Context: an optimization exercise on an open-source flow, tuned for small area. The choices shown serve that exercise and are no tape-out recipe.
Only simulation tests tie the RTL to the original design; equivalence was not proved.
Not every run is shown, and edits may drop behaviour that the tests do not exercise.
Power and IR drop assume default switching activity.

**Run 1: wires at chosen ports, followed through buffers**

Bar = 100 µm.
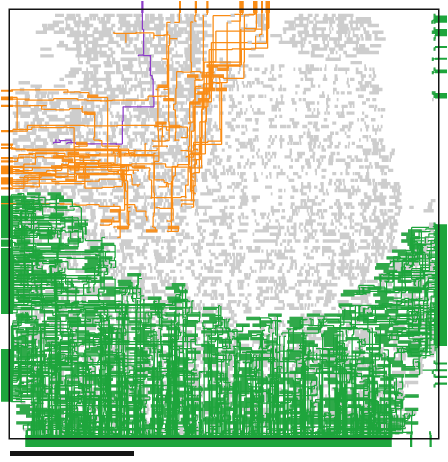
**Run 1: clock wires, drivers and flops**

Bar = 100 µm.
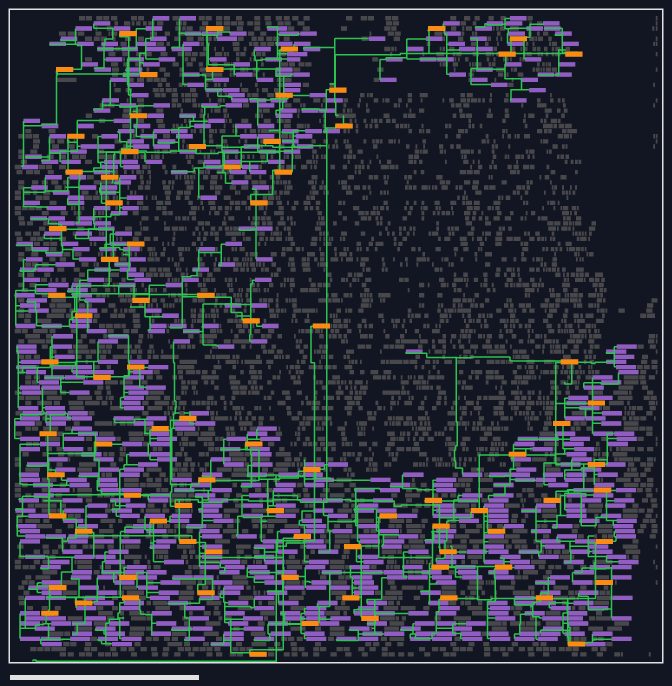
**Run 1: clock tree after CTS**

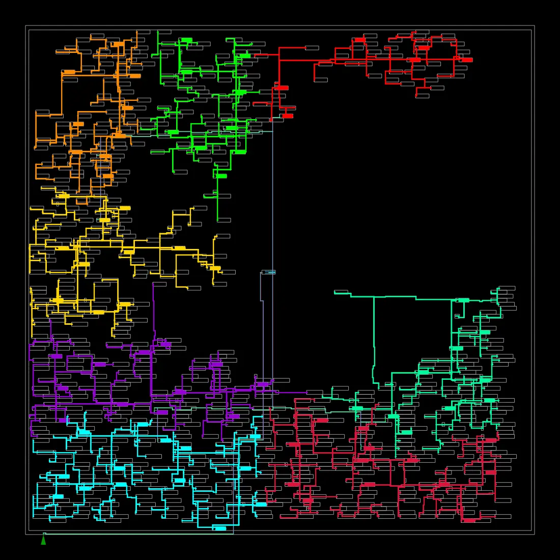
**Run 1: signal wires by layer**

Bar = 100 µm.
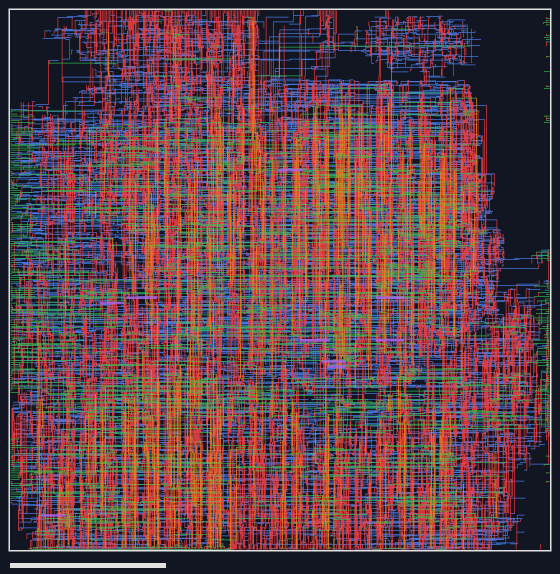
===== flow/run.sh =====
#!/bin/bash
# synth_recipe.tcl (not shown) runs the flow's synth.tcl, then flattens the netlist and writes it again
# the make line also repeats each setting of config.mk as NAME=value (left out here)
make -C /OpenROAD-flow-scripts/flow DESIGN_CONFIG=/design/flow/config.mk WORK_HOME=/design/flow/orfs CLKGATE_MAP_FILE= SYNTH_SCRIPT=/design/flow/synth_recipe.tcl finish

===== flow/config.mk =====
export PLATFORM = sky130hd
export DESIGN_NAME = soc_top
export DESIGN_NICKNAME = soc_top
export VERILOG_FILES = /design/flow/design.v
export SDC_FILE = /design/flow/constraint.sdc
export NUM_CORES = 4
export LEC_CHECK = 0
export CAP_MARGIN = 20
export CORE_MARGIN = 2
export CORE_UTILIZATION = 40
export SLEW_MARGIN = 20

===== flow/constraint.sdc =====
create_clock -name core_clock -period 12.0 [get_ports {clk}]
set_input_delay 2.4000 -clock core_clock [delete_from_list [all_inputs] [get_ports {clk}]]
set_output_delay 2.4000 -clock core_clock [all_outputs]
set_load 0.01 [all_outputs]

===== flow/design.v =====
module alu (
    input  logic [31:0] a, b,
    input  logic [7:0]  op,
    output logic [31:0] y,
    output logic [3:0]  nzcv
);
    logic c;
    always_comb begin
        unique case (op)
            0: y = a;          
            1: y = a + b;      
            2: y = a - b;      
            3: y = a & b;      
            4: y = a | b;      
            5: y = a ^ b;      
            6: y = ~a;         
            7: y = a << b[4:0];  
            8: y = a >> b[4:0];  
            9: y = $signed(a) >>> b[4:0];  
            default: y = 32'hDEAD_BEEF;
        endcase
        c = (op==1) && (y < a);
        nzcv = {y[31], (y==0), c, 1'b0};  
    end
endmodule
module regfile (
    input  logic        clk,
    input  logic        we,
    input  logic [3:0]  rs1, rs2, rd,
    input  logic [31:0] wd,
    output logic [31:0] rd1, rd2,
    output logic [511:0] dbg
);
    logic [31:0] regs[15:0];
    assign rd1 = (rs1 == 4'd0) ? 32'd0 : regs[rs1];
    assign rd2 = (rs2 == 4'd0) ? 32'd0 : regs[rs2];
    genvar gi;
    generate for (gi=0; gi<16; gi++) begin : G_DBG
        if (gi == 0) begin : G_ZERO
            assign dbg[31:0] = 32'd0;
        end else begin : G_REG
            assign dbg[gi*32 +: 32] = regs[gi];
        end
    end endgenerate
    always_ff @(posedge clk) begin
        if (we && rd != 4'd0) regs[rd] <= wd;
    end
endmodule
module sequencer (
    input  logic        clk, rst,
    input  logic [5:0]  ir_opcode,
    input  logic        flag_z, flag_n,
    input  logic [11:0] ui_next,
    input  logic        ui_dispatch,
    input  logic        ui_jam_z,
    input  logic        ui_jam_n,
    input  logic        ui_endi,
    output logic [11:0] upc
);
    logic [11:0] nxt;
    always_ff @(posedge clk or posedge rst) begin
        if (rst) upc <= 12'd0;
        else begin
            nxt = ui_next;
            if (ui_dispatch) nxt[11:6] = ir_opcode;
            if (ui_jam_z && flag_z) nxt[0] = 1'b1;
            if (ui_jam_n && flag_n) nxt[0] = 1'b1;
            upc <= ui_endi ? 12'd0 : nxt;
        end
    end
endmodule
module uart (
    input logic clk,
    input logic rst,
    input logic we,
    input logic [7:0] din,
    output logic [7:0] dout,
    output logic tx_ready
);
    logic [7:0] tx_reg;
    assign dout = tx_reg;
    assign tx_ready = we;
    always_ff @(posedge clk or posedge rst) begin
        if (rst) tx_reg <= 8'd0;
        else if (we) tx_reg <= din;
    end
endmodule
module timer (
    input logic clk,
    input logic rst,
    output logic irq
);
    logic [31:0] count;
    always_ff @(posedge clk or posedge rst) begin
        if (rst) begin
            count <= 0;
            irq <= 0;
        end else begin
            count <= count + 1;
            if (count == 100000) begin
                irq <= 1;
                count <= 0;
            end else irq <= 0;
        end
    end
endmodule
module soc_top (
    input  logic        clk,
    input  logic        rst,
    input  logic [45:0] ui,
    output logic [11:0] upc,
    output logic [31:0] mem_addr,
    output logic        mem_re,
    input  logic [31:0] mem_rdata,
    output logic        mem_we,
    output logic [31:0] mem_wdata,
    output logic        uart_tx_ready,
    output logic [7:0]  uart_tx_data,
    output logic [3:0]  flags,
    output logic        commit_valid,
    output logic [31:0] commit_instr,
    output logic [511:0] regfile_dbg
);
    wire [11:0] ui_next     = ui[11:0];
    wire        ui_jam_z    = ui[12];
    wire        ui_jam_n    = ui[13];
    wire        ui_dispatch = ui[14];
    wire        ui_endi     = ui[15];
    wire [7:0]  ui_alu_op   = ui[23:16];
    wire [3:0]  ui_src_a    = ui[27:24];
    wire [3:0]  ui_src_b    = ui[31:28];
    wire        ui_a_is_rs1 = ui[32];
    wire        ui_b_is_rs2 = ui[33];
    wire        ui_wr_rd    = ui[34];
    wire        ui_wr_pc    = ui[35];
    wire        ui_wr_mar   = ui[36];
    wire        ui_wr_mdr   = ui[37];
    wire        ui_mem_rd   = ui[39];
    wire        ui_mem_wr   = ui[40];
    wire        ui_ir_load  = ui[41];
    wire        ui_pc_inc   = ui[42];
    wire        ui_flags_we = ui[43];
    wire        ui_imm_load = ui[44];
    wire        ui_io_space = ui[45];
    logic [31:0] pc_q, pc_d;
    logic [31:0] ir_q;                  
    logic [3:0]  rs1, rs2, rd;          
    logic [17:0] imm18;                 
    logic [31:0] mar_q, mdr_q;          
    logic [31:0] imm_q;                 
    logic [3:0]  nzcv_q, nzcv_d;        
    logic        rf_we;
    logic [31:0] rf_rd1, rf_rd2, rf_wd;
    logic [31:0] alu_a, alu_b, alu_y;
    regfile rf (
        .clk (clk),
        .we  (rf_we),
        .rs1 (rs1),
        .rs2 (rs2),
        .rd  (rd),
        .wd  (rf_wd),
        .rd1 (rf_rd1),
        .rd2 (rf_rd2),
        .dbg (regfile_dbg)
    );
    alu alu0 (
        .a  (alu_a),
        .b  (alu_b),
        .op (ui_alu_op),
        .y  (alu_y),
        .nzcv(nzcv_d)
    );
    always_ff @(posedge clk or posedge rst) begin
        if (rst) nzcv_q <= '0; else if (ui_flags_we) nzcv_q <= nzcv_d; end
    assign flags = nzcv_q;
    always_comb begin
        pc_d = pc_q;
        if (ui_pc_inc) pc_d = pc_q + 32'd4;
        if (ui_wr_pc)  pc_d = alu_y;  
    end
    always_ff @(posedge clk or posedge rst) begin
        if (rst) pc_q <= 32'h0000_0000; else pc_q <= pc_d; end
    wire [5:0] opcode = ir_q[31:26];
    always_comb begin
        rd    = ir_q[25:22];
        rs1   = ir_q[21:18];
        rs2   = ir_q[17:14];
        imm18 = ir_q[17:0];
    end
    always_ff @(posedge clk or posedge rst) begin
        if (rst) ir_q <= 32'h0000_0000; else if (ui_ir_load) ir_q <= mdr_q; end
    always_ff @(posedge clk or posedge rst) begin
        if (rst)      imm_q <= 32'd0;
        else if (ui_imm_load) imm_q <= {{14{imm18[17]}}, imm18};
    end
    sequencer useq (
        .clk         (clk),
        .rst         (rst),
        .ir_opcode   (opcode),
        .flag_z      (nzcv_q[2]),  
        .flag_n      (nzcv_q[3]),  
        .ui_next     (ui_next),
        .ui_dispatch (ui_dispatch),
        .ui_jam_z    (ui_jam_z),
        .ui_jam_n    (ui_jam_n),
        .ui_endi     (ui_endi),
        .upc         (upc)
    );
    always_ff @(posedge clk or posedge rst) begin
        if (rst) begin
            commit_valid <= 1'b0;
            commit_instr <= 32'd0;
        end else begin
            commit_valid <= ui_endi;
            if (ui_endi) commit_instr <= ir_q;
        end
    end
    localparam SRC_REG  = 4'd0;
    localparam SRC_PC   = 4'd1;
    localparam SRC_MDR  = 4'd2;
    localparam SRC_IMM  = 4'd3;
    localparam SRC_MAR  = 4'd4;
    localparam SRC_C0   = 4'd5;
    localparam SRC_C1   = 4'd6;
    localparam SRC_C4   = 4'd7;
    logic [31:0] reg_sel_a, reg_sel_b;
    always_comb begin
        reg_sel_a = ui_a_is_rs1 ? rf_rd1 : rf_rd2;
        reg_sel_b = ui_b_is_rs2 ? rf_rd2 : rf_rd1;
    end
    always_comb begin
        case (ui_src_a)
            SRC_REG:  alu_a = reg_sel_a;
            SRC_PC:   alu_a = pc_q;
            SRC_MDR:  alu_a = mdr_q;
            SRC_IMM:  alu_a = imm_q;
            SRC_MAR:  alu_a = mar_q;
            SRC_C0:   alu_a = 32'd0;
            SRC_C1:   alu_a = 32'd1;
            SRC_C4:   alu_a = 32'd4;
            default:  alu_a = 32'd0;
        endcase
        case (ui_src_b)
            SRC_REG:  alu_b = reg_sel_b;
            SRC_PC:   alu_b = pc_q;
            SRC_MDR:  alu_b = mdr_q;
            SRC_IMM:  alu_b = imm_q;
            SRC_MAR:  alu_b = mar_q;
            SRC_C0:   alu_b = 32'd0;
            SRC_C1:   alu_b = 32'd1;
            SRC_C4:   alu_b = 32'd4;
            default:  alu_b = 32'd0;
        endcase
    end
    assign rf_we = ui_wr_rd;
    assign rf_wd = alu_y;  
    always_ff @(posedge clk or posedge rst) begin
        if (rst)      mar_q <= 32'd0; else if (ui_wr_mar) mar_q <= alu_y; end
    wire is_rom   = (mar_q[31:16] == 16'h0000);
    wire is_ram   = (mar_q[31:16] >= 16'h0001 && mar_q[31:16] <= 16'h000F);
    wire is_uart  = (mar_q[31:8] == 24'h100000);
    wire is_timer = (mar_q[31:8] == 24'h100010);
    logic        uart_we;
    logic [7:0]  uart_din, uart_dout;
    uart u_uart (
        .clk     (clk),
        .rst     (rst),
        .we      (uart_we),
        .din     (uart_din),
        .dout    (uart_dout),
        .tx_ready(uart_tx_ready)
    );
    assign uart_tx_data = uart_dout;
    logic timer_irq;
    timer u_tim (.clk(clk), .rst(rst), .irq(timer_irq));  
    wire io_uart  = ui_io_space && is_uart;
    wire io_timer = ui_io_space && is_timer;
    assign mem_addr  = mar_q;
    assign mem_wdata = mdr_q;
    assign mem_re    = ui_mem_rd && !io_uart && !io_timer && (is_rom || is_ram);
    assign mem_we    = ui_mem_wr && !io_uart && is_ram;
    always_ff @(posedge clk or posedge rst) begin
        if (rst) mdr_q <= 32'd0;
        else if (ui_mem_rd) begin
            if (io_uart) begin
                mdr_q <= {24'd0, uart_dout};
            end else if (io_timer) begin
                mdr_q <= {31'd0, timer_irq};
            end else if (is_rom || is_ram) begin
                mdr_q <= mem_rdata;
            end else begin
                mdr_q <= 32'hDEAD_BEEF;
            end
        end
        else if (ui_wr_mdr) mdr_q <= alu_y;
    end
    always_ff @(posedge clk) begin
        if (ui_mem_wr && io_uart) begin
            uart_we  <= 1'b1;
            uart_din <= mdr_q[7:0];
        end else begin
            uart_we  <= 1'b0;
        end
    end
endmodule

==> report_table.html, run 1 <==
<table>
<tr><th>Metric</th><th>Value</th></tr>
<tr><th colspan="2">Clock network</th></tr>
<tr><td>Clock transition at path regs</td><td>around 0.080 ns</td></tr>
<tr><td>Resize count post-CTS</td><td>0</td></tr>
<tr><td>CTS Hold Buffers Added</td><td>0</td></tr>
<tr><td>CTS tree</td><td>done</td></tr>
<tr><th colspan="2">GRT</th></tr>
<tr><td>GR Overflow Total</td><td>0</td></tr>
<tr><td>GRT Total Usage</td><td>0.3852</td></tr>
<tr><td>Maximum number of pins on one net before global-route repair</td><td>around 90</td></tr>
<tr><th colspan="2">STA</th></tr>
<tr><td>Setup TNS after final layout</td><td>0 ns</td></tr>
<tr><td>Achievable frequency</td><td>just over 90 MHz</td></tr>
<tr><td>Max-slew headroom</td><td>0.1689</td></tr>
<tr><td>Time the worst path needs with I/O delays and setup</td><td>between 10 and 15 ns</td></tr>
<tr><td>Clock tree skew after final layout</td><td>about 0.067 ns</td></tr>
<tr><th colspan="2">Logic synthesis</th></tr>
<tr><td>Asr flop ratio synth</td><td>0.3108</td></tr>
<tr><td>Sequential-to-total area share from yosys stat</td><td>0.4606</td></tr>
<tr><td>Post-Synthesis Cells</td><td>~4,000</td></tr>
<tr><td>Number of warning messages in the yosys log</td><td>6</td></tr>
<tr><td>Post-Syn Area</td><td>46,710 µm²</td></tr>
<tr><td>Dominant cells by area after synthesis</td><td>sky130_fd_sc_hd__edfxtp_1, sky130_fd_sc_hd__dfrtp_1, sky130_fd_sc_hd__mux4_2</td></tr>
<tr><td>Number of enable-type register cells in the synthesized netlist</td><td>520</td></tr>
<tr><td>Synth Area per Inst</td><td>around 12 µm²</td></tr>
<tr><th colspan="2">Power and ir drop</th></tr>
<tr><td>PD cells</td><td>around 130 nW/µm²</td></tr>
<tr><td>Worst IR Drop VDD</td><td>112.3 µV</td></tr>
<tr><th colspan="2">Detailed routing</th></tr>
<tr><td>Final routed wire length divided by cell count</td><td>approximately 38 µm</td></tr>
<tr><td>Detailed Route WL</td><td>237,600 µm</td></tr>
<tr><td>Post-detailed-route DRC marker count</td><td>0</td></tr>
<tr><td>1st-pass router iterations</td><td>9</td></tr>
<tr><th colspan="2">Final layout</th></tr>
<tr><td># nets final</td><td>~4,900</td></tr>
<tr><td>Summed area of non-filler cells in the final layout</td><td>58,420 µm²</td></tr>
<tr><td>Fin cells</td><td>~6,300</td></tr>
<tr><td>Area growth from synthesis to layout</td><td>25.05%</td></tr>
<tr><th colspan="2">Worst setup path</th></tr>
<tr><td>Crit path top cell by count</td><td>sky130_fd_sc_hd__a21oi_1</td></tr>
<tr><td>Arrival time of data at the critical path endpoint</td><td>11.61 ns</td></tr>
<tr><td>Launch point of the worst reg-to-reg path</td><td>ir_q[20]</td></tr>
<tr><td>Worst-case reg-to-reg path depth</td><td>33</td></tr>
<tr><td>Worst EP required</td><td>approximately 13 ns</td></tr>
<tr><td>Largest fanout on the critical path</td><td>38</td></tr>
<tr><td>Slowest cell on the critical path</td><td>sky130_fd_sc_hd__clkdlybuf4s50_1</td></tr>
<tr><th colspan="2">Floorplan</th></tr>
<tr><td>DIE AREA</td><td>~120,000 µm²</td></tr>
<tr><td>Top-level port count</td><td>~720</td></tr>
<tr><td>Core Area</td><td>~120,000 µm²</td></tr>
<tr><td>Die height</td><td>345.7 µm</td></tr>
<tr><th colspan="2">Min path</th></tr>
<tr><td>Hold crit path type</td><td>flip-flop to flip-flop</td></tr>
<tr><td>Hold path startpoint</td><td>u_tim.count[31]</td></tr>
<tr><th colspan="2">Flow run</th></tr>
<tr><td>Reported max-cap violation count</td><td>0</td></tr>
<tr><th colspan="2">Place</th></tr>
<tr><td>Routability cong.</td><td>1.066</td></tr>
<tr><td>Sum of net half-perimeters after detailed placement</td><td>~170,000 µm</td></tr>
<tr><th colspan="2">Status</th></tr>
<tr><td>Status</td><td>no timing/DRC/antenna violations</td></tr>
</table>
Back to the opening pictures, 'wires at chosen ports, followed through buffers':
| port | color | bits | direction | edge | end cells | buffers | wire |
|---|---|---|---|---|---|---|---|
| mem_re | purple | 1 | output | top | 1 | 1 | 220 µm |
| regfile_dbg | green | 512 | output | 323 bottom, 98 left, 91 right | 512 | 480 | 38.4 mm |
| mem_addr | orange | 32 | output | 20 left, 12 top | 32 | 32 | 5,750 µm |

Back to the opening pictures, 'clock wires, drivers and flops':
[cells driving clock nets] orange | count: 85
[clock wires] green | length: 10,200 µm
[flip-flops] purple | count: 756
flops lie: spread over the die

Back to the opening pictures, 'clock tree after CTS':
number of buffers created by CTS: 85
CTS Root Cell: sky130_fd_sc_hd__clkbuf_16
Max H-tree Level: 3
flip-flop and latch count: 756

Back to the opening pictures, 'signal wires by layer':
| layer | color | wire length |
|---|---|---|
| met4 | orange | 17,500 µm |
| met3 | green | 26.2 mm |
| met1 | blue | 90.9 mm |
| met2 | red | 103 mm |
| met5 | purple | 133 µm |

## run 1: logic make-up after synthesis
family / synth area share
muxes: 0.1773
adders and majority gates: 0.03552
other: 0.00008027
and+or+nand+nor: 0.1030
AOI/OAI and AO/OA: 0.1547
buffers and inverters: 0.04786
xor gates and xnor gates: 0.02100
DFF: 0.4606
## run 1: stage by stage
stage               setup WS [ns]  hold slack [ns]
finish                      1.005           0.4738
global route               0.8342           0.4910
CTS                         1.405           0.4743
detailed placement         0.7055           0.4610
global placement           0.8081           0.4561
floorplan                   1.941           0.4464
## run 1: worst max path at each step
stage	to
after global routing	nzcv_q[1]
after detailed placement	nzcv_q[1]
after global placement	nzcv_q[1]
final	nzcv_q[1]
after CTS	nzcv_q[1]
after floorplan	nzcv_q[1]
## run 1: critical path, delay by kind of cell
family,cells,cell delay (ns)
AOI/OAI and AO/OA,13,3.35
xor gates and xnor gates,2,0.35
adders and majority gates,2,0.61
buffers and inverters,6,1.82
and+or+nand+nor,12,3.04
## run 1: per-layer routing
metal / global-route usage / part of all wire
met1: 0.5056 / 0.38
met2: 0.5745 / 0.43
met3: 0.09956 / 0.11
met4: 0.2283 / 0.074
met5: 0 / 0.00056
## run 1: layout make-up
class	count	area, µm²
antenna	6	15.01
clock buffer	108	2295
clock inverter	49	584.3
fill	10435	57630
inverter	125	476.7
multi-input combinational	2866	23390
sequential	756	21530
tap	1524	1907
timing repair buffer	865	8220
## run 1: cells in the final DEF, fill, tap and decap left out, drive strengths merged, types with 13 or more instances in the layout
master,instances
a31oi,21
a221oi,50
conb,65
and2,14
a21oi,237
o221ai,13
o21ai,243
nand2,249
a22oi,104
and3,26
o22ai,78
nor3,71
mux2i,118
edfxtp,520
nor2,310
xnor2,93
mux2,171
nand4,35
clkdlybuf4s50,675
or3,15
clkbuf,108
nand2b,27
a211oi,45
nand3,122
mux4,228
ha,131
o211ai,61
buf,190
xor2,19
a221o,22
nor4,31
dfrtp,235
inv,128
a22o,22
nor2b,37
clkinv,32
## run 1: report_power, final
group / switching, µW / internal, µW / total [µW]
Clock: 1150 / 1560 / 2720
Combinational: 1140 / 675 / 1820
Sequential: 143 / 2880 / 3020
Total: 2440 / 5120 / 7560
==> run 2: a larger rewrite; changed files in full <==
==> flow/design.v <==
module alu (
    input  logic [31:0] a, bm,
    input  logic        inv_b, cin,
    input  logic        m_p, m_c, m_g, m_shr, m_shl, sar, m_bad,
    output logic [31:0] y,
    output logic        n, z, cout
);
    localparam logic [31:0] DEAD = 32'hDEAD_BEEF;
    logic [31:0] b, p, g, sh, x;
    logic [32:0] c;
    always_comb begin
        b = bm ^ {32{inv_b}};
        p = a ^ b;
        g = a & b;
        c[0] = cin;
        for (int i = 0; i < 32; i++) c[i+1] = g[i] | (p[i] & c[i]);
        for (int i = 0; i < 32; i++) x[i] = m_shl ? a[31-i] : a[i];
        sh = 32'($signed({sar & a[31], x}) >>> bm[4:0]);
        for (int i = 0; i < 32; i++)
            y[i] = ((p[i] & m_p) ^ (c[i] & m_c)) | (g[i] & m_g) |
                   (sh[i] & m_shr) | (sh[31-i] & m_shl) |
                   (m_bad & DEAD[i]);
        n = y[31];
        z = (y == 32'd0);
        cout = c[32];
    end
endmodule
module regfile (
    input  logic        clk,
    input  logic        we,
    input  logic [3:0]  rd,
    input  logic [31:0] wd,
    output logic [511:0] dbg
);
    logic [31:0] regs [15:1];
    assign dbg[31:0] = 32'd0;
    genvar gi;
    generate for (gi = 1; gi < 16; gi++) begin : G_REG
        assign dbg[gi*32 +: 32] = regs[gi];
        always_ff @(posedge clk)
            if (we && rd == 4'(gi)) regs[gi] <= wd;
    end endgenerate
endmodule
module sequencer (
    input  logic        clk,
    input  logic [5:0]  ir_opcode,
    input  logic        flag_z, flag_n,
    input  logic [11:0] ui_next,
    input  logic        ui_dispatch,
    input  logic        ui_jam_z,
    input  logic        ui_jam_n,
    input  logic        ui_endi,
    output logic [11:0] upc
);
    logic [11:0] nxt;
    always_comb begin
        nxt = ui_next;
        if (ui_dispatch) nxt[11:6] = ir_opcode;
        if ((ui_jam_z && flag_z) || (ui_jam_n && flag_n)) nxt[0] = 1'b1;
    end
    always_ff @(posedge clk) upc <= ui_endi ? 12'd0 : nxt;
endmodule
module uart (
    input  logic       clk,
    input  logic       rst,
    input  logic       wr,
    input  logic [7:0] mdr_lo,
    output logic [7:0] dout,
    output logic       tx_ready
);
    logic       we;
    logic [7:0] din, tx_reg;
    assign dout = tx_reg;
    assign tx_ready = we;
    always_ff @(posedge clk) begin
        we  <= wr;
        din <= mdr_lo;
    end
    always_ff @(posedge clk or posedge rst) begin
        if (rst) tx_reg <= 8'd0;
        else if (we) tx_reg <= din;
    end
endmodule
module timer (
    input  logic clk,
    input  logic rst,
    output logic irq
);
    localparam logic [16:0] S0 = 17'h10ce3;
    localparam logic [16:0] X  = 17'h02ce3;
    logic [16:0] s;
    assign irq = (s == X);
    always_ff @(posedge clk or posedge rst) begin
        if (rst) s <= S0;
        else s <= {s[15:0], s[16] ^ s[13]} ^ {2'b0, irq, 14'b0};
    end
endmodule
module soc_top (
    input  logic        clk,
    input  logic        rst,
    input  logic [45:0] ui,
    output logic [11:0] upc,
    output logic [31:0] mem_addr,
    output logic        mem_re,
    input  logic [31:0] mem_rdata,
    output logic        mem_we,
    output logic [31:0] mem_wdata,
    output logic        uart_tx_ready,
    output logic [7:0]  uart_tx_data,
    output logic [3:0]  flags,
    output logic        commit_valid,
    output logic [31:0] commit_instr,
    output logic [511:0] regfile_dbg
);
    wire [11:0] ui_next     = ui[11:0];
    wire        ui_jam_z    = ui[12];
    wire        ui_jam_n    = ui[13];
    wire        ui_dispatch = ui[14];
    wire        ui_endi     = ui[15];
    wire [7:0]  ui_alu_op   = ui[23:16];
    wire [3:0]  ui_src_a    = ui[27:24];
    wire [3:0]  ui_src_b    = ui[31:28];
    wire        ui_a_is_rs1 = ui[32];
    wire        ui_b_is_rs2 = ui[33];
    wire        ui_wr_rd    = ui[34];
    wire        ui_wr_pc    = ui[35];
    wire        ui_wr_mar   = ui[36];
    wire        ui_wr_mdr   = ui[37];
    wire        ui_mem_rd   = ui[39];
    wire        ui_mem_wr   = ui[40];
    wire        ui_ir_load  = ui[41];
    wire        ui_pc_inc   = ui[42];
    wire        ui_flags_we = ui[43];
    wire        ui_imm_load = ui[44];
    wire        ui_io_space = ui[45];
    logic [31:0] pc_q, ir_q, mar_q, mdr_q;
    logic [17:0] imm_q;             
    logic        n_q, z_q, c_q;
    logic [31:0] alu_y;
    logic        alu_n, alu_z, alu_c;
    wire [3:0] rd  = ir_q[25:22];
    wire [3:0] rs1 = ir_q[21:18];
    wire [3:0] rs2 = ir_q[17:14];
    wire [31:0] imm = {{14{imm_q[17]}}, imm_q};
    wire op_hi0  = (ui_alu_op[7:4] == 4'd0);
    wire op_pass = op_hi0 && ui_alu_op[3:0] == 4'd0;
    wire op_add  = op_hi0 && ui_alu_op[3:0] == 4'd1;
    wire op_sub  = op_hi0 && ui_alu_op[3:0] == 4'd2;
    wire op_and  = op_hi0 && ui_alu_op[3:0] == 4'd3;
    wire op_or   = op_hi0 && ui_alu_op[3:0] == 4'd4;
    wire op_xor  = op_hi0 && ui_alu_op[3:0] == 4'd5;
    wire op_not  = op_hi0 && ui_alu_op[3:0] == 4'd6;
    wire op_shl  = op_hi0 && ui_alu_op[3:0] == 4'd7;
    wire op_shr  = op_hi0 && ui_alu_op[3:0] == 4'd8;
    wire op_sar  = op_hi0 && ui_alu_op[3:0] == 4'd9;
    wire op_bad  = !(op_pass | op_add | op_sub | op_and | op_or | op_xor |
                     op_not | op_shl | op_shr | op_sar);
    wire keep_b  = op_add | op_sub | op_and | op_or | op_xor | op_shl | op_shr | op_sar;
    wire inv_b   = op_sub | op_not;
    wire [3:0] ia = ui_a_is_rs1 ? rs1 : rs2;
    wire [3:0] ib = ui_b_is_rs2 ? rs2 : rs1;
    logic [15:1] sel_ra, sel_rb;
    always_comb begin
        for (int i = 1; i < 16; i++) begin
            sel_ra[i] = (ui_src_a == 4'd0) && (ia == 4'(i));
            sel_rb[i] = (ui_src_b == 4'd0) && (ib == 4'(i)) && keep_b;
        end
    end
    wire sa_pc  = ui_src_a == 4'd1;
    wire sa_mdr = ui_src_a == 4'd2;
    wire sa_imm = ui_src_a == 4'd3;
    wire sa_mar = ui_src_a == 4'd4;
    wire sa_c1  = ui_src_a == 4'd6;
    wire sa_c4  = ui_src_a == 4'd7;
    wire sb_pc  = ui_src_b == 4'd1 && keep_b;
    wire sb_mdr = ui_src_b == 4'd2 && keep_b;
    wire sb_imm = ui_src_b == 4'd3 && keep_b;
    wire sb_mar = ui_src_b == 4'd4 && keep_b;
    wire sb_c1  = ui_src_b == 4'd6 && keep_b;
    wire sb_c4  = ui_src_b == 4'd7 && keep_b;
    logic [31:0] opa, opb;
    always_comb begin
        opa = ({32{sa_pc}} & pc_q) | ({32{sa_mdr}} & mdr_q) |
              ({32{sa_imm}} & imm) | ({32{sa_mar}} & mar_q) |
              {29'd0, sa_c4, 1'b0, sa_c1};
        opb = ({32{sb_pc}} & pc_q) | ({32{sb_mdr}} & mdr_q) |
              ({32{sb_imm}} & imm) | ({32{sb_mar}} & mar_q) |
              {29'd0, sb_c4, 1'b0, sb_c1};
        for (int i = 1; i < 16; i++) begin
            opa = opa | ({32{sel_ra[i]}} & regfile_dbg[i*32 +: 32]);
            opb = opb | ({32{sel_rb[i]}} & regfile_dbg[i*32 +: 32]);
        end
    end
    alu alu0 (
        .a(opa), .bm(opb),
        .inv_b(inv_b), .cin(op_sub),
        .m_p(op_add | op_sub | op_pass | op_not | op_xor | op_or),
        .m_c(op_add | op_sub),
        .m_g(op_and | op_or),
        .m_shr(op_shr | op_sar),
        .m_shl(op_shl),
        .sar(op_sar),
        .m_bad(op_bad),
        .y(alu_y), .n(alu_n), .z(alu_z), .cout(alu_c)
    );
    regfile rf (
        .clk(clk), .we(ui_wr_rd), .rd(rd), .wd(alu_y),
        .dbg(regfile_dbg)
    );
    always_ff @(posedge clk or posedge rst) begin
        if (rst) begin
            n_q <= 1'b0; z_q <= 1'b0; c_q <= 1'b0;
        end else if (ui_flags_we) begin
            n_q <= alu_n; z_q <= alu_z; c_q <= alu_c && op_add;
        end
    end
    assign flags = {n_q, z_q, c_q, 1'b0};
    always_ff @(posedge clk or posedge rst) begin
        if (rst) pc_q <= 32'd0;
        else if (ui_wr_pc) pc_q <= alu_y;
        else if (ui_pc_inc) pc_q <= {pc_q[31:2] + 30'd1, pc_q[1:0]};
    end
    always_ff @(posedge clk or posedge rst) begin
        if (rst) ir_q <= 32'd0;
        else if (ui_ir_load) ir_q <= mdr_q;
    end
    always_ff @(posedge clk) begin
        if (ui_imm_load || rst) imm_q <= ir_q[17:0];
    end
    sequencer useq (
        .clk(clk), .ir_opcode(ir_q[31:26]), .flag_z(z_q), .flag_n(n_q),
        .ui_next(ui_next), .ui_dispatch(ui_dispatch), .ui_jam_z(ui_jam_z),
        .ui_jam_n(ui_jam_n), .ui_endi(ui_endi), .upc(upc)
    );
    always_ff @(posedge clk) begin
        commit_valid <= ui_endi;
        if (ui_endi || rst) commit_instr <= ir_q;
    end
    always_ff @(posedge clk or posedge rst) begin
        if (rst) mar_q <= 32'd0;
        else if (ui_wr_mar) mar_q <= alu_y;
    end
    wire is_mem   = (mar_q[31:20] == 12'h000);        
    wire is_ram   = is_mem && (mar_q[19:16] != 4'h0);
    wire io_uart  = ui_io_space && (mar_q[31:8] == 24'h100000);
    wire io_timer = ui_io_space && (mar_q[31:8] == 24'h100010);
    logic [7:0] uart_dout;
    logic       timer_irq;
    uart u_uart (
        .clk(clk), .rst(rst), .wr(ui_mem_wr && io_uart), .mdr_lo(mdr_q[7:0]),
        .dout(uart_dout), .tx_ready(uart_tx_ready)
    );
    assign uart_tx_data = uart_dout;
    timer u_tim (.clk(clk), .rst(rst), .irq(timer_irq));
    assign mem_addr  = mar_q;
    assign mem_wdata = mdr_q;
    assign mem_re    = ui_mem_rd && is_mem;
    assign mem_we    = ui_mem_wr && is_ram;
    always_ff @(posedge clk or posedge rst) begin
        if (rst) mdr_q <= 32'd0;
        else if (ui_mem_rd) begin
            if (io_uart)       mdr_q <= {24'd0, uart_dout};
            else if (io_timer) mdr_q <= {31'd0, timer_irq};
            else if (is_mem)   mdr_q <= mem_rdata;
            else               mdr_q <= 32'hDEAD_BEEF;
        end
        else if (ui_wr_mdr) mdr_q <= alu_y;
    end
endmodule
==> report_table.html, run 2 <==
<table>
<tr><th>Metric</th><th>Value</th></tr>
<tr><th colspan="2">Clock network</th></tr>
<tr><td>Number of buffers created by CTS</td><td>75 (was 85)</td></tr>
<tr><td>Resize count post-CTS</td><td>0 (unchanged)</td></tr>
<tr><td>CTS Hold Buffers Added</td><td>0 (unchanged)</td></tr>
<tr><td>Max H-tree Level</td><td>3 (unchanged)</td></tr>
<tr><td>CTS Root Cell</td><td>sky130_fd_sc_hd__clkbuf_16 (unchanged)</td></tr>
<tr><th colspan="2">Final layout</th></tr>
<tr><td>Commonest cells after routing, fill and taps aside</td><td>sky130_fd_sc_hd__clkdlybuf4s50_1, sky130_fd_sc_hd__edfxtp_1, sky130_fd_sc_hd__buf_4, sky130_fd_sc_hd__nor2_1, sky130_fd_sc_hd__nand2_1 (was sky130_fd_sc_hd__clkdlybuf4s50_1, sky130_fd_sc_hd__edfxtp_1, sky130_fd_sc_hd__nor2_1, sky130_fd_sc_hd__nand2_1, sky130_fd_sc_hd__a21oi_1)</td></tr>
<tr><td>Summed area of non-filler cells in the final layout</td><td>50,770 µm² (was 58,420 µm²)</td></tr>
<tr><td>Area growth from synthesis to layout</td><td>30.46% (was 25.05%)</td></tr>
<tr><td>Fin cells</td><td>5,589 (was 6,299)</td></tr>
<tr><td>Layout fillers</td><td>8,609 (was 10,435)</td></tr>
<tr><td>Most common library cell in the layout ignoring fill and taps</td><td>sky130_fd_sc_hd__clkdlybuf4s50_1 (unchanged)</td></tr>
<tr><th colspan="2">Logic synthesis</th></tr>
<tr><td>Dominant cells by area after synthesis</td><td>sky130_fd_sc_hd__edfxtp_1, sky130_fd_sc_hd__dfrtp_1, sky130_fd_sc_hd__a22oi_1 (was sky130_fd_sc_hd__edfxtp_1, sky130_fd_sc_hd__dfrtp_1, sky130_fd_sc_hd__mux4_2)</td></tr>
<tr><td>Number of warning messages in the yosys log</td><td>7 (was 6)</td></tr>
<tr><td>Synth Area per Inst</td><td>11.05 µm² (was 11.68 µm²)</td></tr>
<tr><td>Number of enable-type register cells in the synthesized netlist</td><td>530 (was 520)</td></tr>
<tr><td>Post-Synthesis Cells</td><td>3,523 (was 4,000)</td></tr>
<tr><td>Sequential-to-total area share from yosys stat</td><td>0.5209 (was 0.4606)</td></tr>
<tr><th colspan="2">Place</th></tr>
<tr><td>Sum of net half-perimeters after detailed placement</td><td>194,300 µm (was 174,700 µm)</td></tr>
<tr><td>DP Worst Slack</td><td>1.214 ns (was 0.7055 ns)</td></tr>
<tr><th colspan="2">Worst setup path</th></tr>
<tr><td>CP top delay family</td><td>compound AO/OA/AOI/OAI gates (unchanged)</td></tr>
<tr><td>Buffers and inverters on the worst path</td><td>6 (unchanged)</td></tr>
<tr><td>Crit path top cell by count</td><td>sky130_fd_sc_hd__a21oi_1 (unchanged)</td></tr>
<tr><td>Slowest cell on the critical path</td><td>sky130_fd_sc_hd__a211oi_4 (was sky130_fd_sc_hd__clkdlybuf4s50_1)</td></tr>
<tr><td>Arrival time of data at the critical path endpoint</td><td>10.79 ns (was 11.61 ns)</td></tr>
<tr><th colspan="2">STA</th></tr>
<tr><td>Time the worst path needs with I/O delays and setup</td><td>10.39 ns (was 10.99 ns)</td></tr>
<tr><td>Achievable frequency</td><td>96.23 MHz (was 90.95 MHz)</td></tr>
<tr><td>Final critical-path setup slack</td><td>1.608 ns (was 1.005 ns)</td></tr>
<tr><td>Max-slew headroom</td><td>0.1574 (was 0.1689)</td></tr>
<tr><td>Setup TNS after final layout</td><td>0 ns (unchanged)</td></tr>
<tr><td>Smallest hold slack</td><td>0.3627 ns (was 0.4738 ns)</td></tr>
<tr><th colspan="2">Power and ir drop</th></tr>
<tr><td>Total combinational power</td><td>872 µW (was 1820 µW)</td></tr>
<tr><td>Power in sequential cells</td><td>2860 µW (was 3020 µW)</td></tr>
<tr><td>Largest Pwr Group</td><td>registers (unchanged)</td></tr>
<tr><td>PD cells</td><td>120.5 nW/µm² (was 129.3 nW/µm²)</td></tr>
<tr><td>Reported net switching power</td><td>1796 µW (was 2438 µW)</td></tr>
<tr><td>Worst IR Drop VDD</td><td>102.3 µV (was 112.3 µV)</td></tr>
<tr><td>Clk pwr</td><td>2390 µW (was 2720 µW)</td></tr>
<tr><td>Fraction of power spent switching nets</td><td>0.2936 (was 0.3226)</td></tr>
<tr><td>Part of the power in registers</td><td>0.467 (was 0.400)</td></tr>
<tr><td>Share of power burned in the clock network</td><td>0.390 (was 0.359)</td></tr>
<tr><td>Int Pwr</td><td>4321 µW (was 5118 µW)</td></tr>
<tr><th colspan="2">GRT</th></tr>
<tr><td>GR Overflow Total</td><td>0 (unchanged)</td></tr>
<tr><td>Met1 demand-to-capacity share in global routing</td><td>0.6395 (was 0.5056)</td></tr>
<tr><td>Maximum number of pins on one net before global-route repair</td><td>100 (was 92)</td></tr>
<tr><td>GRT Total Usage</td><td>0.5112 (was 0.3852)</td></tr>
<tr><td>Global routing usage on met2</td><td>0.7119 (was 0.5745)</td></tr>
<tr><td>Global route hottest layer</td><td>met2 (unchanged)</td></tr>
<tr><th colspan="2">Floorplan</th></tr>
<tr><td>Die height</td><td>315.9 µm (was 345.7 µm)</td></tr>
<tr><td>Top-level port count</td><td>716 (unchanged)</td></tr>
<tr><td>Core Area</td><td>96,570 µm² (was 116,000 µm²)</td></tr>
<tr><td>DIE AREA</td><td>99,800 µm² (was 119,500 µm²)</td></tr>
<tr><th colspan="2">Detailed routing</th></tr>
<tr><td>Final routed wire length divided by cell count</td><td>46.98 µm (was 37.71 µm)</td></tr>
<tr><td>Post-detailed-route DRC marker count</td><td>0 (unchanged)</td></tr>
<tr><td>1st-pass router iterations</td><td>15 (was 9)</td></tr>
<tr><td>Detailed Route WL</td><td>262,600 µm (was 237,600 µm)</td></tr>
<tr><th colspan="2">Flow run</th></tr>
<tr><td>Reported max-cap violation count</td><td>0 (unchanged)</td></tr>
<tr><th colspan="2">Status</th></tr>
<tr><td>Status</td><td>no timing/DRC/antenna violations (unchanged)</td></tr>
</table>
==> run 2: cell types whose count changed in the layout (fill, tap and decap cells not counted), moves of 48 or more <==
cell | previous run | this run
sky130_fd_sc_hd__a21boi_0 | 4 | 78
sky130_fd_sc_hd__a21oi_1 | 235 | 155
sky130_fd_sc_hd__a222oi_1 | 3 | 70
sky130_fd_sc_hd__a22o_1 | 22 | 70
sky130_fd_sc_hd__buf_4 | 181 | 242
sky130_fd_sc_hd__dfrtp_1 | 228 | 148
sky130_fd_sc_hd__ha_1 | 131 | 33
sky130_fd_sc_hd__inv_1 | 120 | 38
sky130_fd_sc_hd__mux2_2 | 170 | 75
sky130_fd_sc_hd__mux4_2 | 218 | 1
sky130_fd_sc_hd__nor2_1 | 291 | 232
sky130_fd_sc_hd__o21ai_0 | 216 | 164
sky130_fd_sc_hd__o22ai_1 | 77 | 23
==> run 2: cell type report <==
type / instances / area, µm² / share of cell area
Sequential cell: 708 / 20270 / 0.3993
Multi-Input combinational cell: 2486 / 17540 / 0.3456
Timing Repair Buffer: 929 / 8713 / 0.1716
Clock buffer: 104 / 2088 / 0.04113
Tap cell: 1276 / 1597 / 0.03145
Clock inverter: 34 / 366.6 / 0.007221
Inverter: 44 / 170.2 / 0.003352
Antenna cell: 8 / 20.02 / 0.0003943
==> run 2: per-layer routing <==
layer	wire length (µm)	vias to the layer above	part of all wire
met5	501	-	0.0019
met4	20680	48	0.079
met3	42980	1075	0.16
met2	104800	4312	0.40
met1	93600	20464	0.36
li1	-	15384	-
==> run 2: path summary, 6_finish.rpt <==
check | slack, ns | to | from | depth (start not counted)
setup reg to reg | 3.42 | rf.regs[1][31] | ir_q[21] | 25
setup / recovery | 1.61 | rf.regs[1][31] | ui[33] | 28
hold / removal | 0.36 | u_tim.s[11] | u_tim.s[10] | 0
min in group asynchronous | 2.34 | ir_q[10] | rst | 2
max in group asynchronous | 8.20 | ir_q[17] | rst | 3
hold reg to reg | 0.36 | u_tim.s[11] | u_tim.s[10] | 0
==> run 2: cell families after synthesis <==
logic type,count (synthesis),share of synthesized area
AO/OA/AOI/OAI,1208,0.2348
AND/OR/NAND/NOR,969,0.1285
flip-flops,708,0.5209
buffers and inverters,361,0.04218
multiplexers,153,0.04267
XOR/XNOR,90,0.02026
adder cells (fa/ha/maj),33,0.01061
other,1,0.00009637
**Run 2: clock wires, drivers and flops**

Bar = 100 µm.
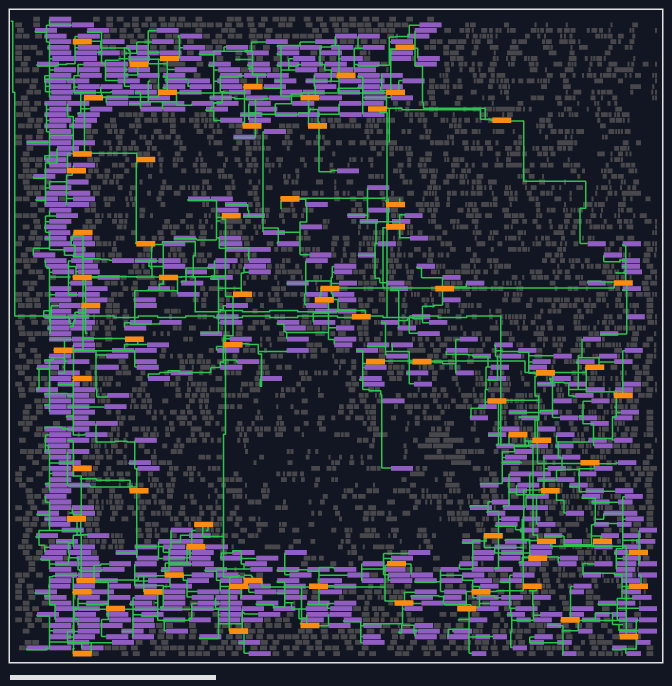
[cells driving clock nets] orange | count: 75
[clock wires] green | length: 9,320 µm
[flip-flops] purple | count: 708
flops lie: spread over the die

**Run 2: wires at chosen ports, followed through buffers**

Bar = 100 µm.
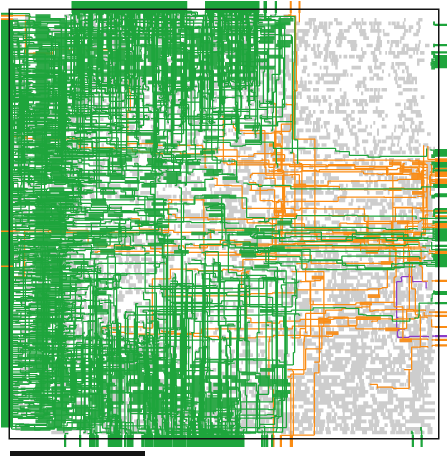
| port | color | bits | direction | edge | end cells | buffers | wire |
|---|---|---|---|---|---|---|---|
| mem_addr | orange | 32 | output | 22 right, 4 bottom, 4 left, 2 top | 32 | 36 | 7,920 µm |
| regfile_dbg | green | 512 | output | 220 left, 138 top, 109 bottom, 45 right | 512 | 480 | 58.4 mm |
| mem_re | purple | 1 | output | right | 1 | 1 | 114 µm |

**Run 2: signal wires by layer**

Bar = 100 µm.
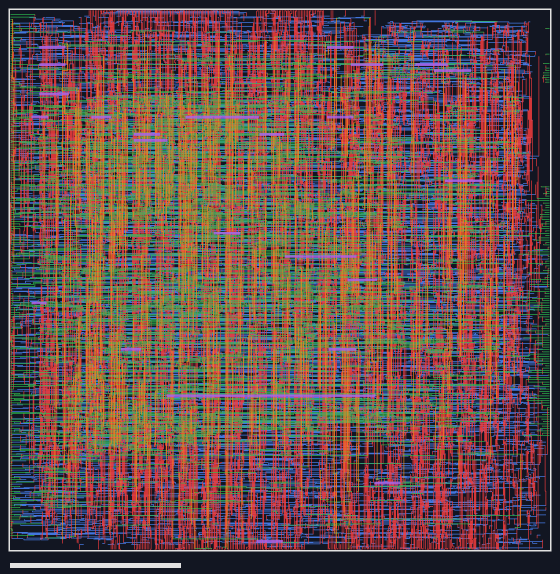
| layer | color | wire length |
|---|---|---|
| met1 | blue | 93.6 mm |
| met4 | orange | 20.7 mm |
| met5 | purple | 501 µm |
| met3 | green | 43.0 mm |
| met2 | red | 105 mm |

--- run 3 (changed files replaced; the others as in run 2) ---
==> flow/design.v <==
module alu (
    input  logic [31:0] a, bm,
    input  logic        inv_b, cin,
    input  logic        m_p, m_c, m_g, m_shr, m_shl, sar, m_bad,
    output logic [31:0] y,
    output logic        n, z, cout
);
    localparam logic [31:0] DEAD = 32'hDEAD_BEEF;
    logic [31:0] p, g, c, sh;
    genvar i;
    generate for (i = 0; i < 32; i++) begin : G_PG
        alu_pg u (.a(a[i]), .b(bm[i]), .inv(inv_b), .p(p[i]), .g(g[i]));
    end endgenerate
    logic [4:0] bc;
    assign bc[0] = cin;
    generate for (i = 0; i < 4; i++) begin : G_BLK
        logic [7:0] gp, pp;
        alu_prefix8 u (.p(p[8*i +: 8]), .g(g[8*i +: 8]), .gp(gp), .pp(pp));
        assign bc[i+1] = gp[7] | (pp[7] & bc[i]);
        assign c[8*i] = bc[i];
        for (genvar j = 1; j < 8; j++) begin : G_C
            assign c[8*i + j] = gp[j-1] | (pp[j-1] & bc[i]);
        end
    end endgenerate
    assign cout = bc[4];
    alu_shift ush (.a(a), .s(bm[4:0]), .shl(m_shl), .f(sar & a[31]), .y(sh));
    generate for (i = 0; i < 32; i++) begin : G_Y
        if (DEAD[i]) begin : G_D
            alu_res_d u (.p(p[i]), .c(c[i]), .g(g[i]), .sh(sh[i]), .shr(sh[31-i]),
                         .m_p(m_p), .m_c(m_c), .m_g(m_g), .m_shr(m_shr), .m_shl(m_shl),
                         .m_bad(m_bad), .y(y[i]));
        end else begin : G_N
            alu_res u (.p(p[i]), .c(c[i]), .g(g[i]), .sh(sh[i]), .shr(sh[31-i]),
                       .m_p(m_p), .m_c(m_c), .m_g(m_g), .m_shr(m_shr), .m_shl(m_shl),
                       .y(y[i]));
        end
    end endgenerate
    assign n = y[31];
    assign z = ~|y;
endmodule
module alu_pg (
    input  logic a, b, inv,
    output logic p, g
);
    logic bx;
    assign bx = b ^ inv;
    assign p = a ^ bx;
    assign g = a & bx;
endmodule
module alu_prefix8 (
    input  logic [7:0] p, g,
    output logic [7:0] gp, pp
);
    always_comb begin
        gp[0] = g[0];
        pp[0] = p[0];
        for (int j = 1; j < 8; j++) begin
            gp[j] = g[j] | (p[j] & gp[j-1]);
            pp[j] = p[j] & pp[j-1];
        end
    end
endmodule
module alu_res (
    input  logic p, c, g, sh, shr,
    input  logic m_p, m_c, m_g, m_shr, m_shl,
    output logic y
);
    logic s, n1, n2;
    assign s = p ^ c;
    aoi222 u1 (s, m_c, p, m_p, g, m_g, n1);
    assign n2 = ~((sh & m_shr) | (shr & m_shl));
    assign y = ~(n1 & n2);
endmodule
module alu_res_d (
    input  logic p, c, g, sh, shr,
    input  logic m_p, m_c, m_g, m_shr, m_shl, m_bad,
    output logic y
);
    logic s, n1, n2;
    assign s = p ^ c;
    aoi222 u1 (s, m_c, p, m_p, g, m_g, n1);
    assign n2 = ~((sh & m_shr) | (shr & m_shl) | m_bad);
    assign y = ~(n1 & n2);
endmodule
module alu_shift (
    input  logic [31:0] a,
    input  logic [4:0]  s,
    input  logic        shl, f,
    output logic [31:0] y
);
    logic [31:0] v [0:5];
    genvar i, k;
    generate
        for (i = 0; i < 32; i++) begin : G_REV
            mxi u (.a(a[i]), .b(a[31-i]), .s(shl), .y(v[0][i]));    
        end
        for (k = 0; k < 5; k++) begin : G_ST
            wire fk = (k % 2 == 0) ? ~f : f;
            for (i = 0; i < 32; i++) begin : G_B
                if (i + (1 << k) < 32) begin : G_D
                    mxi u (.a(v[k][i]), .b(v[k][i + (1 << k)]), .s(s[k]), .y(v[k+1][i]));
                end else begin : G_F
                    mxi u (.a(v[k][i]), .b(fk), .s(s[k]), .y(v[k+1][i]));
                end
            end
        end
    endgenerate
    assign y = v[5];
endmodule
module mxi (
    input  logic a, b, s,
    output logic y
);
    assign y = ~(s ? b : a);
endmodule
module regfile (
    input  logic        clk,
    input  logic        we,
    input  logic [3:0]  rd,
    input  logic [31:0] wd,
    output logic [511:0] dbg
);
    logic [31:0] regs [15:1];
    assign dbg[31:0] = 32'd0;
    genvar gi;
    generate for (gi = 1; gi < 16; gi++) begin : G_REG
        assign dbg[gi*32 +: 32] = regs[gi];
        always_ff @(posedge clk)
            if (we && rd == 4'(gi)) regs[gi] <= wd;
    end endgenerate
endmodule
module opsel (
    input  logic [14:0] r, s,
    input  logic [3:0]  o, so,
    output logic        y
);
    logic [6:0] n;
    aoi222 u0 (r[0],  s[0],  r[1],  s[1],  r[2],  s[2],  n[0]);
    aoi222 u1 (r[3],  s[3],  r[4],  s[4],  r[5],  s[5],  n[1]);
    aoi222 u2 (r[6],  s[6],  r[7],  s[7],  r[8],  s[8],  n[2]);
    aoi222 u3 (r[9],  s[9],  r[10], s[10], r[11], s[11], n[3]);
    aoi222 u4 (r[12], s[12], r[13], s[13], r[14], s[14], n[4]);
    aoi222 u5 (o[0],  so[0], o[1],  so[1], o[2],  so[2], n[5]);
    assign n[6] = ~(o[3] & so[3]);
    assign y = ~&n;
endmodule
module opsel_k (
    input  logic [14:0] r, s,
    input  logic [3:0]  o, so,
    input  logic        k,
    output logic        y
);
    logic [6:0] n;
    aoi222 u0 (r[0],  s[0],  r[1],  s[1],  r[2],  s[2],  n[0]);
    aoi222 u1 (r[3],  s[3],  r[4],  s[4],  r[5],  s[5],  n[1]);
    aoi222 u2 (r[6],  s[6],  r[7],  s[7],  r[8],  s[8],  n[2]);
    aoi222 u3 (r[9],  s[9],  r[10], s[10], r[11], s[11], n[3]);
    aoi222 u4 (r[12], s[12], r[13], s[13], r[14], s[14], n[4]);
    aoi222 u5 (o[0],  so[0], o[1],  so[1], o[2],  so[2], n[5]);
    assign n[6] = ~((o[3] & so[3]) | k);
    assign y = ~&n;
endmodule
module aoi222 (
    input  logic a1, a2, b1, b2, c1, c2,
    output logic y
);
    assign y = ~((a1 & a2) | (b1 & b2) | (c1 & c2));
endmodule
module sequencer (
    input  logic        clk,
    input  logic [5:0]  ir_opcode,
    input  logic        flag_z, flag_n,
    input  logic [11:0] ui_next,
    input  logic        ui_dispatch,
    input  logic        ui_jam_z,
    input  logic        ui_jam_n,
    input  logic        ui_endi,
    output logic [11:0] upc
);
    logic [11:0] nxt;
    always_comb begin
        nxt = ui_next;
        if (ui_dispatch) nxt[11:6] = ir_opcode;
        if ((ui_jam_z && flag_z) || (ui_jam_n && flag_n)) nxt[0] = 1'b1;
    end
    always_ff @(posedge clk) upc <= ui_endi ? 12'd0 : nxt;
endmodule
module uart (
    input  logic       clk,
    input  logic       rst,
    input  logic       wr,
    input  logic [7:0] mdr_lo,
    output logic [7:0] dout,
    output logic       tx_ready
);
    logic       we;
    logic [7:0] din, tx_reg;
    assign dout = tx_reg;
    assign tx_ready = we;
    always_ff @(posedge clk) begin
        we  <= wr;
        din <= mdr_lo;
    end
    always_ff @(posedge clk or posedge rst) begin
        if (rst) tx_reg <= 8'd0;
        else if (we) tx_reg <= din;
    end
endmodule
module timer (
    input  logic clk,
    input  logic rst,
    output logic irq
);
    localparam logic [16:0] S0 = 17'h10ce3;
    localparam logic [16:0] X  = 17'h02ce3;
    logic [16:0] s;
    assign irq = (s == X);
    always_ff @(posedge clk or posedge rst) begin
        if (rst) s <= S0;
        else s <= {s[15:0], s[16] ^ s[13]} ^ {2'b0, irq, 14'b0};
    end
endmodule
module soc_top (
    input  logic        clk,
    input  logic        rst,
    input  logic [45:0] ui,
    output logic [11:0] upc,
    output logic [31:0] mem_addr,
    output logic        mem_re,
    input  logic [31:0] mem_rdata,
    output logic        mem_we,
    output logic [31:0] mem_wdata,
    output logic        uart_tx_ready,
    output logic [7:0]  uart_tx_data,
    output logic [3:0]  flags,
    output logic        commit_valid,
    output logic [31:0] commit_instr,
    output logic [511:0] regfile_dbg
);
    wire [11:0] ui_next     = ui[11:0];
    wire        ui_jam_z    = ui[12];
    wire        ui_jam_n    = ui[13];
    wire        ui_dispatch = ui[14];
    wire        ui_endi     = ui[15];
    wire [7:0]  ui_alu_op   = ui[23:16];
    wire [3:0]  ui_src_a    = ui[27:24];
    wire [3:0]  ui_src_b    = ui[31:28];
    wire        ui_a_is_rs1 = ui[32];
    wire        ui_b_is_rs2 = ui[33];
    wire        ui_wr_rd    = ui[34];
    wire        ui_wr_pc    = ui[35];
    wire        ui_wr_mar   = ui[36];
    wire        ui_wr_mdr   = ui[37];
    wire        ui_mem_rd   = ui[39];
    wire        ui_mem_wr   = ui[40];
    wire        ui_ir_load  = ui[41];
    wire        ui_pc_inc   = ui[42];
    wire        ui_flags_we = ui[43];
    wire        ui_imm_load = ui[44];
    wire        ui_io_space = ui[45];
    logic [31:0] pc_q, ir_q, mar_q, mdr_q;
    logic [17:0] imm_q;             
    logic        n_q, z_q, c_q;
    logic [31:0] alu_y;
    logic        alu_n, alu_z, alu_c;
    wire [3:0] rd  = ir_q[25:22];
    wire [3:0] rs1 = ir_q[21:18];
    wire [3:0] rs2 = ir_q[17:14];
    wire [31:0] imm = {{14{imm_q[17]}}, imm_q};
    wire op_hi0  = (ui_alu_op[7:4] == 4'd0);
    wire op_pass = op_hi0 && ui_alu_op[3:0] == 4'd0;
    wire op_add  = op_hi0 && ui_alu_op[3:0] == 4'd1;
    wire op_sub  = op_hi0 && ui_alu_op[3:0] == 4'd2;
    wire op_and  = op_hi0 && ui_alu_op[3:0] == 4'd3;
    wire op_or   = op_hi0 && ui_alu_op[3:0] == 4'd4;
    wire op_xor  = op_hi0 && ui_alu_op[3:0] == 4'd5;
    wire op_not  = op_hi0 && ui_alu_op[3:0] == 4'd6;
    wire op_shl  = op_hi0 && ui_alu_op[3:0] == 4'd7;
    wire op_shr  = op_hi0 && ui_alu_op[3:0] == 4'd8;
    wire op_sar  = op_hi0 && ui_alu_op[3:0] == 4'd9;
    wire op_bad  = !(op_pass | op_add | op_sub | op_and | op_or | op_xor |
                     op_not | op_shl | op_shr | op_sar);
    wire keep_b  = op_add | op_sub | op_and | op_or | op_xor | op_shl | op_shr | op_sar;
    wire inv_b   = op_sub | op_not;
    wire [3:0] ia = ui_a_is_rs1 ? rs1 : rs2;
    wire [3:0] ib = ui_b_is_rs2 ? rs2 : rs1;
    logic [15:1] sel_ra, sel_rb;
    always_comb begin
        for (int i = 1; i < 16; i++) begin
            sel_ra[i] = (ui_src_a == 4'd0) && (ia == 4'(i)) && !rst;
            sel_rb[i] = (ui_src_b == 4'd0) && (ib == 4'(i)) && keep_b;
        end
    end
    wire sa_pc  = ui_src_a == 4'd1;
    wire sa_mdr = ui_src_a == 4'd2;
    wire sa_imm = ui_src_a == 4'd3;
    wire sa_mar = ui_src_a == 4'd4;
    wire sa_c1  = ui_src_a == 4'd6;
    wire sa_c4  = ui_src_a == 4'd7;
    wire sb_pc  = ui_src_b == 4'd1 && keep_b;
    wire sb_mdr = ui_src_b == 4'd2 && keep_b;
    wire sb_imm = ui_src_b == 4'd3 && keep_b;
    wire sb_mar = ui_src_b == 4'd4 && keep_b;
    wire sb_c1  = ui_src_b == 4'd6 && keep_b;
    wire sb_c4  = ui_src_b == 4'd7 && keep_b;
    logic [31:0] opa, opb;
    wire [3:0] sa_o = {sa_mar, sa_imm, sa_mdr, sa_pc};
    wire [3:0] sb_o = {sb_mar, sb_imm, sb_mdr, sb_pc};
    genvar gk, gi;
    generate for (gk = 0; gk < 32; gk++) begin : G_OP
        wire [14:0] rbit;
        for (gi = 0; gi < 15; gi++) begin : G_R
            assign rbit[gi] = regfile_dbg[(gi+1)*32 + gk];
        end
        wire [3:0] obit = {mar_q[gk], imm[gk], mdr_q[gk], pc_q[gk]};
        if (gk == 0 || gk == 2) begin : G_C
            opsel_k ua (.r(rbit), .s(sel_ra), .o(obit), .so(sa_o), .k(gk == 0 ? sa_c1 : sa_c4), .y(opa[gk]));
            opsel_k ub (.r(rbit), .s(sel_rb), .o(obit), .so(sb_o), .k(gk == 0 ? sb_c1 : sb_c4), .y(opb[gk]));
        end else begin : G_N
            opsel ua (.r(rbit), .s(sel_ra), .o(obit), .so(sa_o), .y(opa[gk]));
            opsel ub (.r(rbit), .s(sel_rb), .o(obit), .so(sb_o), .y(opb[gk]));
        end
    end endgenerate
    alu alu0 (
        .a(opa), .bm(opb),
        .inv_b(inv_b), .cin(op_sub),
        .m_p(op_pass | op_not | op_xor | op_or),
        .m_c(op_add | op_sub),
        .m_g(op_and | op_or),
        .m_shr(op_shr | op_sar),
        .m_shl(op_shl),
        .sar(op_sar),
        .m_bad(op_bad),
        .y(alu_y), .n(alu_n), .z(alu_z), .cout(alu_c)
    );
    regfile rf (
        .clk(clk), .we(ui_wr_rd), .rd(rd), .wd(alu_y),
        .dbg(regfile_dbg)
    );
    always_ff @(posedge clk) begin
        if (ui_flags_we || rst) begin
            n_q <= alu_n; z_q <= alu_z && !rst; c_q <= alu_c && op_add;
        end
    end
    assign flags = {n_q, z_q, c_q, 1'b0};
    always_ff @(posedge clk or posedge rst) begin
        if (rst) pc_q <= 32'd0;
        else if (ui_wr_pc) pc_q <= alu_y;
        else if (ui_pc_inc) pc_q <= {pc_q[31:2] + 30'd1, pc_q[1:0]};
    end
    always_ff @(posedge clk or posedge rst) begin
        if (rst) ir_q <= 32'd0;
        else if (ui_ir_load) ir_q <= mdr_q;
    end
    always_ff @(posedge clk) begin
        if (ui_imm_load || rst) imm_q <= ir_q[17:0];
    end
    sequencer useq (
        .clk(clk), .ir_opcode(ir_q[31:26]), .flag_z(z_q), .flag_n(n_q),
        .ui_next(ui_next), .ui_dispatch(ui_dispatch), .ui_jam_z(ui_jam_z),
        .ui_jam_n(ui_jam_n), .ui_endi(ui_endi), .upc(upc)
    );
    always_ff @(posedge clk) begin
        commit_valid <= ui_endi;
        if (ui_endi || rst) commit_instr <= ir_q;
    end
    always_ff @(posedge clk) begin
        if (ui_wr_mar || rst) mar_q <= alu_y;
    end
    wire is_mem   = (mar_q[31:20] == 12'h000);        
    wire is_ram   = is_mem && (mar_q[19:16] != 4'h0);
    wire io_uart  = ui_io_space && (mar_q[31:8] == 24'h100000);
    wire io_timer = ui_io_space && (mar_q[31:8] == 24'h100010);
    logic [7:0] uart_dout;
    logic       timer_irq;
    uart u_uart (
        .clk(clk), .rst(rst), .wr(ui_mem_wr && io_uart), .mdr_lo(mdr_q[7:0]),
        .dout(uart_dout), .tx_ready(uart_tx_ready)
    );
    assign uart_tx_data = uart_dout;
    timer u_tim (.clk(clk), .rst(rst), .irq(timer_irq));
    assign mem_addr  = mar_q;
    assign mem_wdata = mdr_q;
    assign mem_re    = ui_mem_rd && is_mem;
    assign mem_we    = ui_mem_wr && is_ram;
    always_ff @(posedge clk) begin
        if (ui_mem_rd) begin
            if (io_uart)       mdr_q <= {24'd0, uart_dout};
            else if (io_timer) mdr_q <= {31'd0, timer_irq};
            else if (is_mem)   mdr_q <= mem_rdata;
            else               mdr_q <= 32'hDEAD_BEEF;
        end
        else if (ui_wr_mdr || rst) mdr_q <= alu_y;
    end
endmodule
==> flow/config.mk <==
export PLATFORM = sky130hd
export DESIGN_NAME = soc_top
export DESIGN_NICKNAME = soc_top
export VERILOG_FILES = /design/flow/design.v
export SDC_FILE = /design/flow/constraint.sdc
export NUM_CORES = 4
export LEC_CHECK = 0
export CAP_MARGIN = 20
export CORE_MARGIN = 2
export CORE_UTILIZATION = 40
export SLEW_MARGIN = 20
export SYNTH_HIERARCHICAL = 1
==> report_table.html, run 3 <==
<table>
<tr><th>Metric</th><th>Value</th></tr>
<tr><th colspan="2">Floorplan</th></tr>
<tr><td>TAP cells</td><td>1,144 (was 1,276)</td></tr>
<tr><td>Die height</td><td>297.2 µm (was 315.9 µm)</td></tr>
<tr><td>Core Area</td><td>85,150 µm² (was 96,570 µm²)</td></tr>
<tr><th colspan="2">Min path</th></tr>
<tr><td>Worst Hold Path Cells</td><td>0 (unchanged)</td></tr>
<tr><td>Hold crit path type</td><td>flip-flop to flip-flop (unchanged)</td></tr>
<tr><td>Hold Path End</td><td>u_tim.s[11] (unchanged)</td></tr>
<tr><td>Hold path startpoint</td><td>u_tim.s[10] (unchanged)</td></tr>
<tr><th colspan="2">Logic synthesis</th></tr>
<tr><td>Number of enable-type register cells in the synthesized netlist</td><td>597 (was 530)</td></tr>
<tr><td>Sequential-to-total area share from yosys stat</td><td>0.5993 (was 0.5209)</td></tr>
<tr><td>Post-Syn Area</td><td>34,380 µm² (was 38,910 µm²)</td></tr>
<tr><td>Post-Synthesis Cells</td><td>2,480 (was 3,523)</td></tr>
<tr><td>Number of warning messages in the yosys log</td><td>15 (was 7)</td></tr>
<tr><td>Asr flop ratio synth</td><td>0.1257 (was 0.2203)</td></tr>
<tr><td>Dominant cells by area after synthesis</td><td>sky130_fd_sc_hd__edfxtp_1, sky130_fd_sc_hd__a222oi_1, sky130_fd_sc_hd__dfrtp_1 (was sky130_fd_sc_hd__edfxtp_1, sky130_fd_sc_hd__dfrtp_1, sky130_fd_sc_hd__a22oi_1)</td></tr>
<tr><td>Synth Area per Inst</td><td>13.86 µm² (was 11.05 µm²)</td></tr>
<tr><th colspan="2">Final layout</th></tr>
<tr><td>Fin cells</td><td>4,481 (was 5,589)</td></tr>
<tr><td>Area growth from synthesis to layout</td><td>33.58% (was 30.46%)</td></tr>
<tr><td>Summed area of non-filler cells in the final layout</td><td>45,930 µm² (was 50,770 µm²)</td></tr>
<tr><td>Max reg flops</td><td>480 (unchanged)</td></tr>
<tr><td>Bufs w/o clock</td><td>818 (was 929)</td></tr>
<tr><td># nets final</td><td>3,379 (was 4,357)</td></tr>
<tr><td>Number of multi-input combinational cells in the layout</td><td>1,633 (was 2,486)</td></tr>
<tr><td>Dominant class by area</td><td>sequential cells (unchanged)</td></tr>
<tr><td>Fraction of area in registers</td><td>0.4486 (was 0.3993)</td></tr>
<tr><td>Area of the multi-input gates</td><td>13,070 µm² (was 17,540 µm²)</td></tr>
<tr><td>Final-layout clock-cell area share</td><td>0.05906 (was 0.04835)</td></tr>
<tr><td>Commonest cells after routing, fill and taps aside</td><td>sky130_fd_sc_hd__clkdlybuf4s50_1, sky130_fd_sc_hd__edfxtp_1, sky130_fd_sc_hd__a222oi_1, sky130_fd_sc_hd__mux2i_1, sky130_fd_sc_hd__nand2_1 (was sky130_fd_sc_hd__clkdlybuf4s50_1, sky130_fd_sc_hd__edfxtp_1, sky130_fd_sc_hd__buf_4, sky130_fd_sc_hd__nor2_1, sky130_fd_sc_hd__nand2_1)</td></tr>
<tr><td>Clock Buffer Count</td><td>101 (was 104)</td></tr>
<tr><td>Most common library cell in the layout ignoring fill and taps</td><td>sky130_fd_sc_hd__clkdlybuf4s50_1 (unchanged)</td></tr>
<tr><td>Flip-flop and latch count</td><td>708 (unchanged)</td></tr>
<tr><td>Non-clock buffer share</td><td>0.1742 (was 0.1716)</td></tr>
<tr><td>Final antenna diode count</td><td>7 (was 8)</td></tr>
<tr><td>Share of the final layout cell area in multi-input gates</td><td>0.2845 (was 0.3456)</td></tr>
<tr><td>Area used by sequential logic in the layout</td><td>20,600 µm² (was 20,270 µm²)</td></tr>
<tr><th colspan="2">Detailed routing</th></tr>
<tr><td>Post-detailed-route DRC marker count</td><td>0 (unchanged)</td></tr>
<tr><td>Detailed Route WL</td><td>174,600 µm (was 262,600 µm)</td></tr>
<tr><td>Final routed wire length divided by cell count</td><td>38.97 µm (was 46.98 µm)</td></tr>
<tr><td>1st-pass router iterations</td><td>15 (unchanged)</td></tr>
<tr><td>Antenna Nets Post-Route</td><td>0 (unchanged)</td></tr>
<tr><th colspan="2">STA</th></tr>
<tr><td>Max-slew headroom</td><td>0.2516 (was 0.1574)</td></tr>
<tr><td>Time the worst path needs with I/O delays and setup</td><td>10.26 ns (was 10.39 ns)</td></tr>
<tr><td>Clock tree skew after final layout</td><td>0.05039 ns (was 0.03699 ns)</td></tr>
<tr><td>Final critical-path setup slack</td><td>1.738 ns (was 1.608 ns)</td></tr>
<tr><td>Achievable frequency</td><td>97.44 MHz (was 96.23 MHz)</td></tr>
<tr><td>Smallest hold slack</td><td>0.3680 ns (was 0.3627 ns)</td></tr>
<tr><th colspan="2">Worst setup path</th></tr>
<tr><td>Reg-to-reg endpoint</td><td>z_q (was rf.regs[1][31])</td></tr>
<tr><td>CP top delay family</td><td>simple AND/OR/NAND/NOR gates (was compound AO/OA/AOI/OAI gates)</td></tr>
<tr><td>Worst EP required</td><td>12.50 ns (was 12.40 ns)</td></tr>
<tr><td>Launch point of the worst reg-to-reg path</td><td>ir_q[15] (was ir_q[21])</td></tr>
<tr><td>Slowest cell on the critical path</td><td>sky130_fd_sc_hd__o21ai_0 (was sky130_fd_sc_hd__a211oi_4)</td></tr>
<tr><td>Arrival time of data at the critical path endpoint</td><td>10.76 ns (was 10.79 ns)</td></tr>
<tr><td>Buffers and inverters on the worst path</td><td>4 (was 6)</td></tr>
<tr><td>Reg2reg setup slack</td><td>4.18 ns (was 3.42 ns)</td></tr>
<tr><th colspan="2">Status</th></tr>
<tr><td>Status</td><td>no timing/DRC/antenna violations (unchanged)</td></tr>
<tr><th colspan="2">Place</th></tr>
<tr><td>Sum of net half-perimeters after detailed placement</td><td>122,700 µm (was 194,300 µm)</td></tr>
<tr><td>Routability cong.</td><td>1.014 (was 1.151)</td></tr>
<tr><th colspan="2">GRT</th></tr>
<tr><td>Met3 layer usage reported by global route</td><td>0.1320 (was 0.2401)</td></tr>
<tr><td>GRT Total Usage</td><td>0.3789 (was 0.5112)</td></tr>
<tr><td>Maximum number of pins on one net before global-route repair</td><td>65 (was 100)</td></tr>
<tr><td>Global routing usage on met2</td><td>0.6046 (was 0.7119)</td></tr>
<tr><td>Met1 demand-to-capacity share in global routing</td><td>0.4595 (was 0.6395)</td></tr>
<tr><td>GR Overflow Total</td><td>0 (unchanged)</td></tr>
<tr><td>Global route hottest layer</td><td>met2 (unchanged)</td></tr>
<tr><th colspan="2">Clock network</th></tr>
<tr><td>Resize count post-CTS</td><td>0 (unchanged)</td></tr>
<tr><td>Max H-tree Level</td><td>3 (unchanged)</td></tr>
<tr><td>Clock transition at path regs</td><td>0.06 ns (about the same)</td></tr>
<tr><td>CTS Root Cell</td><td>sky130_fd_sc_hd__clkbuf_16 (unchanged)</td></tr>
<tr><td>Number of buffers created by CTS</td><td>80 (was 75)</td></tr>
<tr><th colspan="2">Power and ir drop</th></tr>
<tr><td>PD cells</td><td>127.1 nW/µm² (was 120.5 nW/µm²)</td></tr>
<tr><td>Worst IR Drop VDD</td><td>115.1 µV (was 102.3 µV)</td></tr>
<tr><th colspan="2">Flow run</th></tr>
<tr><td>Reported max-cap violation count</td><td>0 (unchanged)</td></tr>
</table>
==> run 3: cell count changes in the layout (fill, tap and decap cells not counted), moves of 70 or more <==
cell,before,now
sky130_fd_sc_hd__a21oi_1,155,15
sky130_fd_sc_hd__a222oi_1,70,416
sky130_fd_sc_hd__a22o_1,70,0
sky130_fd_sc_hd__nand3_1,114,23
sky130_fd_sc_hd__buf_4,242,123
sky130_fd_sc_hd__nor2_1,232,61
sky130_fd_sc_hd__o21ai_0,164,43
sky130_fd_sc_hd__a22oi_1,133,9
sky130_fd_sc_hd__a21boi_0,78,0
sky130_fd_sc_hd__mux2i_1,72,201
==> run 3: per-layer routing <==
metal | wire length (µm) | vias to the layer above
met5 | 44 | -
met4 | 9649 | 6
met3 | 23660 | 503
met2 | 80460 | 2646
met1 | 60820 | 15550
li1 | - | 12329
==> run 3: report_power, final <==
| part | switching (µW) | internal (µW) |
|---|---|---|
| clock | 1080 | 1490 |
| combinational | 284 | 173 |
| sequential | 83.9 | 2730 |
==> run 3: cell families after synthesis <==
group / Yosys count / synth area share
buffers and inverters: 170 / 0.03151
multiplexers: 241 / 0.07249
flip-flops: 708 / 0.5993
XOR/XNOR: 80 / 0.02038
AND/OR/NAND/NOR: 619 / 0.1004
adder cells (fa/ha/maj): 34 / 0.01230
AO/OA/AOI/OAI: 626 / 0.1634
other: 2 / 0.0002184
==> run 3: modules after synthesis (local to each module, per instance), excerpt <==
module / cell area (µm²) / cells inside / flip-flops and latches / times used
alu_shift: 3.754 / 1 / 0 / 1
opsel_k: 22.52 / 3 / 0 / 4
regfile: 14760 / 535 / 480 / 1
soc_top: 8377 / 707 / 182 / 1
timer: 511.7 / 27 / 17 / 1
uart: 515.5 / 27 / 17 / 1
==> run 3: worst reg2reg max path, delay by kind of cell (launching register included) <==
family          cells  cell delay, ns
simple gates        8            2.32
fa+ha+maj           1            0.36
xor+xnor            2            0.35
buf+inv             4            0.90
compound gates      9            3.22
flops               1            0.51
==> run 3: worst max path at each step <==
stage	from	end	slack (ns)	cells after the start
2_1_floorplan	ui[21]	z_q	0.91	15
3_3_place_gp	ui[17]	z_q	1.44	26
3_5_place_dp	ui[17]	z_q	1.43	26
4_1_cts	ui[17]	z_q	2.08	26
5_1_grt	ui[17]	z_q	1.54	26
6_report	ui[18]	z_q	1.74	26
**Run 3: cell classes on the final placement**

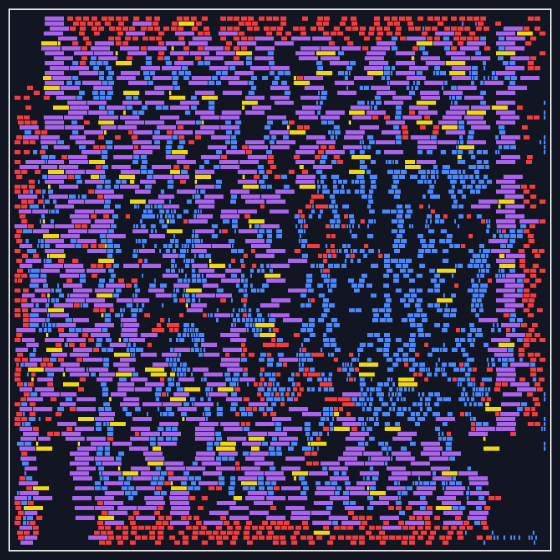
| class | color | cells | share of their area |
|---|---|---|---|
| all other logic | blue | 1,658 | 30% |
| flip-flops | purple | 708 | 46% |
| other buffers and delay cells | red | 818 | 18% |
| clock drivers and dummy loads | yellow | 146 | 6.1% |

**Run 3: clock wires, drivers and flops**

Bar = 100 µm.
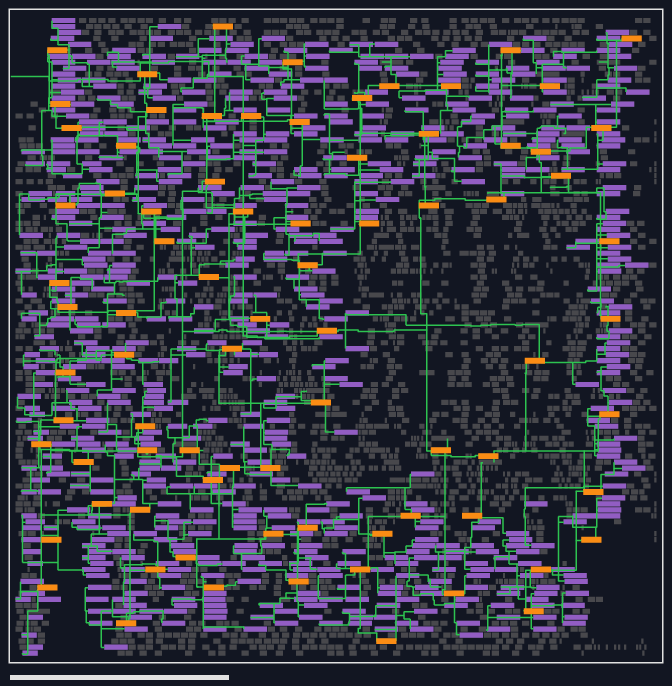
[cells driving clock nets] orange | count: 80
[clock wires] green | length: 9,520 µm
[flip-flops] purple | count: 708
routed clock nets: 81
flops lie: spread over the die

**Run 3: wires at chosen ports, followed through buffers**

Bar = 100 µm.
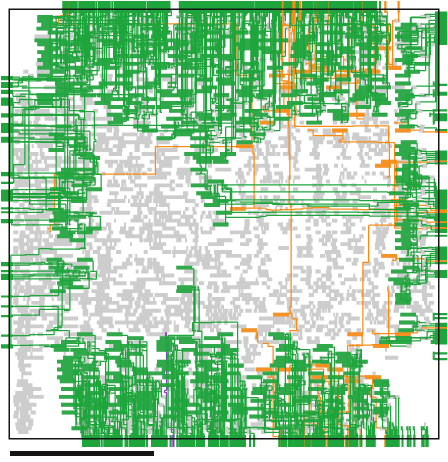
| port | color | bits | direction | edge | end cells | buffers | wire |
|---|---|---|---|---|---|---|---|
| mem_re | purple | 1 | output | bottom | 1 | 1 | 74.9 µm |
| mem_addr | orange | 32 | output | 15 top, 9 bottom, 8 right | 32 | 32 | 3,330 µm |
| regfile_dbg | green | 512 | output | 210 top, 179 bottom, 77 right, 46 left | 512 | 480 | 32.3 mm |

## Run 4: what changed since run 3
==> flow/flow/run.sh (new file) <==
#!/bin/bash
# Own layout flow: the standard flow (standard synthesis unchanged), with
# plain buf_1 cells as the port buffers and a clock tree built from smaller
# clock buffers without dummy loads. make's full output goes to flow_make.log;
# ORFS also keeps each step's log under orfs/logs/.
set -euo pipefail
bash standard.sh \
  "BUFFER_PORTS_ARGS=-buffer_cell sky130_fd_sc_hd__buf_1" \
  "CTS_ARGS=-sink_clustering_enable -repair_clock_nets -dont_use_dummy_load -buf_list {sky130_fd_sc_hd__clkbuf_4 sky130_fd_sc_hd__clkbuf_8}" \
  finish > flow_make.log 2>&1
==> flow/standard.sh (new file) <==
#!/bin/bash
# synth_recipe.tcl (not shown) runs the flow's synth.tcl, then flattens the netlist and writes it again
# the make line also repeats each setting of config.mk as NAME=value (left out here)
make -C /OpenROAD-flow-scripts/flow DESIGN_CONFIG=/design/flow/config.mk WORK_HOME=/design/flow/orfs CLKGATE_MAP_FILE= SYNTH_SCRIPT=/design/flow/synth_recipe.tcl "${@:-finish}"
removed: flow/run.sh
==> report_table.html, run 4 <==
<table>
<tr><th>Metric</th><th>Value</th></tr>
<tr><th colspan="2">Worst setup path</th></tr>
<tr><td>Arrival time of data at the critical path endpoint</td><td>10.68 ns (was 10.76 ns)</td></tr>
<tr><td>Launching instance or port of the critical path</td><td>ui[17] (was ui[18])</td></tr>
<tr><td>Launch point of the worst reg-to-reg path</td><td>ir_q[18] (was ir_q[15])</td></tr>
<tr><td>Worst EP required</td><td>12.53 ns (was 12.50 ns)</td></tr>
<tr><td>Slowest cell on the critical path</td><td>sky130_fd_sc_hd__nor4_1 (was sky130_fd_sc_hd__o21ai_0)</td></tr>
<tr><td>Critical path start-end classification</td><td>input port to flip-flop (unchanged)</td></tr>
<tr><td>Longest individual stage delay on the worst path</td><td>0.79 ns (was 0.65 ns)</td></tr>
<tr><td>Worst-case reg-to-reg path depth</td><td>23 (was 24)</td></tr>
<tr><td>Reg2reg setup slack</td><td>3.60 ns (was 4.18 ns)</td></tr>
<tr><td>Cell-by-cell trace of the critical path</td><td>buf_1 &gt; nor3_1 &gt; o21ai_0 &gt; nand4b_1 &gt; nor3_2 &gt; buf_4 &gt; a222oi_1 &gt; and4_1 &gt; nand4_1 &gt; xor2_1 &gt; ha_1 &gt; and4_4 &gt; and3_1 &gt; a21o_1 &gt; a21oi_4 &gt; o21ai_0 &gt; xor2_1 &gt; a222oi_1 &gt; nand2_1 &gt; nor4_1 &gt; nand4_1 &gt; nor2_1 &gt; nor2b_1</td></tr>
<tr><td>Buffers and inverters on the worst path</td><td>2 (was 4)</td></tr>
<tr><td>CP top delay family</td><td>simple AND/OR/NAND/NOR gates (unchanged)</td></tr>
<tr><td>Critical Path Sink</td><td>z_q (unchanged)</td></tr>
<tr><td>Endpoint kind of the worst setup timing path</td><td>flip-flop (unchanged)</td></tr>
<tr><td>Reg-to-reg endpoint</td><td>z_q (unchanged)</td></tr>
<tr><td>Crit start category</td><td>input port (unchanged)</td></tr>
<tr><td>Critical path depth</td><td>23 (was 26)</td></tr>
<tr><td>Largest fanout on the critical path</td><td>27 (was 32)</td></tr>
<tr><th colspan="2">Min path</th></tr>
<tr><td>Hold path startpoint</td><td>u_tim.s[4] (was u_tim.s[10])</td></tr>
<tr><td>Hold crit path type</td><td>flip-flop to flip-flop (unchanged)</td></tr>
<tr><th colspan="2">Place</th></tr>
<tr><td>Routability cong.</td><td>1.033 (was 1.014)</td></tr>
<tr><td>Quantity of I/O buffers inserted on ports</td><td>681 (unchanged)</td></tr>
<tr><td>Sum of net half-perimeters after detailed placement</td><td>120,400 µm (was 122,700 µm)</td></tr>
<tr><td>DP Worst Slack</td><td>1.648 ns (was 1.429 ns)</td></tr>
<tr><th colspan="2">Logic synthesis</th></tr>
<tr><td>Post-Synthesis Cells</td><td>2,480 (unchanged)</td></tr>
<tr><td>Cell type with the largest total area after synthesis</td><td>sky130_fd_sc_hd__edfxtp_1 (unchanged)</td></tr>
<tr><td>Count of different cell masters after synthesis</td><td>73 (unchanged)</td></tr>
<tr><td>Number of enable-type register cells in the synthesized netlist</td><td>597 (unchanged)</td></tr>
<tr><td>Sequential-to-total area share from yosys stat</td><td>0.5993 (unchanged)</td></tr>
<tr><td>Number of warning messages in the yosys log</td><td>15 (unchanged)</td></tr>
<tr><td>Synth Area per Inst</td><td>13.86 µm² (unchanged)</td></tr>
<tr><td>Share of the synthesized area in the top cell type</td><td>0.5214 (unchanged)</td></tr>
<tr><td>Post-synth top flop</td><td>sky130_fd_sc_hd__edfxtp_1 (unchanged)</td></tr>
<tr><td>Flops &amp; latches, synth</td><td>708 (unchanged)</td></tr>
<tr><td>Cell with the most instances after synthesis</td><td>sky130_fd_sc_hd__edfxtp_1 (unchanged)</td></tr>
<tr><td>Post-Syn Area</td><td>34,380 µm² (unchanged)</td></tr>
<tr><td>Cell types with the highest counts after synthesis</td><td>sky130_fd_sc_hd__edfxtp_1, sky130_fd_sc_hd__a222oi_1, sky130_fd_sc_hd__mux2i_1, sky130_fd_sc_hd__nand2_1, sky130_fd_sc_hd__buf_4 (unchanged)</td></tr>
<tr><td>Asr flop ratio synth</td><td>0.1257 (unchanged)</td></tr>
<tr><td>Dominant cells by area after synthesis</td><td>sky130_fd_sc_hd__edfxtp_1, sky130_fd_sc_hd__a222oi_1, sky130_fd_sc_hd__dfrtp_1 (unchanged)</td></tr>
<tr><th colspan="2">Floorplan</th></tr>
<tr><td>Top-level port count</td><td>716 (unchanged)</td></tr>
<tr><td>Site Rows</td><td>107 (unchanged)</td></tr>
<tr><td>Horizontal die dimension</td><td>297.2 µm (unchanged)</td></tr>
<tr><td>Die height</td><td>297.2 µm (unchanged)</td></tr>
<tr><td>Starting utilization of the core area</td><td>0.4038 (unchanged)</td></tr>
<tr><td>DIE AREA</td><td>88,320 µm² (unchanged)</td></tr>
<tr><th colspan="2">Power and ir drop</th></tr>
<tr><td>Fraction of power spent switching nets</td><td>0.2591 (was 0.2480)</td></tr>
<tr><td>Int Pwr</td><td>3685 µW (was 4389 µW)</td></tr>
<tr><td>Share of power burned in the clock network</td><td>0.356 (was 0.440)</td></tr>
<tr><td>Total combinational power</td><td>391 µW (was 458 µW)</td></tr>
<tr><td>Reported net switching power</td><td>1289 µW (was 1447 µW)</td></tr>
<tr><td>Worst IR Drop VDD</td><td>95.10 µV (was 115.1 µV)</td></tr>
<tr><td>Clk pwr</td><td>1770 µW (was 2570 µW)</td></tr>
<tr><td>Power in sequential cells</td><td>2810 µW (about the same)</td></tr>
<tr><td>Static Leakage</td><td>0.01358 µW (was 0.01578 µW)</td></tr>
<tr><td>Largest Pwr Group</td><td>registers (unchanged)</td></tr>
<tr><td>Pwr Total</td><td>4974 µW (was 5836 µW)</td></tr>
<tr><td>Part of the power in registers</td><td>0.566 (was 0.482)</td></tr>
<tr><td>Fraction of power consumed by combinational cells</td><td>0.079 (was 0.078)</td></tr>
<tr><td>PD cells</td><td>122.7 nW/µm² (was 127.1 nW/µm²)</td></tr>
<tr><th colspan="2">Final layout</th></tr>
<tr><td>Commonest cells after routing, fill and taps aside</td><td>sky130_fd_sc_hd__buf_1, sky130_fd_sc_hd__edfxtp_1, sky130_fd_sc_hd__a222oi_1, sky130_fd_sc_hd__mux2i_1, sky130_fd_sc_hd__nand2_1 (was sky130_fd_sc_hd__clkdlybuf4s50_1, sky130_fd_sc_hd__edfxtp_1, sky130_fd_sc_hd__a222oi_1, sky130_fd_sc_hd__mux2i_1, sky130_fd_sc_hd__nand2_1)</td></tr>
<tr><td>Area growth from synthesis to layout</td><td>17.94% (was 33.58%)</td></tr>
<tr><td>Layout fillers</td><td>7,823 (was 7,140)</td></tr>
<tr><td>Most flops, register</td><td>rf.regs (unchanged)</td></tr>
<tr><td>Max reg flops</td><td>480 (unchanged)</td></tr>
<tr><td># nets final</td><td>3,425 (was 3,379)</td></tr>
<tr><td>Most common library cell in the layout ignoring fill and taps</td><td>sky130_fd_sc_hd__buf_1 (was sky130_fd_sc_hd__clkdlybuf4s50_1)</td></tr>
<tr><td>Proportion of layout cells with a drive suffix above 1</td><td>0.1215 (was 0.1186)</td></tr>
<tr><th colspan="2">Detailed routing</th></tr>
<tr><td>Post-detailed-route DRC marker count</td><td>0 (unchanged)</td></tr>
<tr><td>Routed via count</td><td>31,667 (was 31,034)</td></tr>
<tr><td>Antenna Nets Post-Route</td><td>0 (unchanged)</td></tr>
<tr><td>Detailed Route WL</td><td>171,100 µm (was 174,600 µm)</td></tr>
<tr><td>DRC violation total after the first TritonRoute iteration</td><td>7,747 (was 7,042)</td></tr>
<tr><td>Final routed wire length divided by cell count</td><td>38.34 µm (was 38.97 µm)</td></tr>
<tr><td>Detail-routed via count per cell</td><td>7.094 (was 6.926)</td></tr>
<tr><td>1st-pass router iterations</td><td>15 (unchanged)</td></tr>
<tr><th colspan="2">Clock network</th></tr>
<tr><td>Resize count post-CTS</td><td>0 (unchanged)</td></tr>
<tr><td>Clk sinks</td><td>708 (unchanged)</td></tr>
<tr><td>CTS Root Cell</td><td>sky130_fd_sc_hd__clkbuf_8 (was sky130_fd_sc_hd__clkbuf_16)</td></tr>
<tr><td>Clock insertion delay at the later pin of the skew report</td><td>0.81 ns (was 0.66 ns)</td></tr>
<tr><td>Number of buffers created by CTS</td><td>117 (was 80)</td></tr>
<tr><td>CTS Hold Buffers Added</td><td>0 (unchanged)</td></tr>
<tr><td>Max H-tree Level</td><td>3 (unchanged)</td></tr>
<tr><td>Number of buffers between clock root and the deepest sink</td><td>3 (unchanged)</td></tr>
<tr><td>CTS tree</td><td>done (unchanged)</td></tr>
<tr><td>Number of buffers inserted to repair setup after CTS</td><td>0 (unchanged)</td></tr>
<tr><td>Clock transition at path regs</td><td>0.06 ns (about the same)</td></tr>
<tr><th colspan="2">GRT</th></tr>
<tr><td>Wire length of the first global-routing pass</td><td>233,100 µm (was 237,000 µm)</td></tr>
<tr><td>Initial antenna violation count</td><td>18 (was 19)</td></tr>
<tr><td>GRT Total Usage</td><td>0.3704 (was 0.3789)</td></tr>
<tr><td>Maximum number of pins on one net before global-route repair</td><td>65 (unchanged)</td></tr>
<tr><td>GR Overflow Total</td><td>0 (unchanged)</td></tr>
<tr><td>Vias in the first global route</td><td>30,148 (was 29,762)</td></tr>
<tr><th colspan="2">STA</th></tr>
<tr><td>Unrepaired setup endpoints after global routing</td><td>false (unchanged)</td></tr>
<tr><td>Achievable frequency</td><td>98.58 MHz (was 97.44 MHz)</td></tr>
<tr><td>Setup TNS after final layout</td><td>0 ns (unchanged)</td></tr>
<tr><td>Smallest hold slack</td><td>0.3383 ns (was 0.3680 ns)</td></tr>
<tr><td>Worst slew pin tran</td><td>1.171 ns (was 1.123 ns)</td></tr>
<tr><td>Clock tree skew after final layout</td><td>0.1321 ns (was 0.05039 ns)</td></tr>
<tr><td>Setup violation total in the final timing report</td><td>0 (unchanged)</td></tr>
<tr><td>Final Cycle Share</td><td>0.8453 (was 0.8552)</td></tr>
<tr><td>Time the worst path needs with I/O delays and setup</td><td>10.14 ns (was 10.26 ns)</td></tr>
<tr><td>Number of max-slew violations in the final report</td><td>0 (unchanged)</td></tr>
<tr><td>Max-slew headroom</td><td>0.2186 (was 0.2516)</td></tr>
<tr><td>Final critical-path setup slack</td><td>1.856 ns (was 1.738 ns)</td></tr>
<tr><th colspan="2">Status</th></tr>
<tr><td>Status</td><td>no timing/DRC/antenna violations (unchanged)</td></tr>
<tr><th colspan="2">Flow run</th></tr>
<tr><td>Reported max-cap violation count</td><td>0 (unchanged)</td></tr>
</table>
-- run 4: cells by family (layout without fill, tap and decap cells) --
group | after synthesis | in the layout | share of synthesized area
AO/OA/AOI/OAI | 626 | 626 | 0.1634
XOR/XNOR | 80 | 80 | 0.02038
adder cells (fa/ha/maj) | 34 | 34 | 0.01230
buffers and inverters | 170 | 969 | 0.03151
flip-flops | 708 | 708 | 0.5993
multiplexers | 241 | 241 | 0.07249
other | 2 | 43 | 0.0002184
AND/OR/NAND/NOR | 619 | 619 | 0.1004
-- run 4: per-layer routing --
layer | share of wire | global-route usage | up-vias
met4 | 0.073 | 0.2091 | 14
met3 | 0.15 | 0.1315 | 703
met1 | 0.35 | 0.4554 | 15576
li1 | - | - | 12356
met2 | 0.44 | 0.5664 | 3018
met5 | 0.00053 | 0 | -
-- run 4: cell type report --
class / instances / area (µm²) / share of cell area
clock buffer: 117 / 1610 / 0.03971
sequential: 708 / 20600 / 0.5081
multi-input combinational: 1633 / 13100 / 0.3231
antenna: 10 / 25.02 / 0.0006171
tap: 1144 / 1431 / 0.03530
inverter: 25 / 96.34 / 0.002376
timing repair buffer: 827 / 3681 / 0.09078
-- run 4: per-module statistics from Yosys, one instance, submodules excluded, excerpt --
module | area, µm² | copies in the design | cells
alu_res | 20.02 | 8 | 3
alu_pg | 21.27 | 32 | 2
alu_prefix8 | 167.7 | 4 | 25
soc_top | 8377 | 1 | 707
alu | 415.4 | 1 | 66
timer | 511.7 | 1 | 27
opsel_k | 22.52 | 4 | 3
regfile | 14760 | 1 | 535
uart | 515.5 | 1 | 27
opsel | 18.77 | 60 | 3
mxi | 10.01 | 192 | 1
alu_res_d | 25.02 | 24 | 4
alu_shift | 3.754 | 1 | 1
sequencer | 382.9 | 1 | 33
-- run 4: how the worst min path moves through the flow --
stage                  to  depth (start not counted)
6_report       u_tim.s[5]                          0
5_1_grt        u_tim.s[5]                          0
4_1_cts        u_tim.s[5]                          0
3_5_place_dp   u_tim.s[7]                          0
3_3_place_gp   u_tim.s[5]                          0
2_1_floorplan  u_tim.s[4]                          0
-- run 4: per-stage QoR --
step,area (µm²),instances,utilization
after global routing,40530,4455,0.4760
after global placement,38910,4337,0.4570
after floorplan,34500,2511,-
final,40550,4464,0.4762
after CTS,40520,4454,0.4759
after detailed placement,38910,4337,0.4570
**Run 4: cell classes on the final placement**

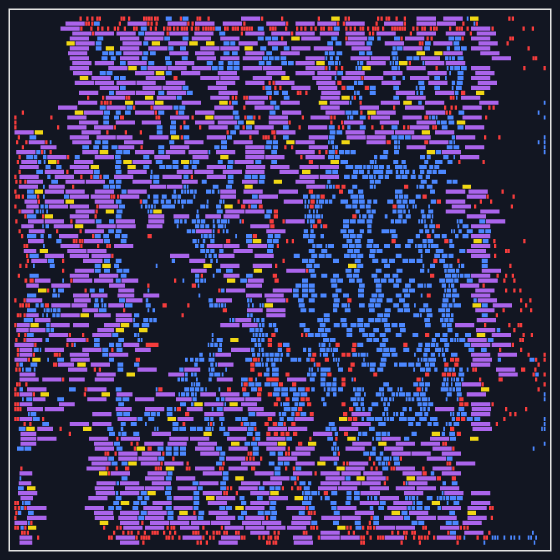
Core Area: 85,150 µm²
fraction of area in registers: 0.5081
final core area utilization: 0.4762
summed area of non-filler cells in the final layout: 40,550 µm²

**Run 4: clock wires, drivers and flops**

Bar = 100 µm.
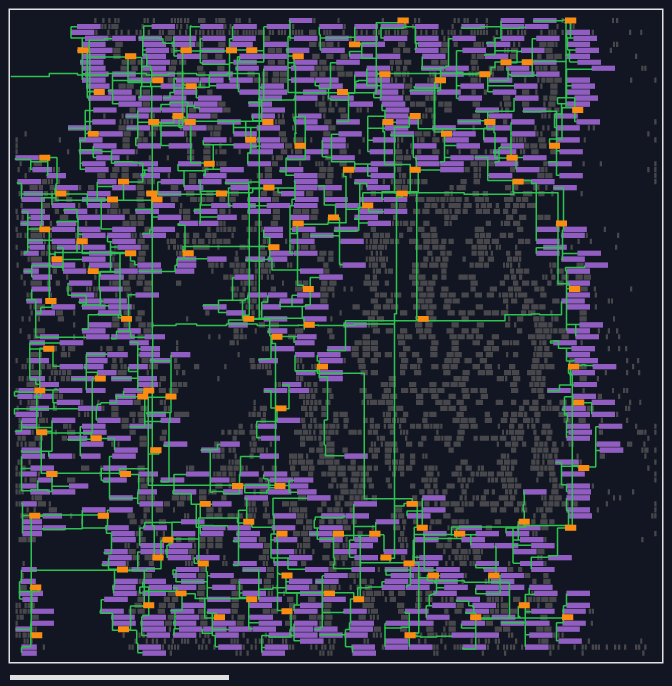
[clock wires] green | length: 9,510 µm
[cells driving clock nets] orange | count: 117
[flip-flops] purple | count: 708
flops lie: spread over the die

**Run 4: wires at chosen ports, followed through buffers**

Bar = 100 µm.
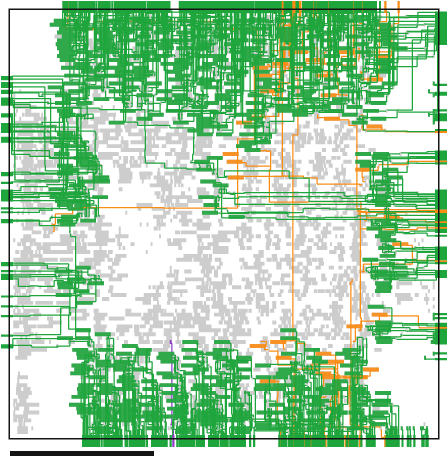
| port | color | bits | direction | edge | end cells | buffers | wire |
|---|---|---|---|---|---|---|---|
| mem_addr | orange | 32 | output | 15 top, 9 bottom, 8 right | 32 | 32 | 3,440 µm |
| regfile_dbg | green | 512 | output | 210 top, 179 bottom, 77 right, 46 left | 512 | 480 | 31.1 mm |
| mem_re | purple | 1 | output | bottom | 1 | 1 | 68.5 µm |

## Run 5: what changed since run 4
==> flow/flow/run.sh (replaced) <==
#!/bin/bash
# Own layout flow: the standard flow (standard synthesis unchanged), with
# plain buf_1 cells as the port buffers and a clock tree of clkbuf_8 cells
# over clusters of up to 16 sinks, without dummy loads. make's full output
# goes to flow_make.log; ORFS also keeps each step's log under orfs/logs/.
set -euo pipefail
bash standard.sh \
  "BUFFER_PORTS_ARGS=-buffer_cell sky130_fd_sc_hd__buf_1" \
  "CTS_ARGS=-sink_clustering_enable -repair_clock_nets -dont_use_dummy_load -buf_list {sky130_fd_sc_hd__clkbuf_8} -sink_clustering_size 16 -sink_clustering_max_diameter 60" \
  SKIP_REPAIR_TIE_FANOUT=1 \
  finish > flow_make.log 2>&1
--- a/flow/config.mk
+++ b/flow/config.mk
@@ -6,7 +6,7 @@
 export NUM_CORES = 4
 export LEC_CHECK = 0
-export CAP_MARGIN = 20
+export CAP_MARGIN = 10
 export CORE_MARGIN = 2
 export CORE_UTILIZATION = 40
-export SLEW_MARGIN = 20
+export SLEW_MARGIN = 10
 export SYNTH_HIERARCHICAL = 1
==> report_table.html, run 5 <==
<table>
<tr><th>Metric</th><th>Value</th></tr>
<tr><th colspan="2">Status</th></tr>
<tr><td>Status</td><td>no timing/DRC/antenna violations (unchanged)</td></tr>
<tr><th colspan="2">STA</th></tr>
<tr><td>Time the worst path needs with I/O delays and setup</td><td>10.25 ns (was 10.14 ns)</td></tr>
<tr><td>Number of max-slew violations in the final report</td><td>0 (unchanged)</td></tr>
<tr><td>Clock tree skew after final layout</td><td>0.1672 ns (was 0.1321 ns)</td></tr>
<tr><td>Setup TNS after final layout</td><td>0 ns (unchanged)</td></tr>
<tr><td>Setup violation total in the final timing report</td><td>0 (unchanged)</td></tr>
<tr><td>Final number of hold-violating endpoints</td><td>0 (unchanged)</td></tr>
<tr><td>Max-slew headroom</td><td>0.1272 (was 0.2186)</td></tr>
<tr><td>Unrepaired setup endpoints after global routing</td><td>false (unchanged)</td></tr>
<tr><td>Smallest hold slack</td><td>0.3768 ns (was 0.3383 ns)</td></tr>
<tr><td>Achievable frequency</td><td>97.57 MHz (was 98.58 MHz)</td></tr>
<tr><td>Final Cycle Share</td><td>0.8541 (was 0.8453)</td></tr>
<tr><td>Worst slew pin tran</td><td>1.308 ns (was 1.171 ns)</td></tr>
<tr><th colspan="2">Final layout</th></tr>
<tr><td>Area growth from synthesis to layout</td><td>15.53% (was 17.94%)</td></tr>
<tr><td>Most common library cell in the layout ignoring fill and taps</td><td>sky130_fd_sc_hd__buf_1 (unchanged)</td></tr>
<tr><td>Max reg flops</td><td>480 (unchanged)</td></tr>
<tr><td># nets final</td><td>3,332 (was 3,425)</td></tr>
<tr><td>Most flops, register</td><td>rf.regs (unchanged)</td></tr>
<tr><td>Proportion of layout cells with a drive suffix above 1</td><td>0.1060 (was 0.1215)</td></tr>
<tr><td>Final core area utilization</td><td>0.4665 (was 0.4762)</td></tr>
<tr><td>Commonest cells after routing, fill and taps aside</td><td>sky130_fd_sc_hd__buf_1, sky130_fd_sc_hd__edfxtp_1, sky130_fd_sc_hd__a222oi_1, sky130_fd_sc_hd__mux2i_1, sky130_fd_sc_hd__nand2_1 (unchanged)</td></tr>
<tr><th colspan="2">Worst setup path</th></tr>
<tr><td>Worst-case reg-to-reg path depth</td><td>21 (was 23)</td></tr>
<tr><td>Largest fanout on the critical path</td><td>19 (was 27)</td></tr>
<tr><td>Worst EP required</td><td>12.54 ns (was 12.53 ns)</td></tr>
<tr><td>Critical path start-end classification</td><td>input port to flip-flop (unchanged)</td></tr>
<tr><td>Launch point of the worst reg-to-reg path</td><td>ir_q[14] (was ir_q[18])</td></tr>
<tr><td>Reg2reg setup slack</td><td>3.69 ns (was 3.60 ns)</td></tr>
<tr><td>Arrival time of data at the critical path endpoint</td><td>10.79 ns (was 10.68 ns)</td></tr>
<tr><td>Longest individual stage delay on the worst path</td><td>0.75 ns (was 0.79 ns)</td></tr>
<tr><td>Endpoint kind of the worst setup timing path</td><td>flip-flop (unchanged)</td></tr>
<tr><td>Slowest cell on the critical path</td><td>sky130_fd_sc_hd__nor3_4 (was sky130_fd_sc_hd__nor4_1)</td></tr>
<tr><td>Crit start category</td><td>input port (unchanged)</td></tr>
<tr><td>Reg-to-reg endpoint</td><td>z_q (unchanged)</td></tr>
<tr><th colspan="2">Clock network</th></tr>
<tr><td>Number of buffers created by CTS</td><td>60 (was 117)</td></tr>
<tr><td>Clock insertion delay at the later pin of the skew report</td><td>0.81 ns (about the same)</td></tr>
<tr><td>Clock transition at path regs</td><td>0.09 ns (was 0.06 ns)</td></tr>
<tr><td>CTS Hold Buffers Added</td><td>0 (unchanged)</td></tr>
<tr><td>Number of buffers inserted to repair setup after CTS</td><td>0 (unchanged)</td></tr>
<tr><td>Resize count post-CTS</td><td>0 (unchanged)</td></tr>
<tr><td>CTS Root Cell</td><td>sky130_fd_sc_hd__clkbuf_8 (unchanged)</td></tr>
<tr><td>Max H-tree Level</td><td>2 (was 3)</td></tr>
<tr><td>Clk sinks</td><td>708 (unchanged)</td></tr>
<tr><td>Number of buffers between clock root and the deepest sink</td><td>3 (unchanged)</td></tr>
<tr><td>CTS tree</td><td>done (unchanged)</td></tr>
<tr><th colspan="2">Power and ir drop</th></tr>
<tr><td>Worst IR Drop VDD</td><td>103.7 µV (was 95.10 µV)</td></tr>
<tr><td>Pwr Total</td><td>4450 µW (was 4974 µW)</td></tr>
<tr><td>Static Leakage</td><td>0.01306 µW (was 0.01358 µW)</td></tr>
<tr><td>PD cells</td><td>112.0 nW/µm² (was 122.7 nW/µm²)</td></tr>
<tr><th colspan="2">Floorplan</th></tr>
<tr><td>Horizontal die dimension</td><td>297.2 µm (unchanged)</td></tr>
<tr><td>Top-level port count</td><td>716 (unchanged)</td></tr>
<tr><td>Starting utilization of the core area</td><td>0.4038 (unchanged)</td></tr>
<tr><td>DIE AREA</td><td>88,320 µm² (unchanged)</td></tr>
<tr><td>Core Area</td><td>85,150 µm² (unchanged)</td></tr>
<tr><td>Site Rows</td><td>107 (unchanged)</td></tr>
<tr><td>Die height</td><td>297.2 µm (unchanged)</td></tr>
<tr><th colspan="2">Detailed routing</th></tr>
<tr><td>Wl on met1</td><td>59,230 µm (was 59,270 µm)</td></tr>
<tr><td>Met2 wire length</td><td>77,880 µm (was 74,500 µm)</td></tr>
<tr><td>Antenna Nets Post-Route</td><td>0 (unchanged)</td></tr>
<tr><td>Wire length on met3</td><td>23,570 µm (was 24,850 µm)</td></tr>
<tr><td>Final routed wire length divided by cell count</td><td>38.86 µm (was 38.34 µm)</td></tr>
<tr><td>Detail-routed via count per cell</td><td>7.024 (was 7.094)</td></tr>
<tr><td>Routed via count</td><td>30,732 (was 31,667)</td></tr>
<tr><td>1st-pass router iterations</td><td>15 (unchanged)</td></tr>
<tr><td>Detailed Route WL</td><td>170,000 µm (was 171,100 µm)</td></tr>
<tr><td>Post-detailed-route DRC marker count</td><td>0 (unchanged)</td></tr>
<tr><td>Highest metal layer with signal wires</td><td>met5 (unchanged)</td></tr>
<tr><td>DRC violation total after the first TritonRoute iteration</td><td>6,793 (was 7,747)</td></tr>
<tr><th colspan="2">Flow run</th></tr>
<tr><td>Reported max-cap violation count</td><td>0 (unchanged)</td></tr>
<tr><th colspan="2">Logic synthesis</th></tr>
<tr><td>Dominant cells by area after synthesis</td><td>sky130_fd_sc_hd__edfxtp_1, sky130_fd_sc_hd__a222oi_1, sky130_fd_sc_hd__dfrtp_1 (unchanged)</td></tr>
<tr><td>Number of enable-type register cells in the synthesized netlist</td><td>597 (unchanged)</td></tr>
<tr><td>Cell types with the highest counts after synthesis</td><td>sky130_fd_sc_hd__edfxtp_1, sky130_fd_sc_hd__a222oi_1, sky130_fd_sc_hd__mux2i_1, sky130_fd_sc_hd__nand2_1, sky130_fd_sc_hd__buf_4 (unchanged)</td></tr>
<tr><td>Number of warning messages in the yosys log</td><td>15 (unchanged)</td></tr>
<tr><td>Count of different cell masters after synthesis</td><td>73 (unchanged)</td></tr>
<tr><td>Synth Area per Inst</td><td>13.86 µm² (unchanged)</td></tr>
<tr><td>Post-synth top flop</td><td>sky130_fd_sc_hd__edfxtp_1 (unchanged)</td></tr>
<tr><td>Post-Synthesis Cells</td><td>2,480 (unchanged)</td></tr>
<tr><td>Sequential-to-total area share from yosys stat</td><td>0.5993 (unchanged)</td></tr>
<tr><td>Cell with the most instances after synthesis</td><td>sky130_fd_sc_hd__edfxtp_1 (unchanged)</td></tr>
<tr><td>Post-Syn Area</td><td>34,380 µm² (unchanged)</td></tr>
<tr><td>Asr flop ratio synth</td><td>0.1257 (unchanged)</td></tr>
<tr><td>Flops &amp; latches, synth</td><td>708 (unchanged)</td></tr>
<tr><td>Share of the synthesized area in the top cell type</td><td>0.5214 (unchanged)</td></tr>
<tr><td>Cell type with the largest total area after synthesis</td><td>sky130_fd_sc_hd__edfxtp_1 (unchanged)</td></tr>
<tr><th colspan="2">GRT</th></tr>
<tr><td>Maximum number of pins on one net before global-route repair</td><td>65 (unchanged)</td></tr>
<tr><td>Global route hottest layer</td><td>met2 (unchanged)</td></tr>
<tr><td>Met3 layer usage reported by global route</td><td>0.1286 (was 0.1315)</td></tr>
<tr><td>GR Overflow Total</td><td>0 (unchanged)</td></tr>
<tr><td>GRT Total Usage</td><td>0.3694 (was 0.3704)</td></tr>
<tr><td>Global routing usage on met2</td><td>0.5891 (was 0.5664)</td></tr>
<tr><td>Wire length of the first global-routing pass</td><td>233,200 µm (was 233,100 µm)</td></tr>
<tr><td>Met1 demand-to-capacity share in global routing</td><td>0.4530 (was 0.4554)</td></tr>
<tr><td>Initial antenna violation count</td><td>22 (was 18)</td></tr>
<tr><td>Vias in the first global route</td><td>29,069 (was 30,148)</td></tr>
<tr><th colspan="2">Min path</th></tr>
<tr><td>Hold path startpoint</td><td>u_tim.s[0] (was u_tim.s[4])</td></tr>
<tr><td>Hold Path End</td><td>u_tim.s[1] (was u_tim.s[5])</td></tr>
<tr><td>Hold crit path type</td><td>flip-flop to flip-flop (unchanged)</td></tr>
<tr><td>Worst Hold Path Cells</td><td>0 (unchanged)</td></tr>
<tr><th colspan="2">Place</th></tr>
<tr><td>Routability cong.</td><td>1.040 (was 1.033)</td></tr>
<tr><td>Sum of net half-perimeters after detailed placement</td><td>121,000 µm (was 120,400 µm)</td></tr>
<tr><td>Quantity of I/O buffers inserted on ports</td><td>681 (unchanged)</td></tr>
</table>
-- run 5: cell counts after synthesis --
Identical to the previous run, type by type.
-- run 5: worst max path at each step --
stage,slack (ns),endpoint,startpoint,cells after the start
after floorplan,0.91,z_q,ui[21],15
after detailed placement,1.41,z_q,ui[21],25
after global placement,1.46,z_q,ui[21],25
after global routing,1.45,z_q,ui[21],25
after CTS,2.11,z_q,ui[21],25
final,1.75,z_q,ui[21],25
-- run 5: cell type report --
| type | instances | area [µm²] |
|---|---|---|
| tap | 1144 | 1431 |
| timing repair buffer | 822 | 3681 |
| fill | 7976 | 45420 |
| clock buffer | 60 | 825.8 |
| antenna | 14 | 35.03 |
| multi-input combinational | 1602 | 13050 |
| inverter | 25 | 96.34 |
| sequential | 708 | 20600 |
-- run 5: worst max-delay path, delay by kind of cell --
family	cells	cell delay (ns)
AOI/OAI and AO/OA	6	1.63
xor gates and xnor gates	2	0.46
adders and majority gates	1	0.35
buffers and inverters	3	0.75
and+or+nand+nor	13	5.16
-- run 5: power breakdown --
group          internal, µW  switching, µW  leakage (µW)
Combinational           104            287       0.00550
Sequential             2720           77.5       0.00712
Clock                   443            814      0.000431
-- run 5: cells by family (layout without fill, tap and decap cells) --
| family | count (synthesis) | count (layout) | synth area share |
|---|---|---|---|
| mux | 241 | 241 | 0.07249 |
| simple gates | 619 | 619 | 0.1004 |
| xor+xnor | 80 | 80 | 0.02038 |
| compound gates | 626 | 626 | 0.1634 |
| flops | 708 | 708 | 0.5993 |
| other cells | 2 | 16 | 0.0002184 |
| buf+inv | 170 | 907 | 0.03151 |
| fa+ha+maj | 34 | 34 | 0.01230 |
-- run 5: through the flow --
step,std cells,setup WS [ns],cell area (µm²)
finish,4375,1.751,39720
global route,4370,1.446,39710
CTS,4361,2.105,39680
detailed placement,4301,1.414,38850
global placement,4301,1.464,38850
floorplan,2480,0.9119,34380
-- run 5: per-module statistics from Yosys (local to each module, per instance), a selection --
module / copies in the design / area (µm²) / flip-flops and latches
alu_shift: 1 / 3.754 / 0
opsel_k: 4 / 22.52 / 0
opsel: 60 / 18.77 / 0
regfile: 1 / 14760 / 480
alu_res_d: 24 / 25.02 / 0
sequencer: 1 / 382.9 / 12
soc_top: 1 / 8377 / 182
aoi222: 416 / 10.01 / 0
alu_pg: 32 / 21.27 / 0
alu_res: 8 / 20.02 / 0
mxi: 192 / 10.01 / 0
uart: 1 / 515.5 / 17
**Run 5: wires at chosen ports, followed through buffers**

Bar = 100 µm.
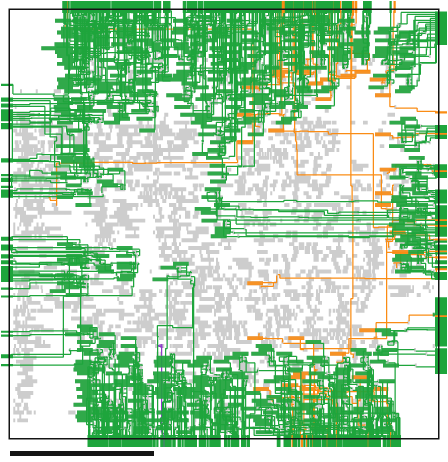
| port | color | bits | direction | edge | end cells | buffers | wire |
|---|---|---|---|---|---|---|---|
| mem_addr | orange | 32 | output | 14 top, 10 right, 8 bottom | 32 | 32 | 3,230 µm |
| regfile_dbg | green | 512 | output | 196 top, 169 bottom, 99 right, 48 left | 481 | 480 | 29.9 mm |
| mem_re | purple | 1 | output | bottom | 1 | 1 | 68.0 µm |

**Run 5: cell classes on the final placement**

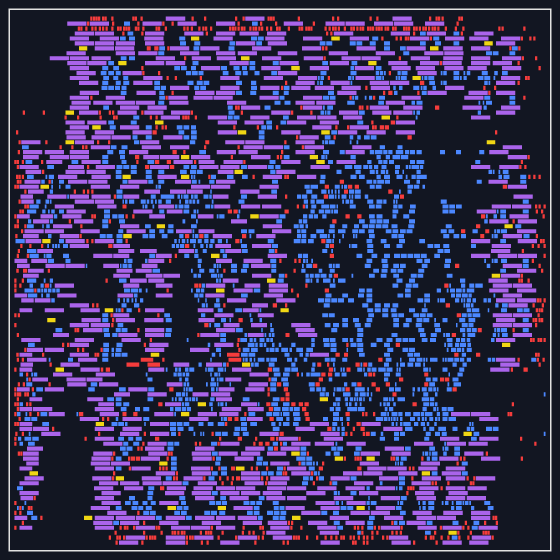
| class | color | cells | share of their area |
|---|---|---|---|
| other buffers and delay cells | red | 822 | 9.6% |
| cells driving clock nets | yellow | 60 | 2.2% |
| all other logic | blue | 1,627 | 34% |
| flip-flops | purple | 708 | 54% |

**Run 5: clock wires, drivers and flops**

Bar = 100 µm.
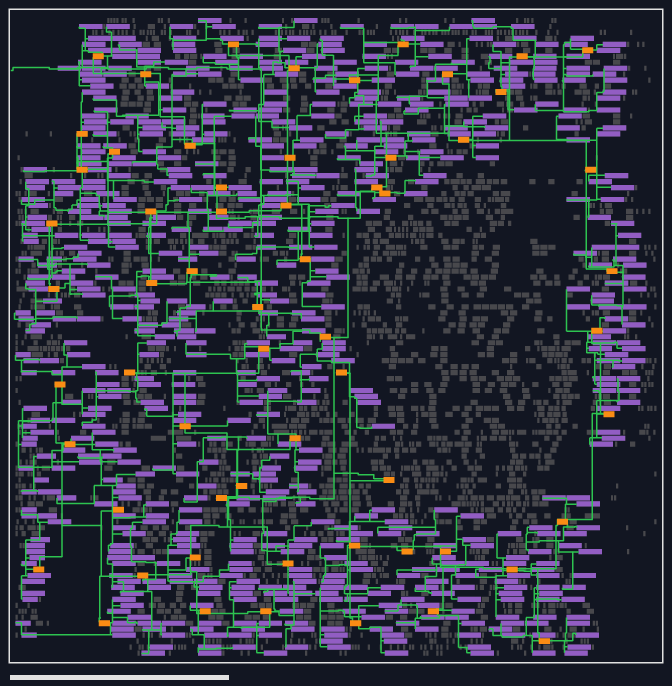
[flip-flops] purple | count: 708
[clock wires] green | length: 8,750 µm
[cells driving clock nets] orange | count: 60
flops lie: spread over the die
routed clock nets: 61

## Run 6: what changed since run 5
--- a/flow/design.v
+++ b/flow/design.v
@@ -9,19 +9,5 @@
     logic [31:0] p, g, c, sh;
     genvar i;
-    generate for (i = 0; i < 32; i++) begin : G_PG
-        alu_pg u (.a(a[i]), .b(bm[i]), .inv(inv_b), .p(p[i]), .g(g[i]));
-    end endgenerate
-    logic [4:0] bc;
-    assign bc[0] = cin;
-    generate for (i = 0; i < 4; i++) begin : G_BLK
-        logic [7:0] gp, pp;
-        alu_prefix8 u (.p(p[8*i +: 8]), .g(g[8*i +: 8]), .gp(gp), .pp(pp));
-        assign bc[i+1] = gp[7] | (pp[7] & bc[i]);
-        assign c[8*i] = bc[i];
-        for (genvar j = 1; j < 8; j++) begin : G_C
-            assign c[8*i + j] = gp[j-1] | (pp[j-1] & bc[i]);
-        end
-    end endgenerate
-    assign cout = bc[4];
+    alu_add uadd (.a(a), .bm(bm), .inv(inv_b), .cin(cin), .p(p), .g(g), .c(c), .cout(cout));
     alu_shift ush (.a(a), .s(bm[4:0]), .shl(m_shl), .f(sar & a[31]), .y(sh));
     generate for (i = 0; i < 32; i++) begin : G_Y
@@ -39,24 +25,31 @@
     assign z = ~|y;
 endmodule
-module alu_pg (
-    input  logic a, b, inv,
-    output logic p, g
-);
-    logic bx;
-    assign bx = b ^ inv;
-    assign p = a ^ bx;
-    assign g = a & bx;
-endmodule
-module alu_prefix8 (
-    input  logic [7:0] p, g,
-    output logic [7:0] gp, pp
+module alu_add (
+    input  logic [31:0] a, bm,
+    input  logic        inv, cin,
+    output logic [31:0] p, g, c,
+    output logic        cout
 );
+    logic [31:0] bx;
+    logic [4:0]  bc;
+    logic [7:0]  gp [0:3];
+    logic [7:0]  pp [0:3];
     always_comb begin
-        gp[0] = g[0];
-        pp[0] = p[0];
-        for (int j = 1; j < 8; j++) begin
-            gp[j] = g[j] | (p[j] & gp[j-1]);
-            pp[j] = p[j] & pp[j-1];
+        bx = bm ^ {32{inv}};
+        p = a ^ bx;
+        g = a & bx;
+        bc[0] = cin;
+        for (int i = 0; i < 4; i++) begin
+            gp[i][0] = g[8*i];
+            pp[i][0] = p[8*i];
+            for (int j = 1; j < 8; j++) begin
+                gp[i][j] = g[8*i+j] | (p[8*i+j] & gp[i][j-1]);
+                pp[i][j] = p[8*i+j] & pp[i][j-1];
+            end
+            bc[i+1] = gp[i][7] | (pp[i][7] & bc[i]);
+            c[8*i] = bc[i];
+            for (int j = 1; j < 8; j++) c[8*i+j] = gp[i][j-1] | (pp[i][j-1] & bc[i]);
         end
+        cout = bc[4];
     end
 endmodule
==> flow/flow/run.sh (replaced) <==
#!/bin/bash
# Own layout flow: the standard flow (standard synthesis unchanged), with
# plain buf_1 cells as the port buffers and a clock tree of clkbuf_8 cells
# over clusters of up to 14 sinks, without dummy loads. make's full output
# goes to flow_make.log; ORFS also keeps each step's log under orfs/logs/.
set -euo pipefail
bash standard.sh \
  "BUFFER_PORTS_ARGS=-buffer_cell sky130_fd_sc_hd__buf_1" \
  "CTS_ARGS=-sink_clustering_enable -repair_clock_nets -dont_use_dummy_load -buf_list {sky130_fd_sc_hd__clkbuf_8} -sink_clustering_size 14 -sink_clustering_max_diameter 60" \
  SKIP_REPAIR_TIE_FANOUT=1 \
  finish > flow_make.log 2>&1
==> report_table.html, run 6 <==
<table>
<tr><th>Metric</th><th>Value</th></tr>
<tr><th colspan="2">Logic synthesis</th></tr>
<tr><td>Cell types with the highest counts after synthesis</td><td>sky130_fd_sc_hd__edfxtp_1, sky130_fd_sc_hd__a222oi_1, sky130_fd_sc_hd__mux2i_1, sky130_fd_sc_hd__nand2_1, sky130_fd_sc_hd__buf_4 (unchanged)</td></tr>
<tr><td>Number of warning messages in the yosys log</td><td>17 (was 15)</td></tr>
<tr><td>Dominant cells by area after synthesis</td><td>sky130_fd_sc_hd__edfxtp_1, sky130_fd_sc_hd__a222oi_1, sky130_fd_sc_hd__dfrtp_1 (unchanged)</td></tr>
<tr><td>Cell type with the largest total area after synthesis</td><td>sky130_fd_sc_hd__edfxtp_1 (unchanged)</td></tr>
<tr><td>Post-Synthesis Cells</td><td>2,438 (was 2,480)</td></tr>
<tr><td>Cell with the most instances after synthesis</td><td>sky130_fd_sc_hd__edfxtp_1 (unchanged)</td></tr>
<tr><td>Post-synth top flop</td><td>sky130_fd_sc_hd__edfxtp_1 (unchanged)</td></tr>
<tr><td>Flops &amp; latches, synth</td><td>708 (unchanged)</td></tr>
<tr><th colspan="2">Min path</th></tr>
<tr><td>Hold path startpoint</td><td>u_tim.s[10] (was u_tim.s[0])</td></tr>
<tr><th colspan="2">Worst setup path</th></tr>
<tr><td>Crit start category</td><td>input port (unchanged)</td></tr>
<tr><td>Worst-case reg-to-reg path depth</td><td>21 (unchanged)</td></tr>
<tr><td>Worst EP required</td><td>12.52 ns (was 12.54 ns)</td></tr>
<tr><td>Reg-to-reg endpoint</td><td>z_q (unchanged)</td></tr>
<tr><td>Longest individual stage delay on the worst path</td><td>0.78 ns (was 0.75 ns)</td></tr>
<tr><td>Reg2reg setup slack</td><td>4.41 ns (was 3.69 ns)</td></tr>
<tr><td>Launch point of the worst reg-to-reg path</td><td>ir_q[15] (was ir_q[14])</td></tr>
<tr><th colspan="2">Floorplan</th></tr>
<tr><td>Starting utilization of the core area</td><td>0.4022 (was 0.4038)</td></tr>
<tr><td>DIE AREA</td><td>87,560 µm² (was 88,320 µm²)</td></tr>
<tr><td>Site Rows</td><td>107 (unchanged)</td></tr>
<tr><td>Die height</td><td>295.9 µm (was 297.2 µm)</td></tr>
<tr><th colspan="2">STA</th></tr>
<tr><td>Setup TNS after final layout</td><td>0 ns (unchanged)</td></tr>
<tr><td>Setup violation total in the final timing report</td><td>0 (unchanged)</td></tr>
<tr><td>Final Cycle Share</td><td>0.8052 (was 0.8541)</td></tr>
<tr><td>Smallest hold slack</td><td>0.3439 ns (was 0.3768 ns)</td></tr>
<tr><td>Achievable frequency</td><td>103.5 MHz (was 97.57 MHz)</td></tr>
<tr><td>Time the worst path needs with I/O delays and setup</td><td>9.662 ns (was 10.25 ns)</td></tr>
<tr><td>Worst slew pin tran</td><td>1.164 ns (was 1.308 ns)</td></tr>
<tr><th colspan="2">Place</th></tr>
<tr><td>Quantity of I/O buffers inserted on ports</td><td>681 (unchanged)</td></tr>
<tr><th colspan="2">Power and ir drop</th></tr>
<tr><td>Pwr Total</td><td>4546 µW (was 4450 µW)</td></tr>
<tr><td>PD cells</td><td>115.4 nW/µm² (was 112.0 nW/µm²)</td></tr>
<tr><td>Share of power burned in the clock network</td><td>0.298 (was 0.282)</td></tr>
<tr><td>Reported net switching power</td><td>1198 µW (was 1179 µW)</td></tr>
<tr><th colspan="2">GRT</th></tr>
<tr><td>Wire length of the first global-routing pass</td><td>224,700 µm (was 233,200 µm)</td></tr>
<tr><td>Maximum number of pins on one net before global-route repair</td><td>65 (unchanged)</td></tr>
<tr><td>Vias in the first global route</td><td>28,697 (was 29,069)</td></tr>
<tr><td>GR Overflow Total</td><td>0 (unchanged)</td></tr>
<tr><th colspan="2">Detailed routing</th></tr>
<tr><td>Wl on met1</td><td>57,770 µm (was 59,230 µm)</td></tr>
<tr><td>1st-pass router iterations</td><td>14 (was 15)</td></tr>
<tr><th colspan="2">Final layout</th></tr>
<tr><td>Proportion of layout cells with a drive suffix above 1</td><td>0.1044 (was 0.1060)</td></tr>
<tr><td>Fin cells</td><td>4,332 (was 4,375)</td></tr>
<tr><td>Area growth from synthesis to layout</td><td>15.62% (was 15.53%)</td></tr>
<tr><th colspan="2">Status</th></tr>
<tr><td>Status</td><td>no timing/DRC/antenna violations (unchanged)</td></tr>
<tr><th colspan="2">Clock network</th></tr>
<tr><td>CTS Hold Buffers Added</td><td>0 (unchanged)</td></tr>
<tr><td>CTS tree</td><td>done (unchanged)</td></tr>
<tr><td>Max H-tree Level</td><td>3 (was 2)</td></tr>
<tr><td>Number of buffers between clock root and the deepest sink</td><td>3 (unchanged)</td></tr>
</table>
==> run 6: cell types whose count changed after synthesis, moves of 6 or more <==
| cell | previous run | this run |
|---|---|---|
| sky130_fd_sc_hd__a21o_1 | 27 | 14 |
| sky130_fd_sc_hd__o21ai_0 | 43 | 32 |
| sky130_fd_sc_hd__a31oi_1 | 20 | 30 |
| sky130_fd_sc_hd__nand3_1 | 23 | 33 |
| sky130_fd_sc_hd__and2_1 | 12 | 4 |
| sky130_fd_sc_hd__o21a_1 | 8 | 0 |
| sky130_fd_sc_hd__buf_4 | 109 | 102 |
| sky130_fd_sc_hd__nand4_1 | 74 | 80 |
| sky130_fd_sc_hd__o21bai_1 | 8 | 2 |
| sky130_fd_sc_hd__o22ai_1 | 13 | 7 |
| sky130_fd_sc_hd__o2bb2ai_1 | 18 | 24 |
| sky130_fd_sc_hd__o31ai_1 | 10 | 16 |
==> run 6: modules after synthesis (local to each module, per instance), excerpt <==
module / cells / times used / cell area, µm² / flip-flops and latches
alu_add: 177 / 1 / 1360 / 0
alu_res: 3 / 8 / 20.02 / 0
alu_res_d: 4 / 24 / 25.02 / 0
uart: 27 / 1 / 515.5 / 17
mxi: 1 / 192 / 10.01 / 0
timer: 27 / 1 / 511.7 / 17
alu_shift: 1 / 1 / 3.754 / 0
soc_top: 705 / 1 / 8398 / 182
opsel: 3 / 60 / 18.77 / 0
sequencer: 33 / 1 / 382.9 / 12
opsel_k: 3 / 4 / 22.52 / 0
aoi222: 1 / 416 / 10.01 / 0
regfile: 535 / 1 / 14760 / 480
==> run 6: area by class of cell <==
type | count | area, µm²
well taps | 1144 | 1431
fillers | 7770 | 45340
repair buffers | 809 | 3557
diodes | 8 | 20.02
clock buffers | 70 | 963.4
multi-input cells | 1566 | 12730
flip-flops and latches | 708 | 20600
inverters | 27 | 101.3
==> run 6: cell families (layout without fill, tap and decap cells) <==
family,Yosys count,in the layout,synth area share
flip-flops,708,708,0.6045
adder cells (fa/ha/maj),34,34,0.01241
AND/OR/NAND/NOR,620,620,0.1008
XOR/XNOR,76,76,0.01953
other,2,10,0.0002203
multiplexers,241,241,0.07309
buffers and inverters,164,906,0.03043
AO/OA/AOI/OAI,593,593,0.1590
==> run 6: power by group through the flow <==
stage	clock (µW)	sequential (µW)	combinational (µW)
after global routing	1440	2810	409
after floorplan	0	2840	209
after CTS	1360	2800	380
after detailed placement	0	2850	379
final	1360	2800	390
after global placement	0	2850	374
**Run 6: signal wires by layer**

Bar = 100 µm.
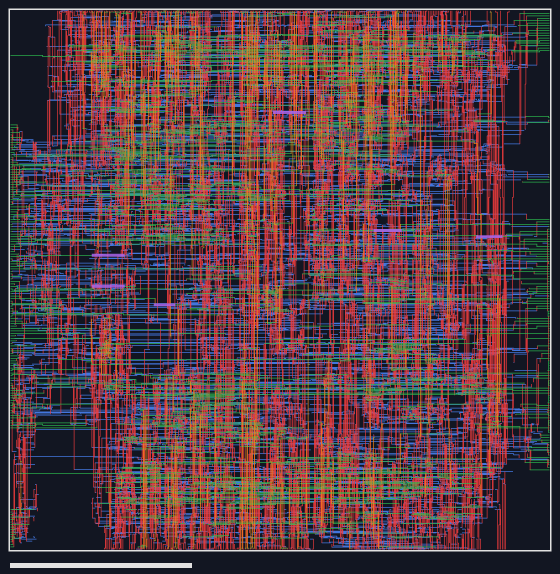
final routed wire length divided by cell count: 38.48 µm
GRT Total Usage: 0.3663
Detailed Route WL: 166,700 µm
routed via count: 30,404

**Run 6: wires at chosen ports, followed through buffers**

Bar = 100 µm.
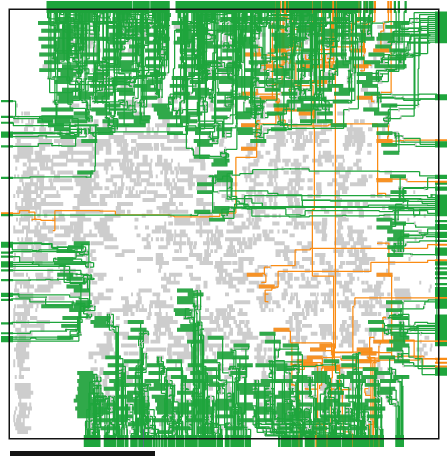
| port | color | bits | direction | edge | end cells | buffers | wire |
|---|---|---|---|---|---|---|---|
| regfile_dbg | green | 512 | output | 225 top, 174 bottom, 86 right, 27 left | 481 | 480 | 29.6 mm |
| mem_re | purple | 1 | output | bottom | 1 | 1 | 51.8 µm |
| mem_addr | orange | 32 | output | 15 top, 9 right, 7 bottom, 1 left | 32 | 32 | 3,420 µm |

**Run 6: clock wires, drivers and flops**

Bar = 100 µm.
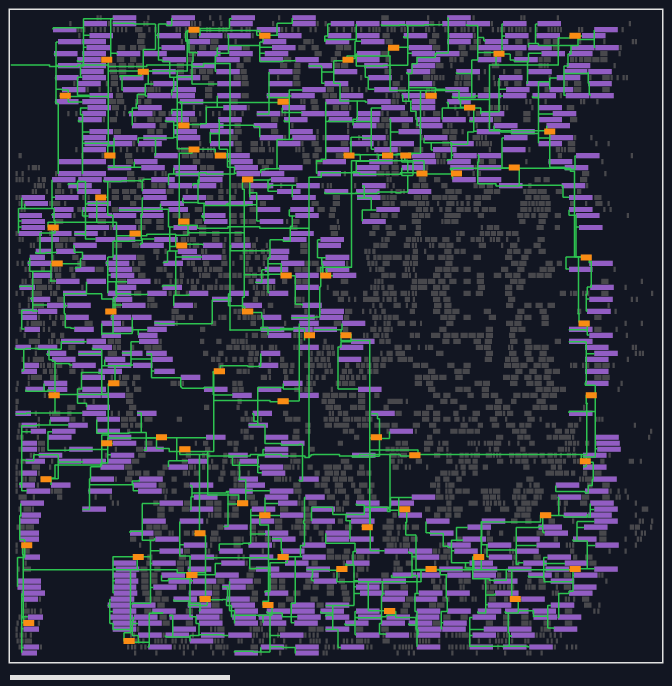
[cells driving clock nets] orange | count: 70
[flip-flops] purple | count: 708
[clock wires] green | length: 8,980 µm
flops lie: spread over the die
routed clock nets: 71


## Gallery

Clock tree after CTS.
Plate I
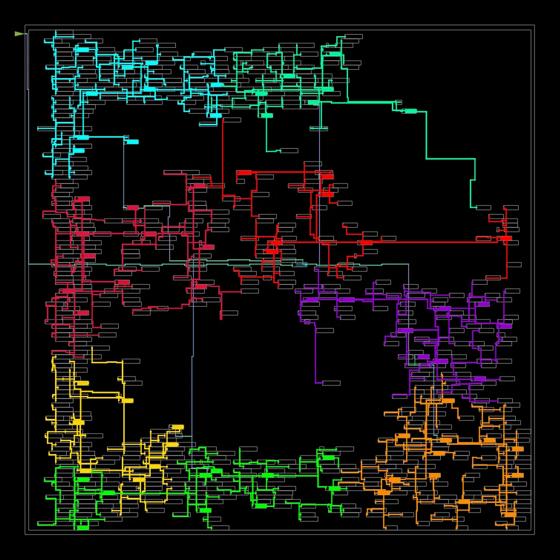
Plate II
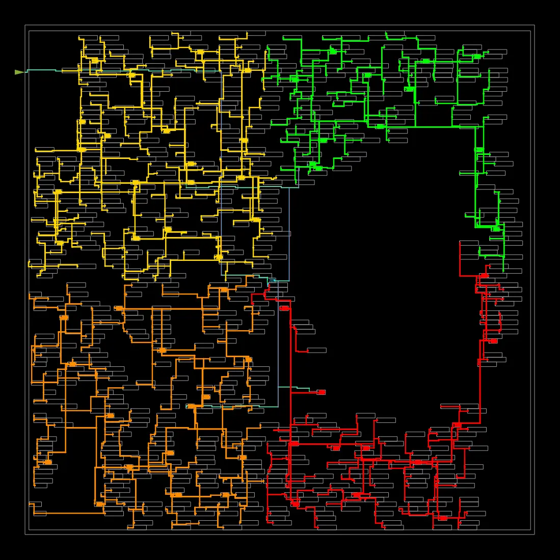
Plate III
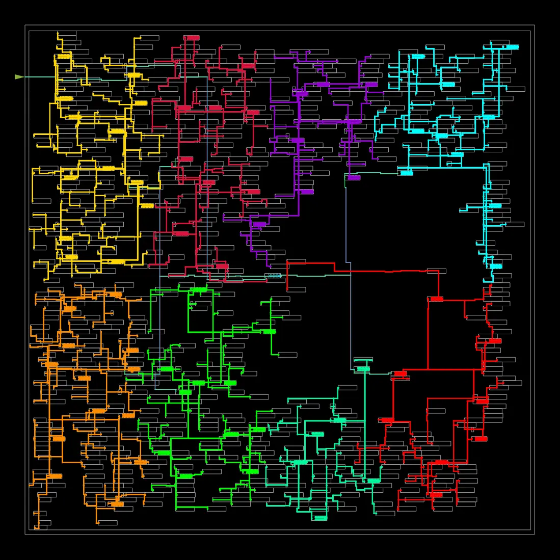
run 2: Plate I
run 3: Plate III
run 5: Plate II

==> afterwards: timing with drivers on the ports <==
In the flow no input, the clock included, has a driving cell. The finished layouts below were timed again as built, in two steps. Step 1 sets driving cells, clkbuf_16 on the clock port and buf_2 on the other inputs (assumed; they add their load-dependent delay and slew). Step 2 also shifts input and output timing later by t, the mid clock arrival at the registers, as if the neighbouring blocks saw the same clock. Slacks: no drivers / after step 1 / after step 2; pairs: no drivers / after step 1.
| run | t (ns) | slack for setup (ns) | slew at the worst register clock pin (ns) |
|---|---|---|---|
| run 1 | 0.748 | 1.005 / 1.061 / 0.314 | 0.08 / 0.08 |
| run 2 | 0.762 | 1.608 / 1.646 / 0.885 | 0.08 / 0.08 |
| run 3 | 0.709 | 1.738 / 1.768 / 1.059 | 0.07 / 0.07 |
| run 4 | 0.811 | 1.856 / 1.875 / 1.063 | 0.07 / 0.07 |
| run 5 | 0.797 | 1.751 / 1.791 / 0.994 | 0.11 / 0.11 |
| run 6 | 0.734 | 2.338 / 2.370 / 1.637 | 0.10 / 0.10 |
After both steps every run listed still meets setup and hold. The setup slack of run 4, which loses most, moves by +0.019 ns with the drivers and by -0.793 ns with both steps.
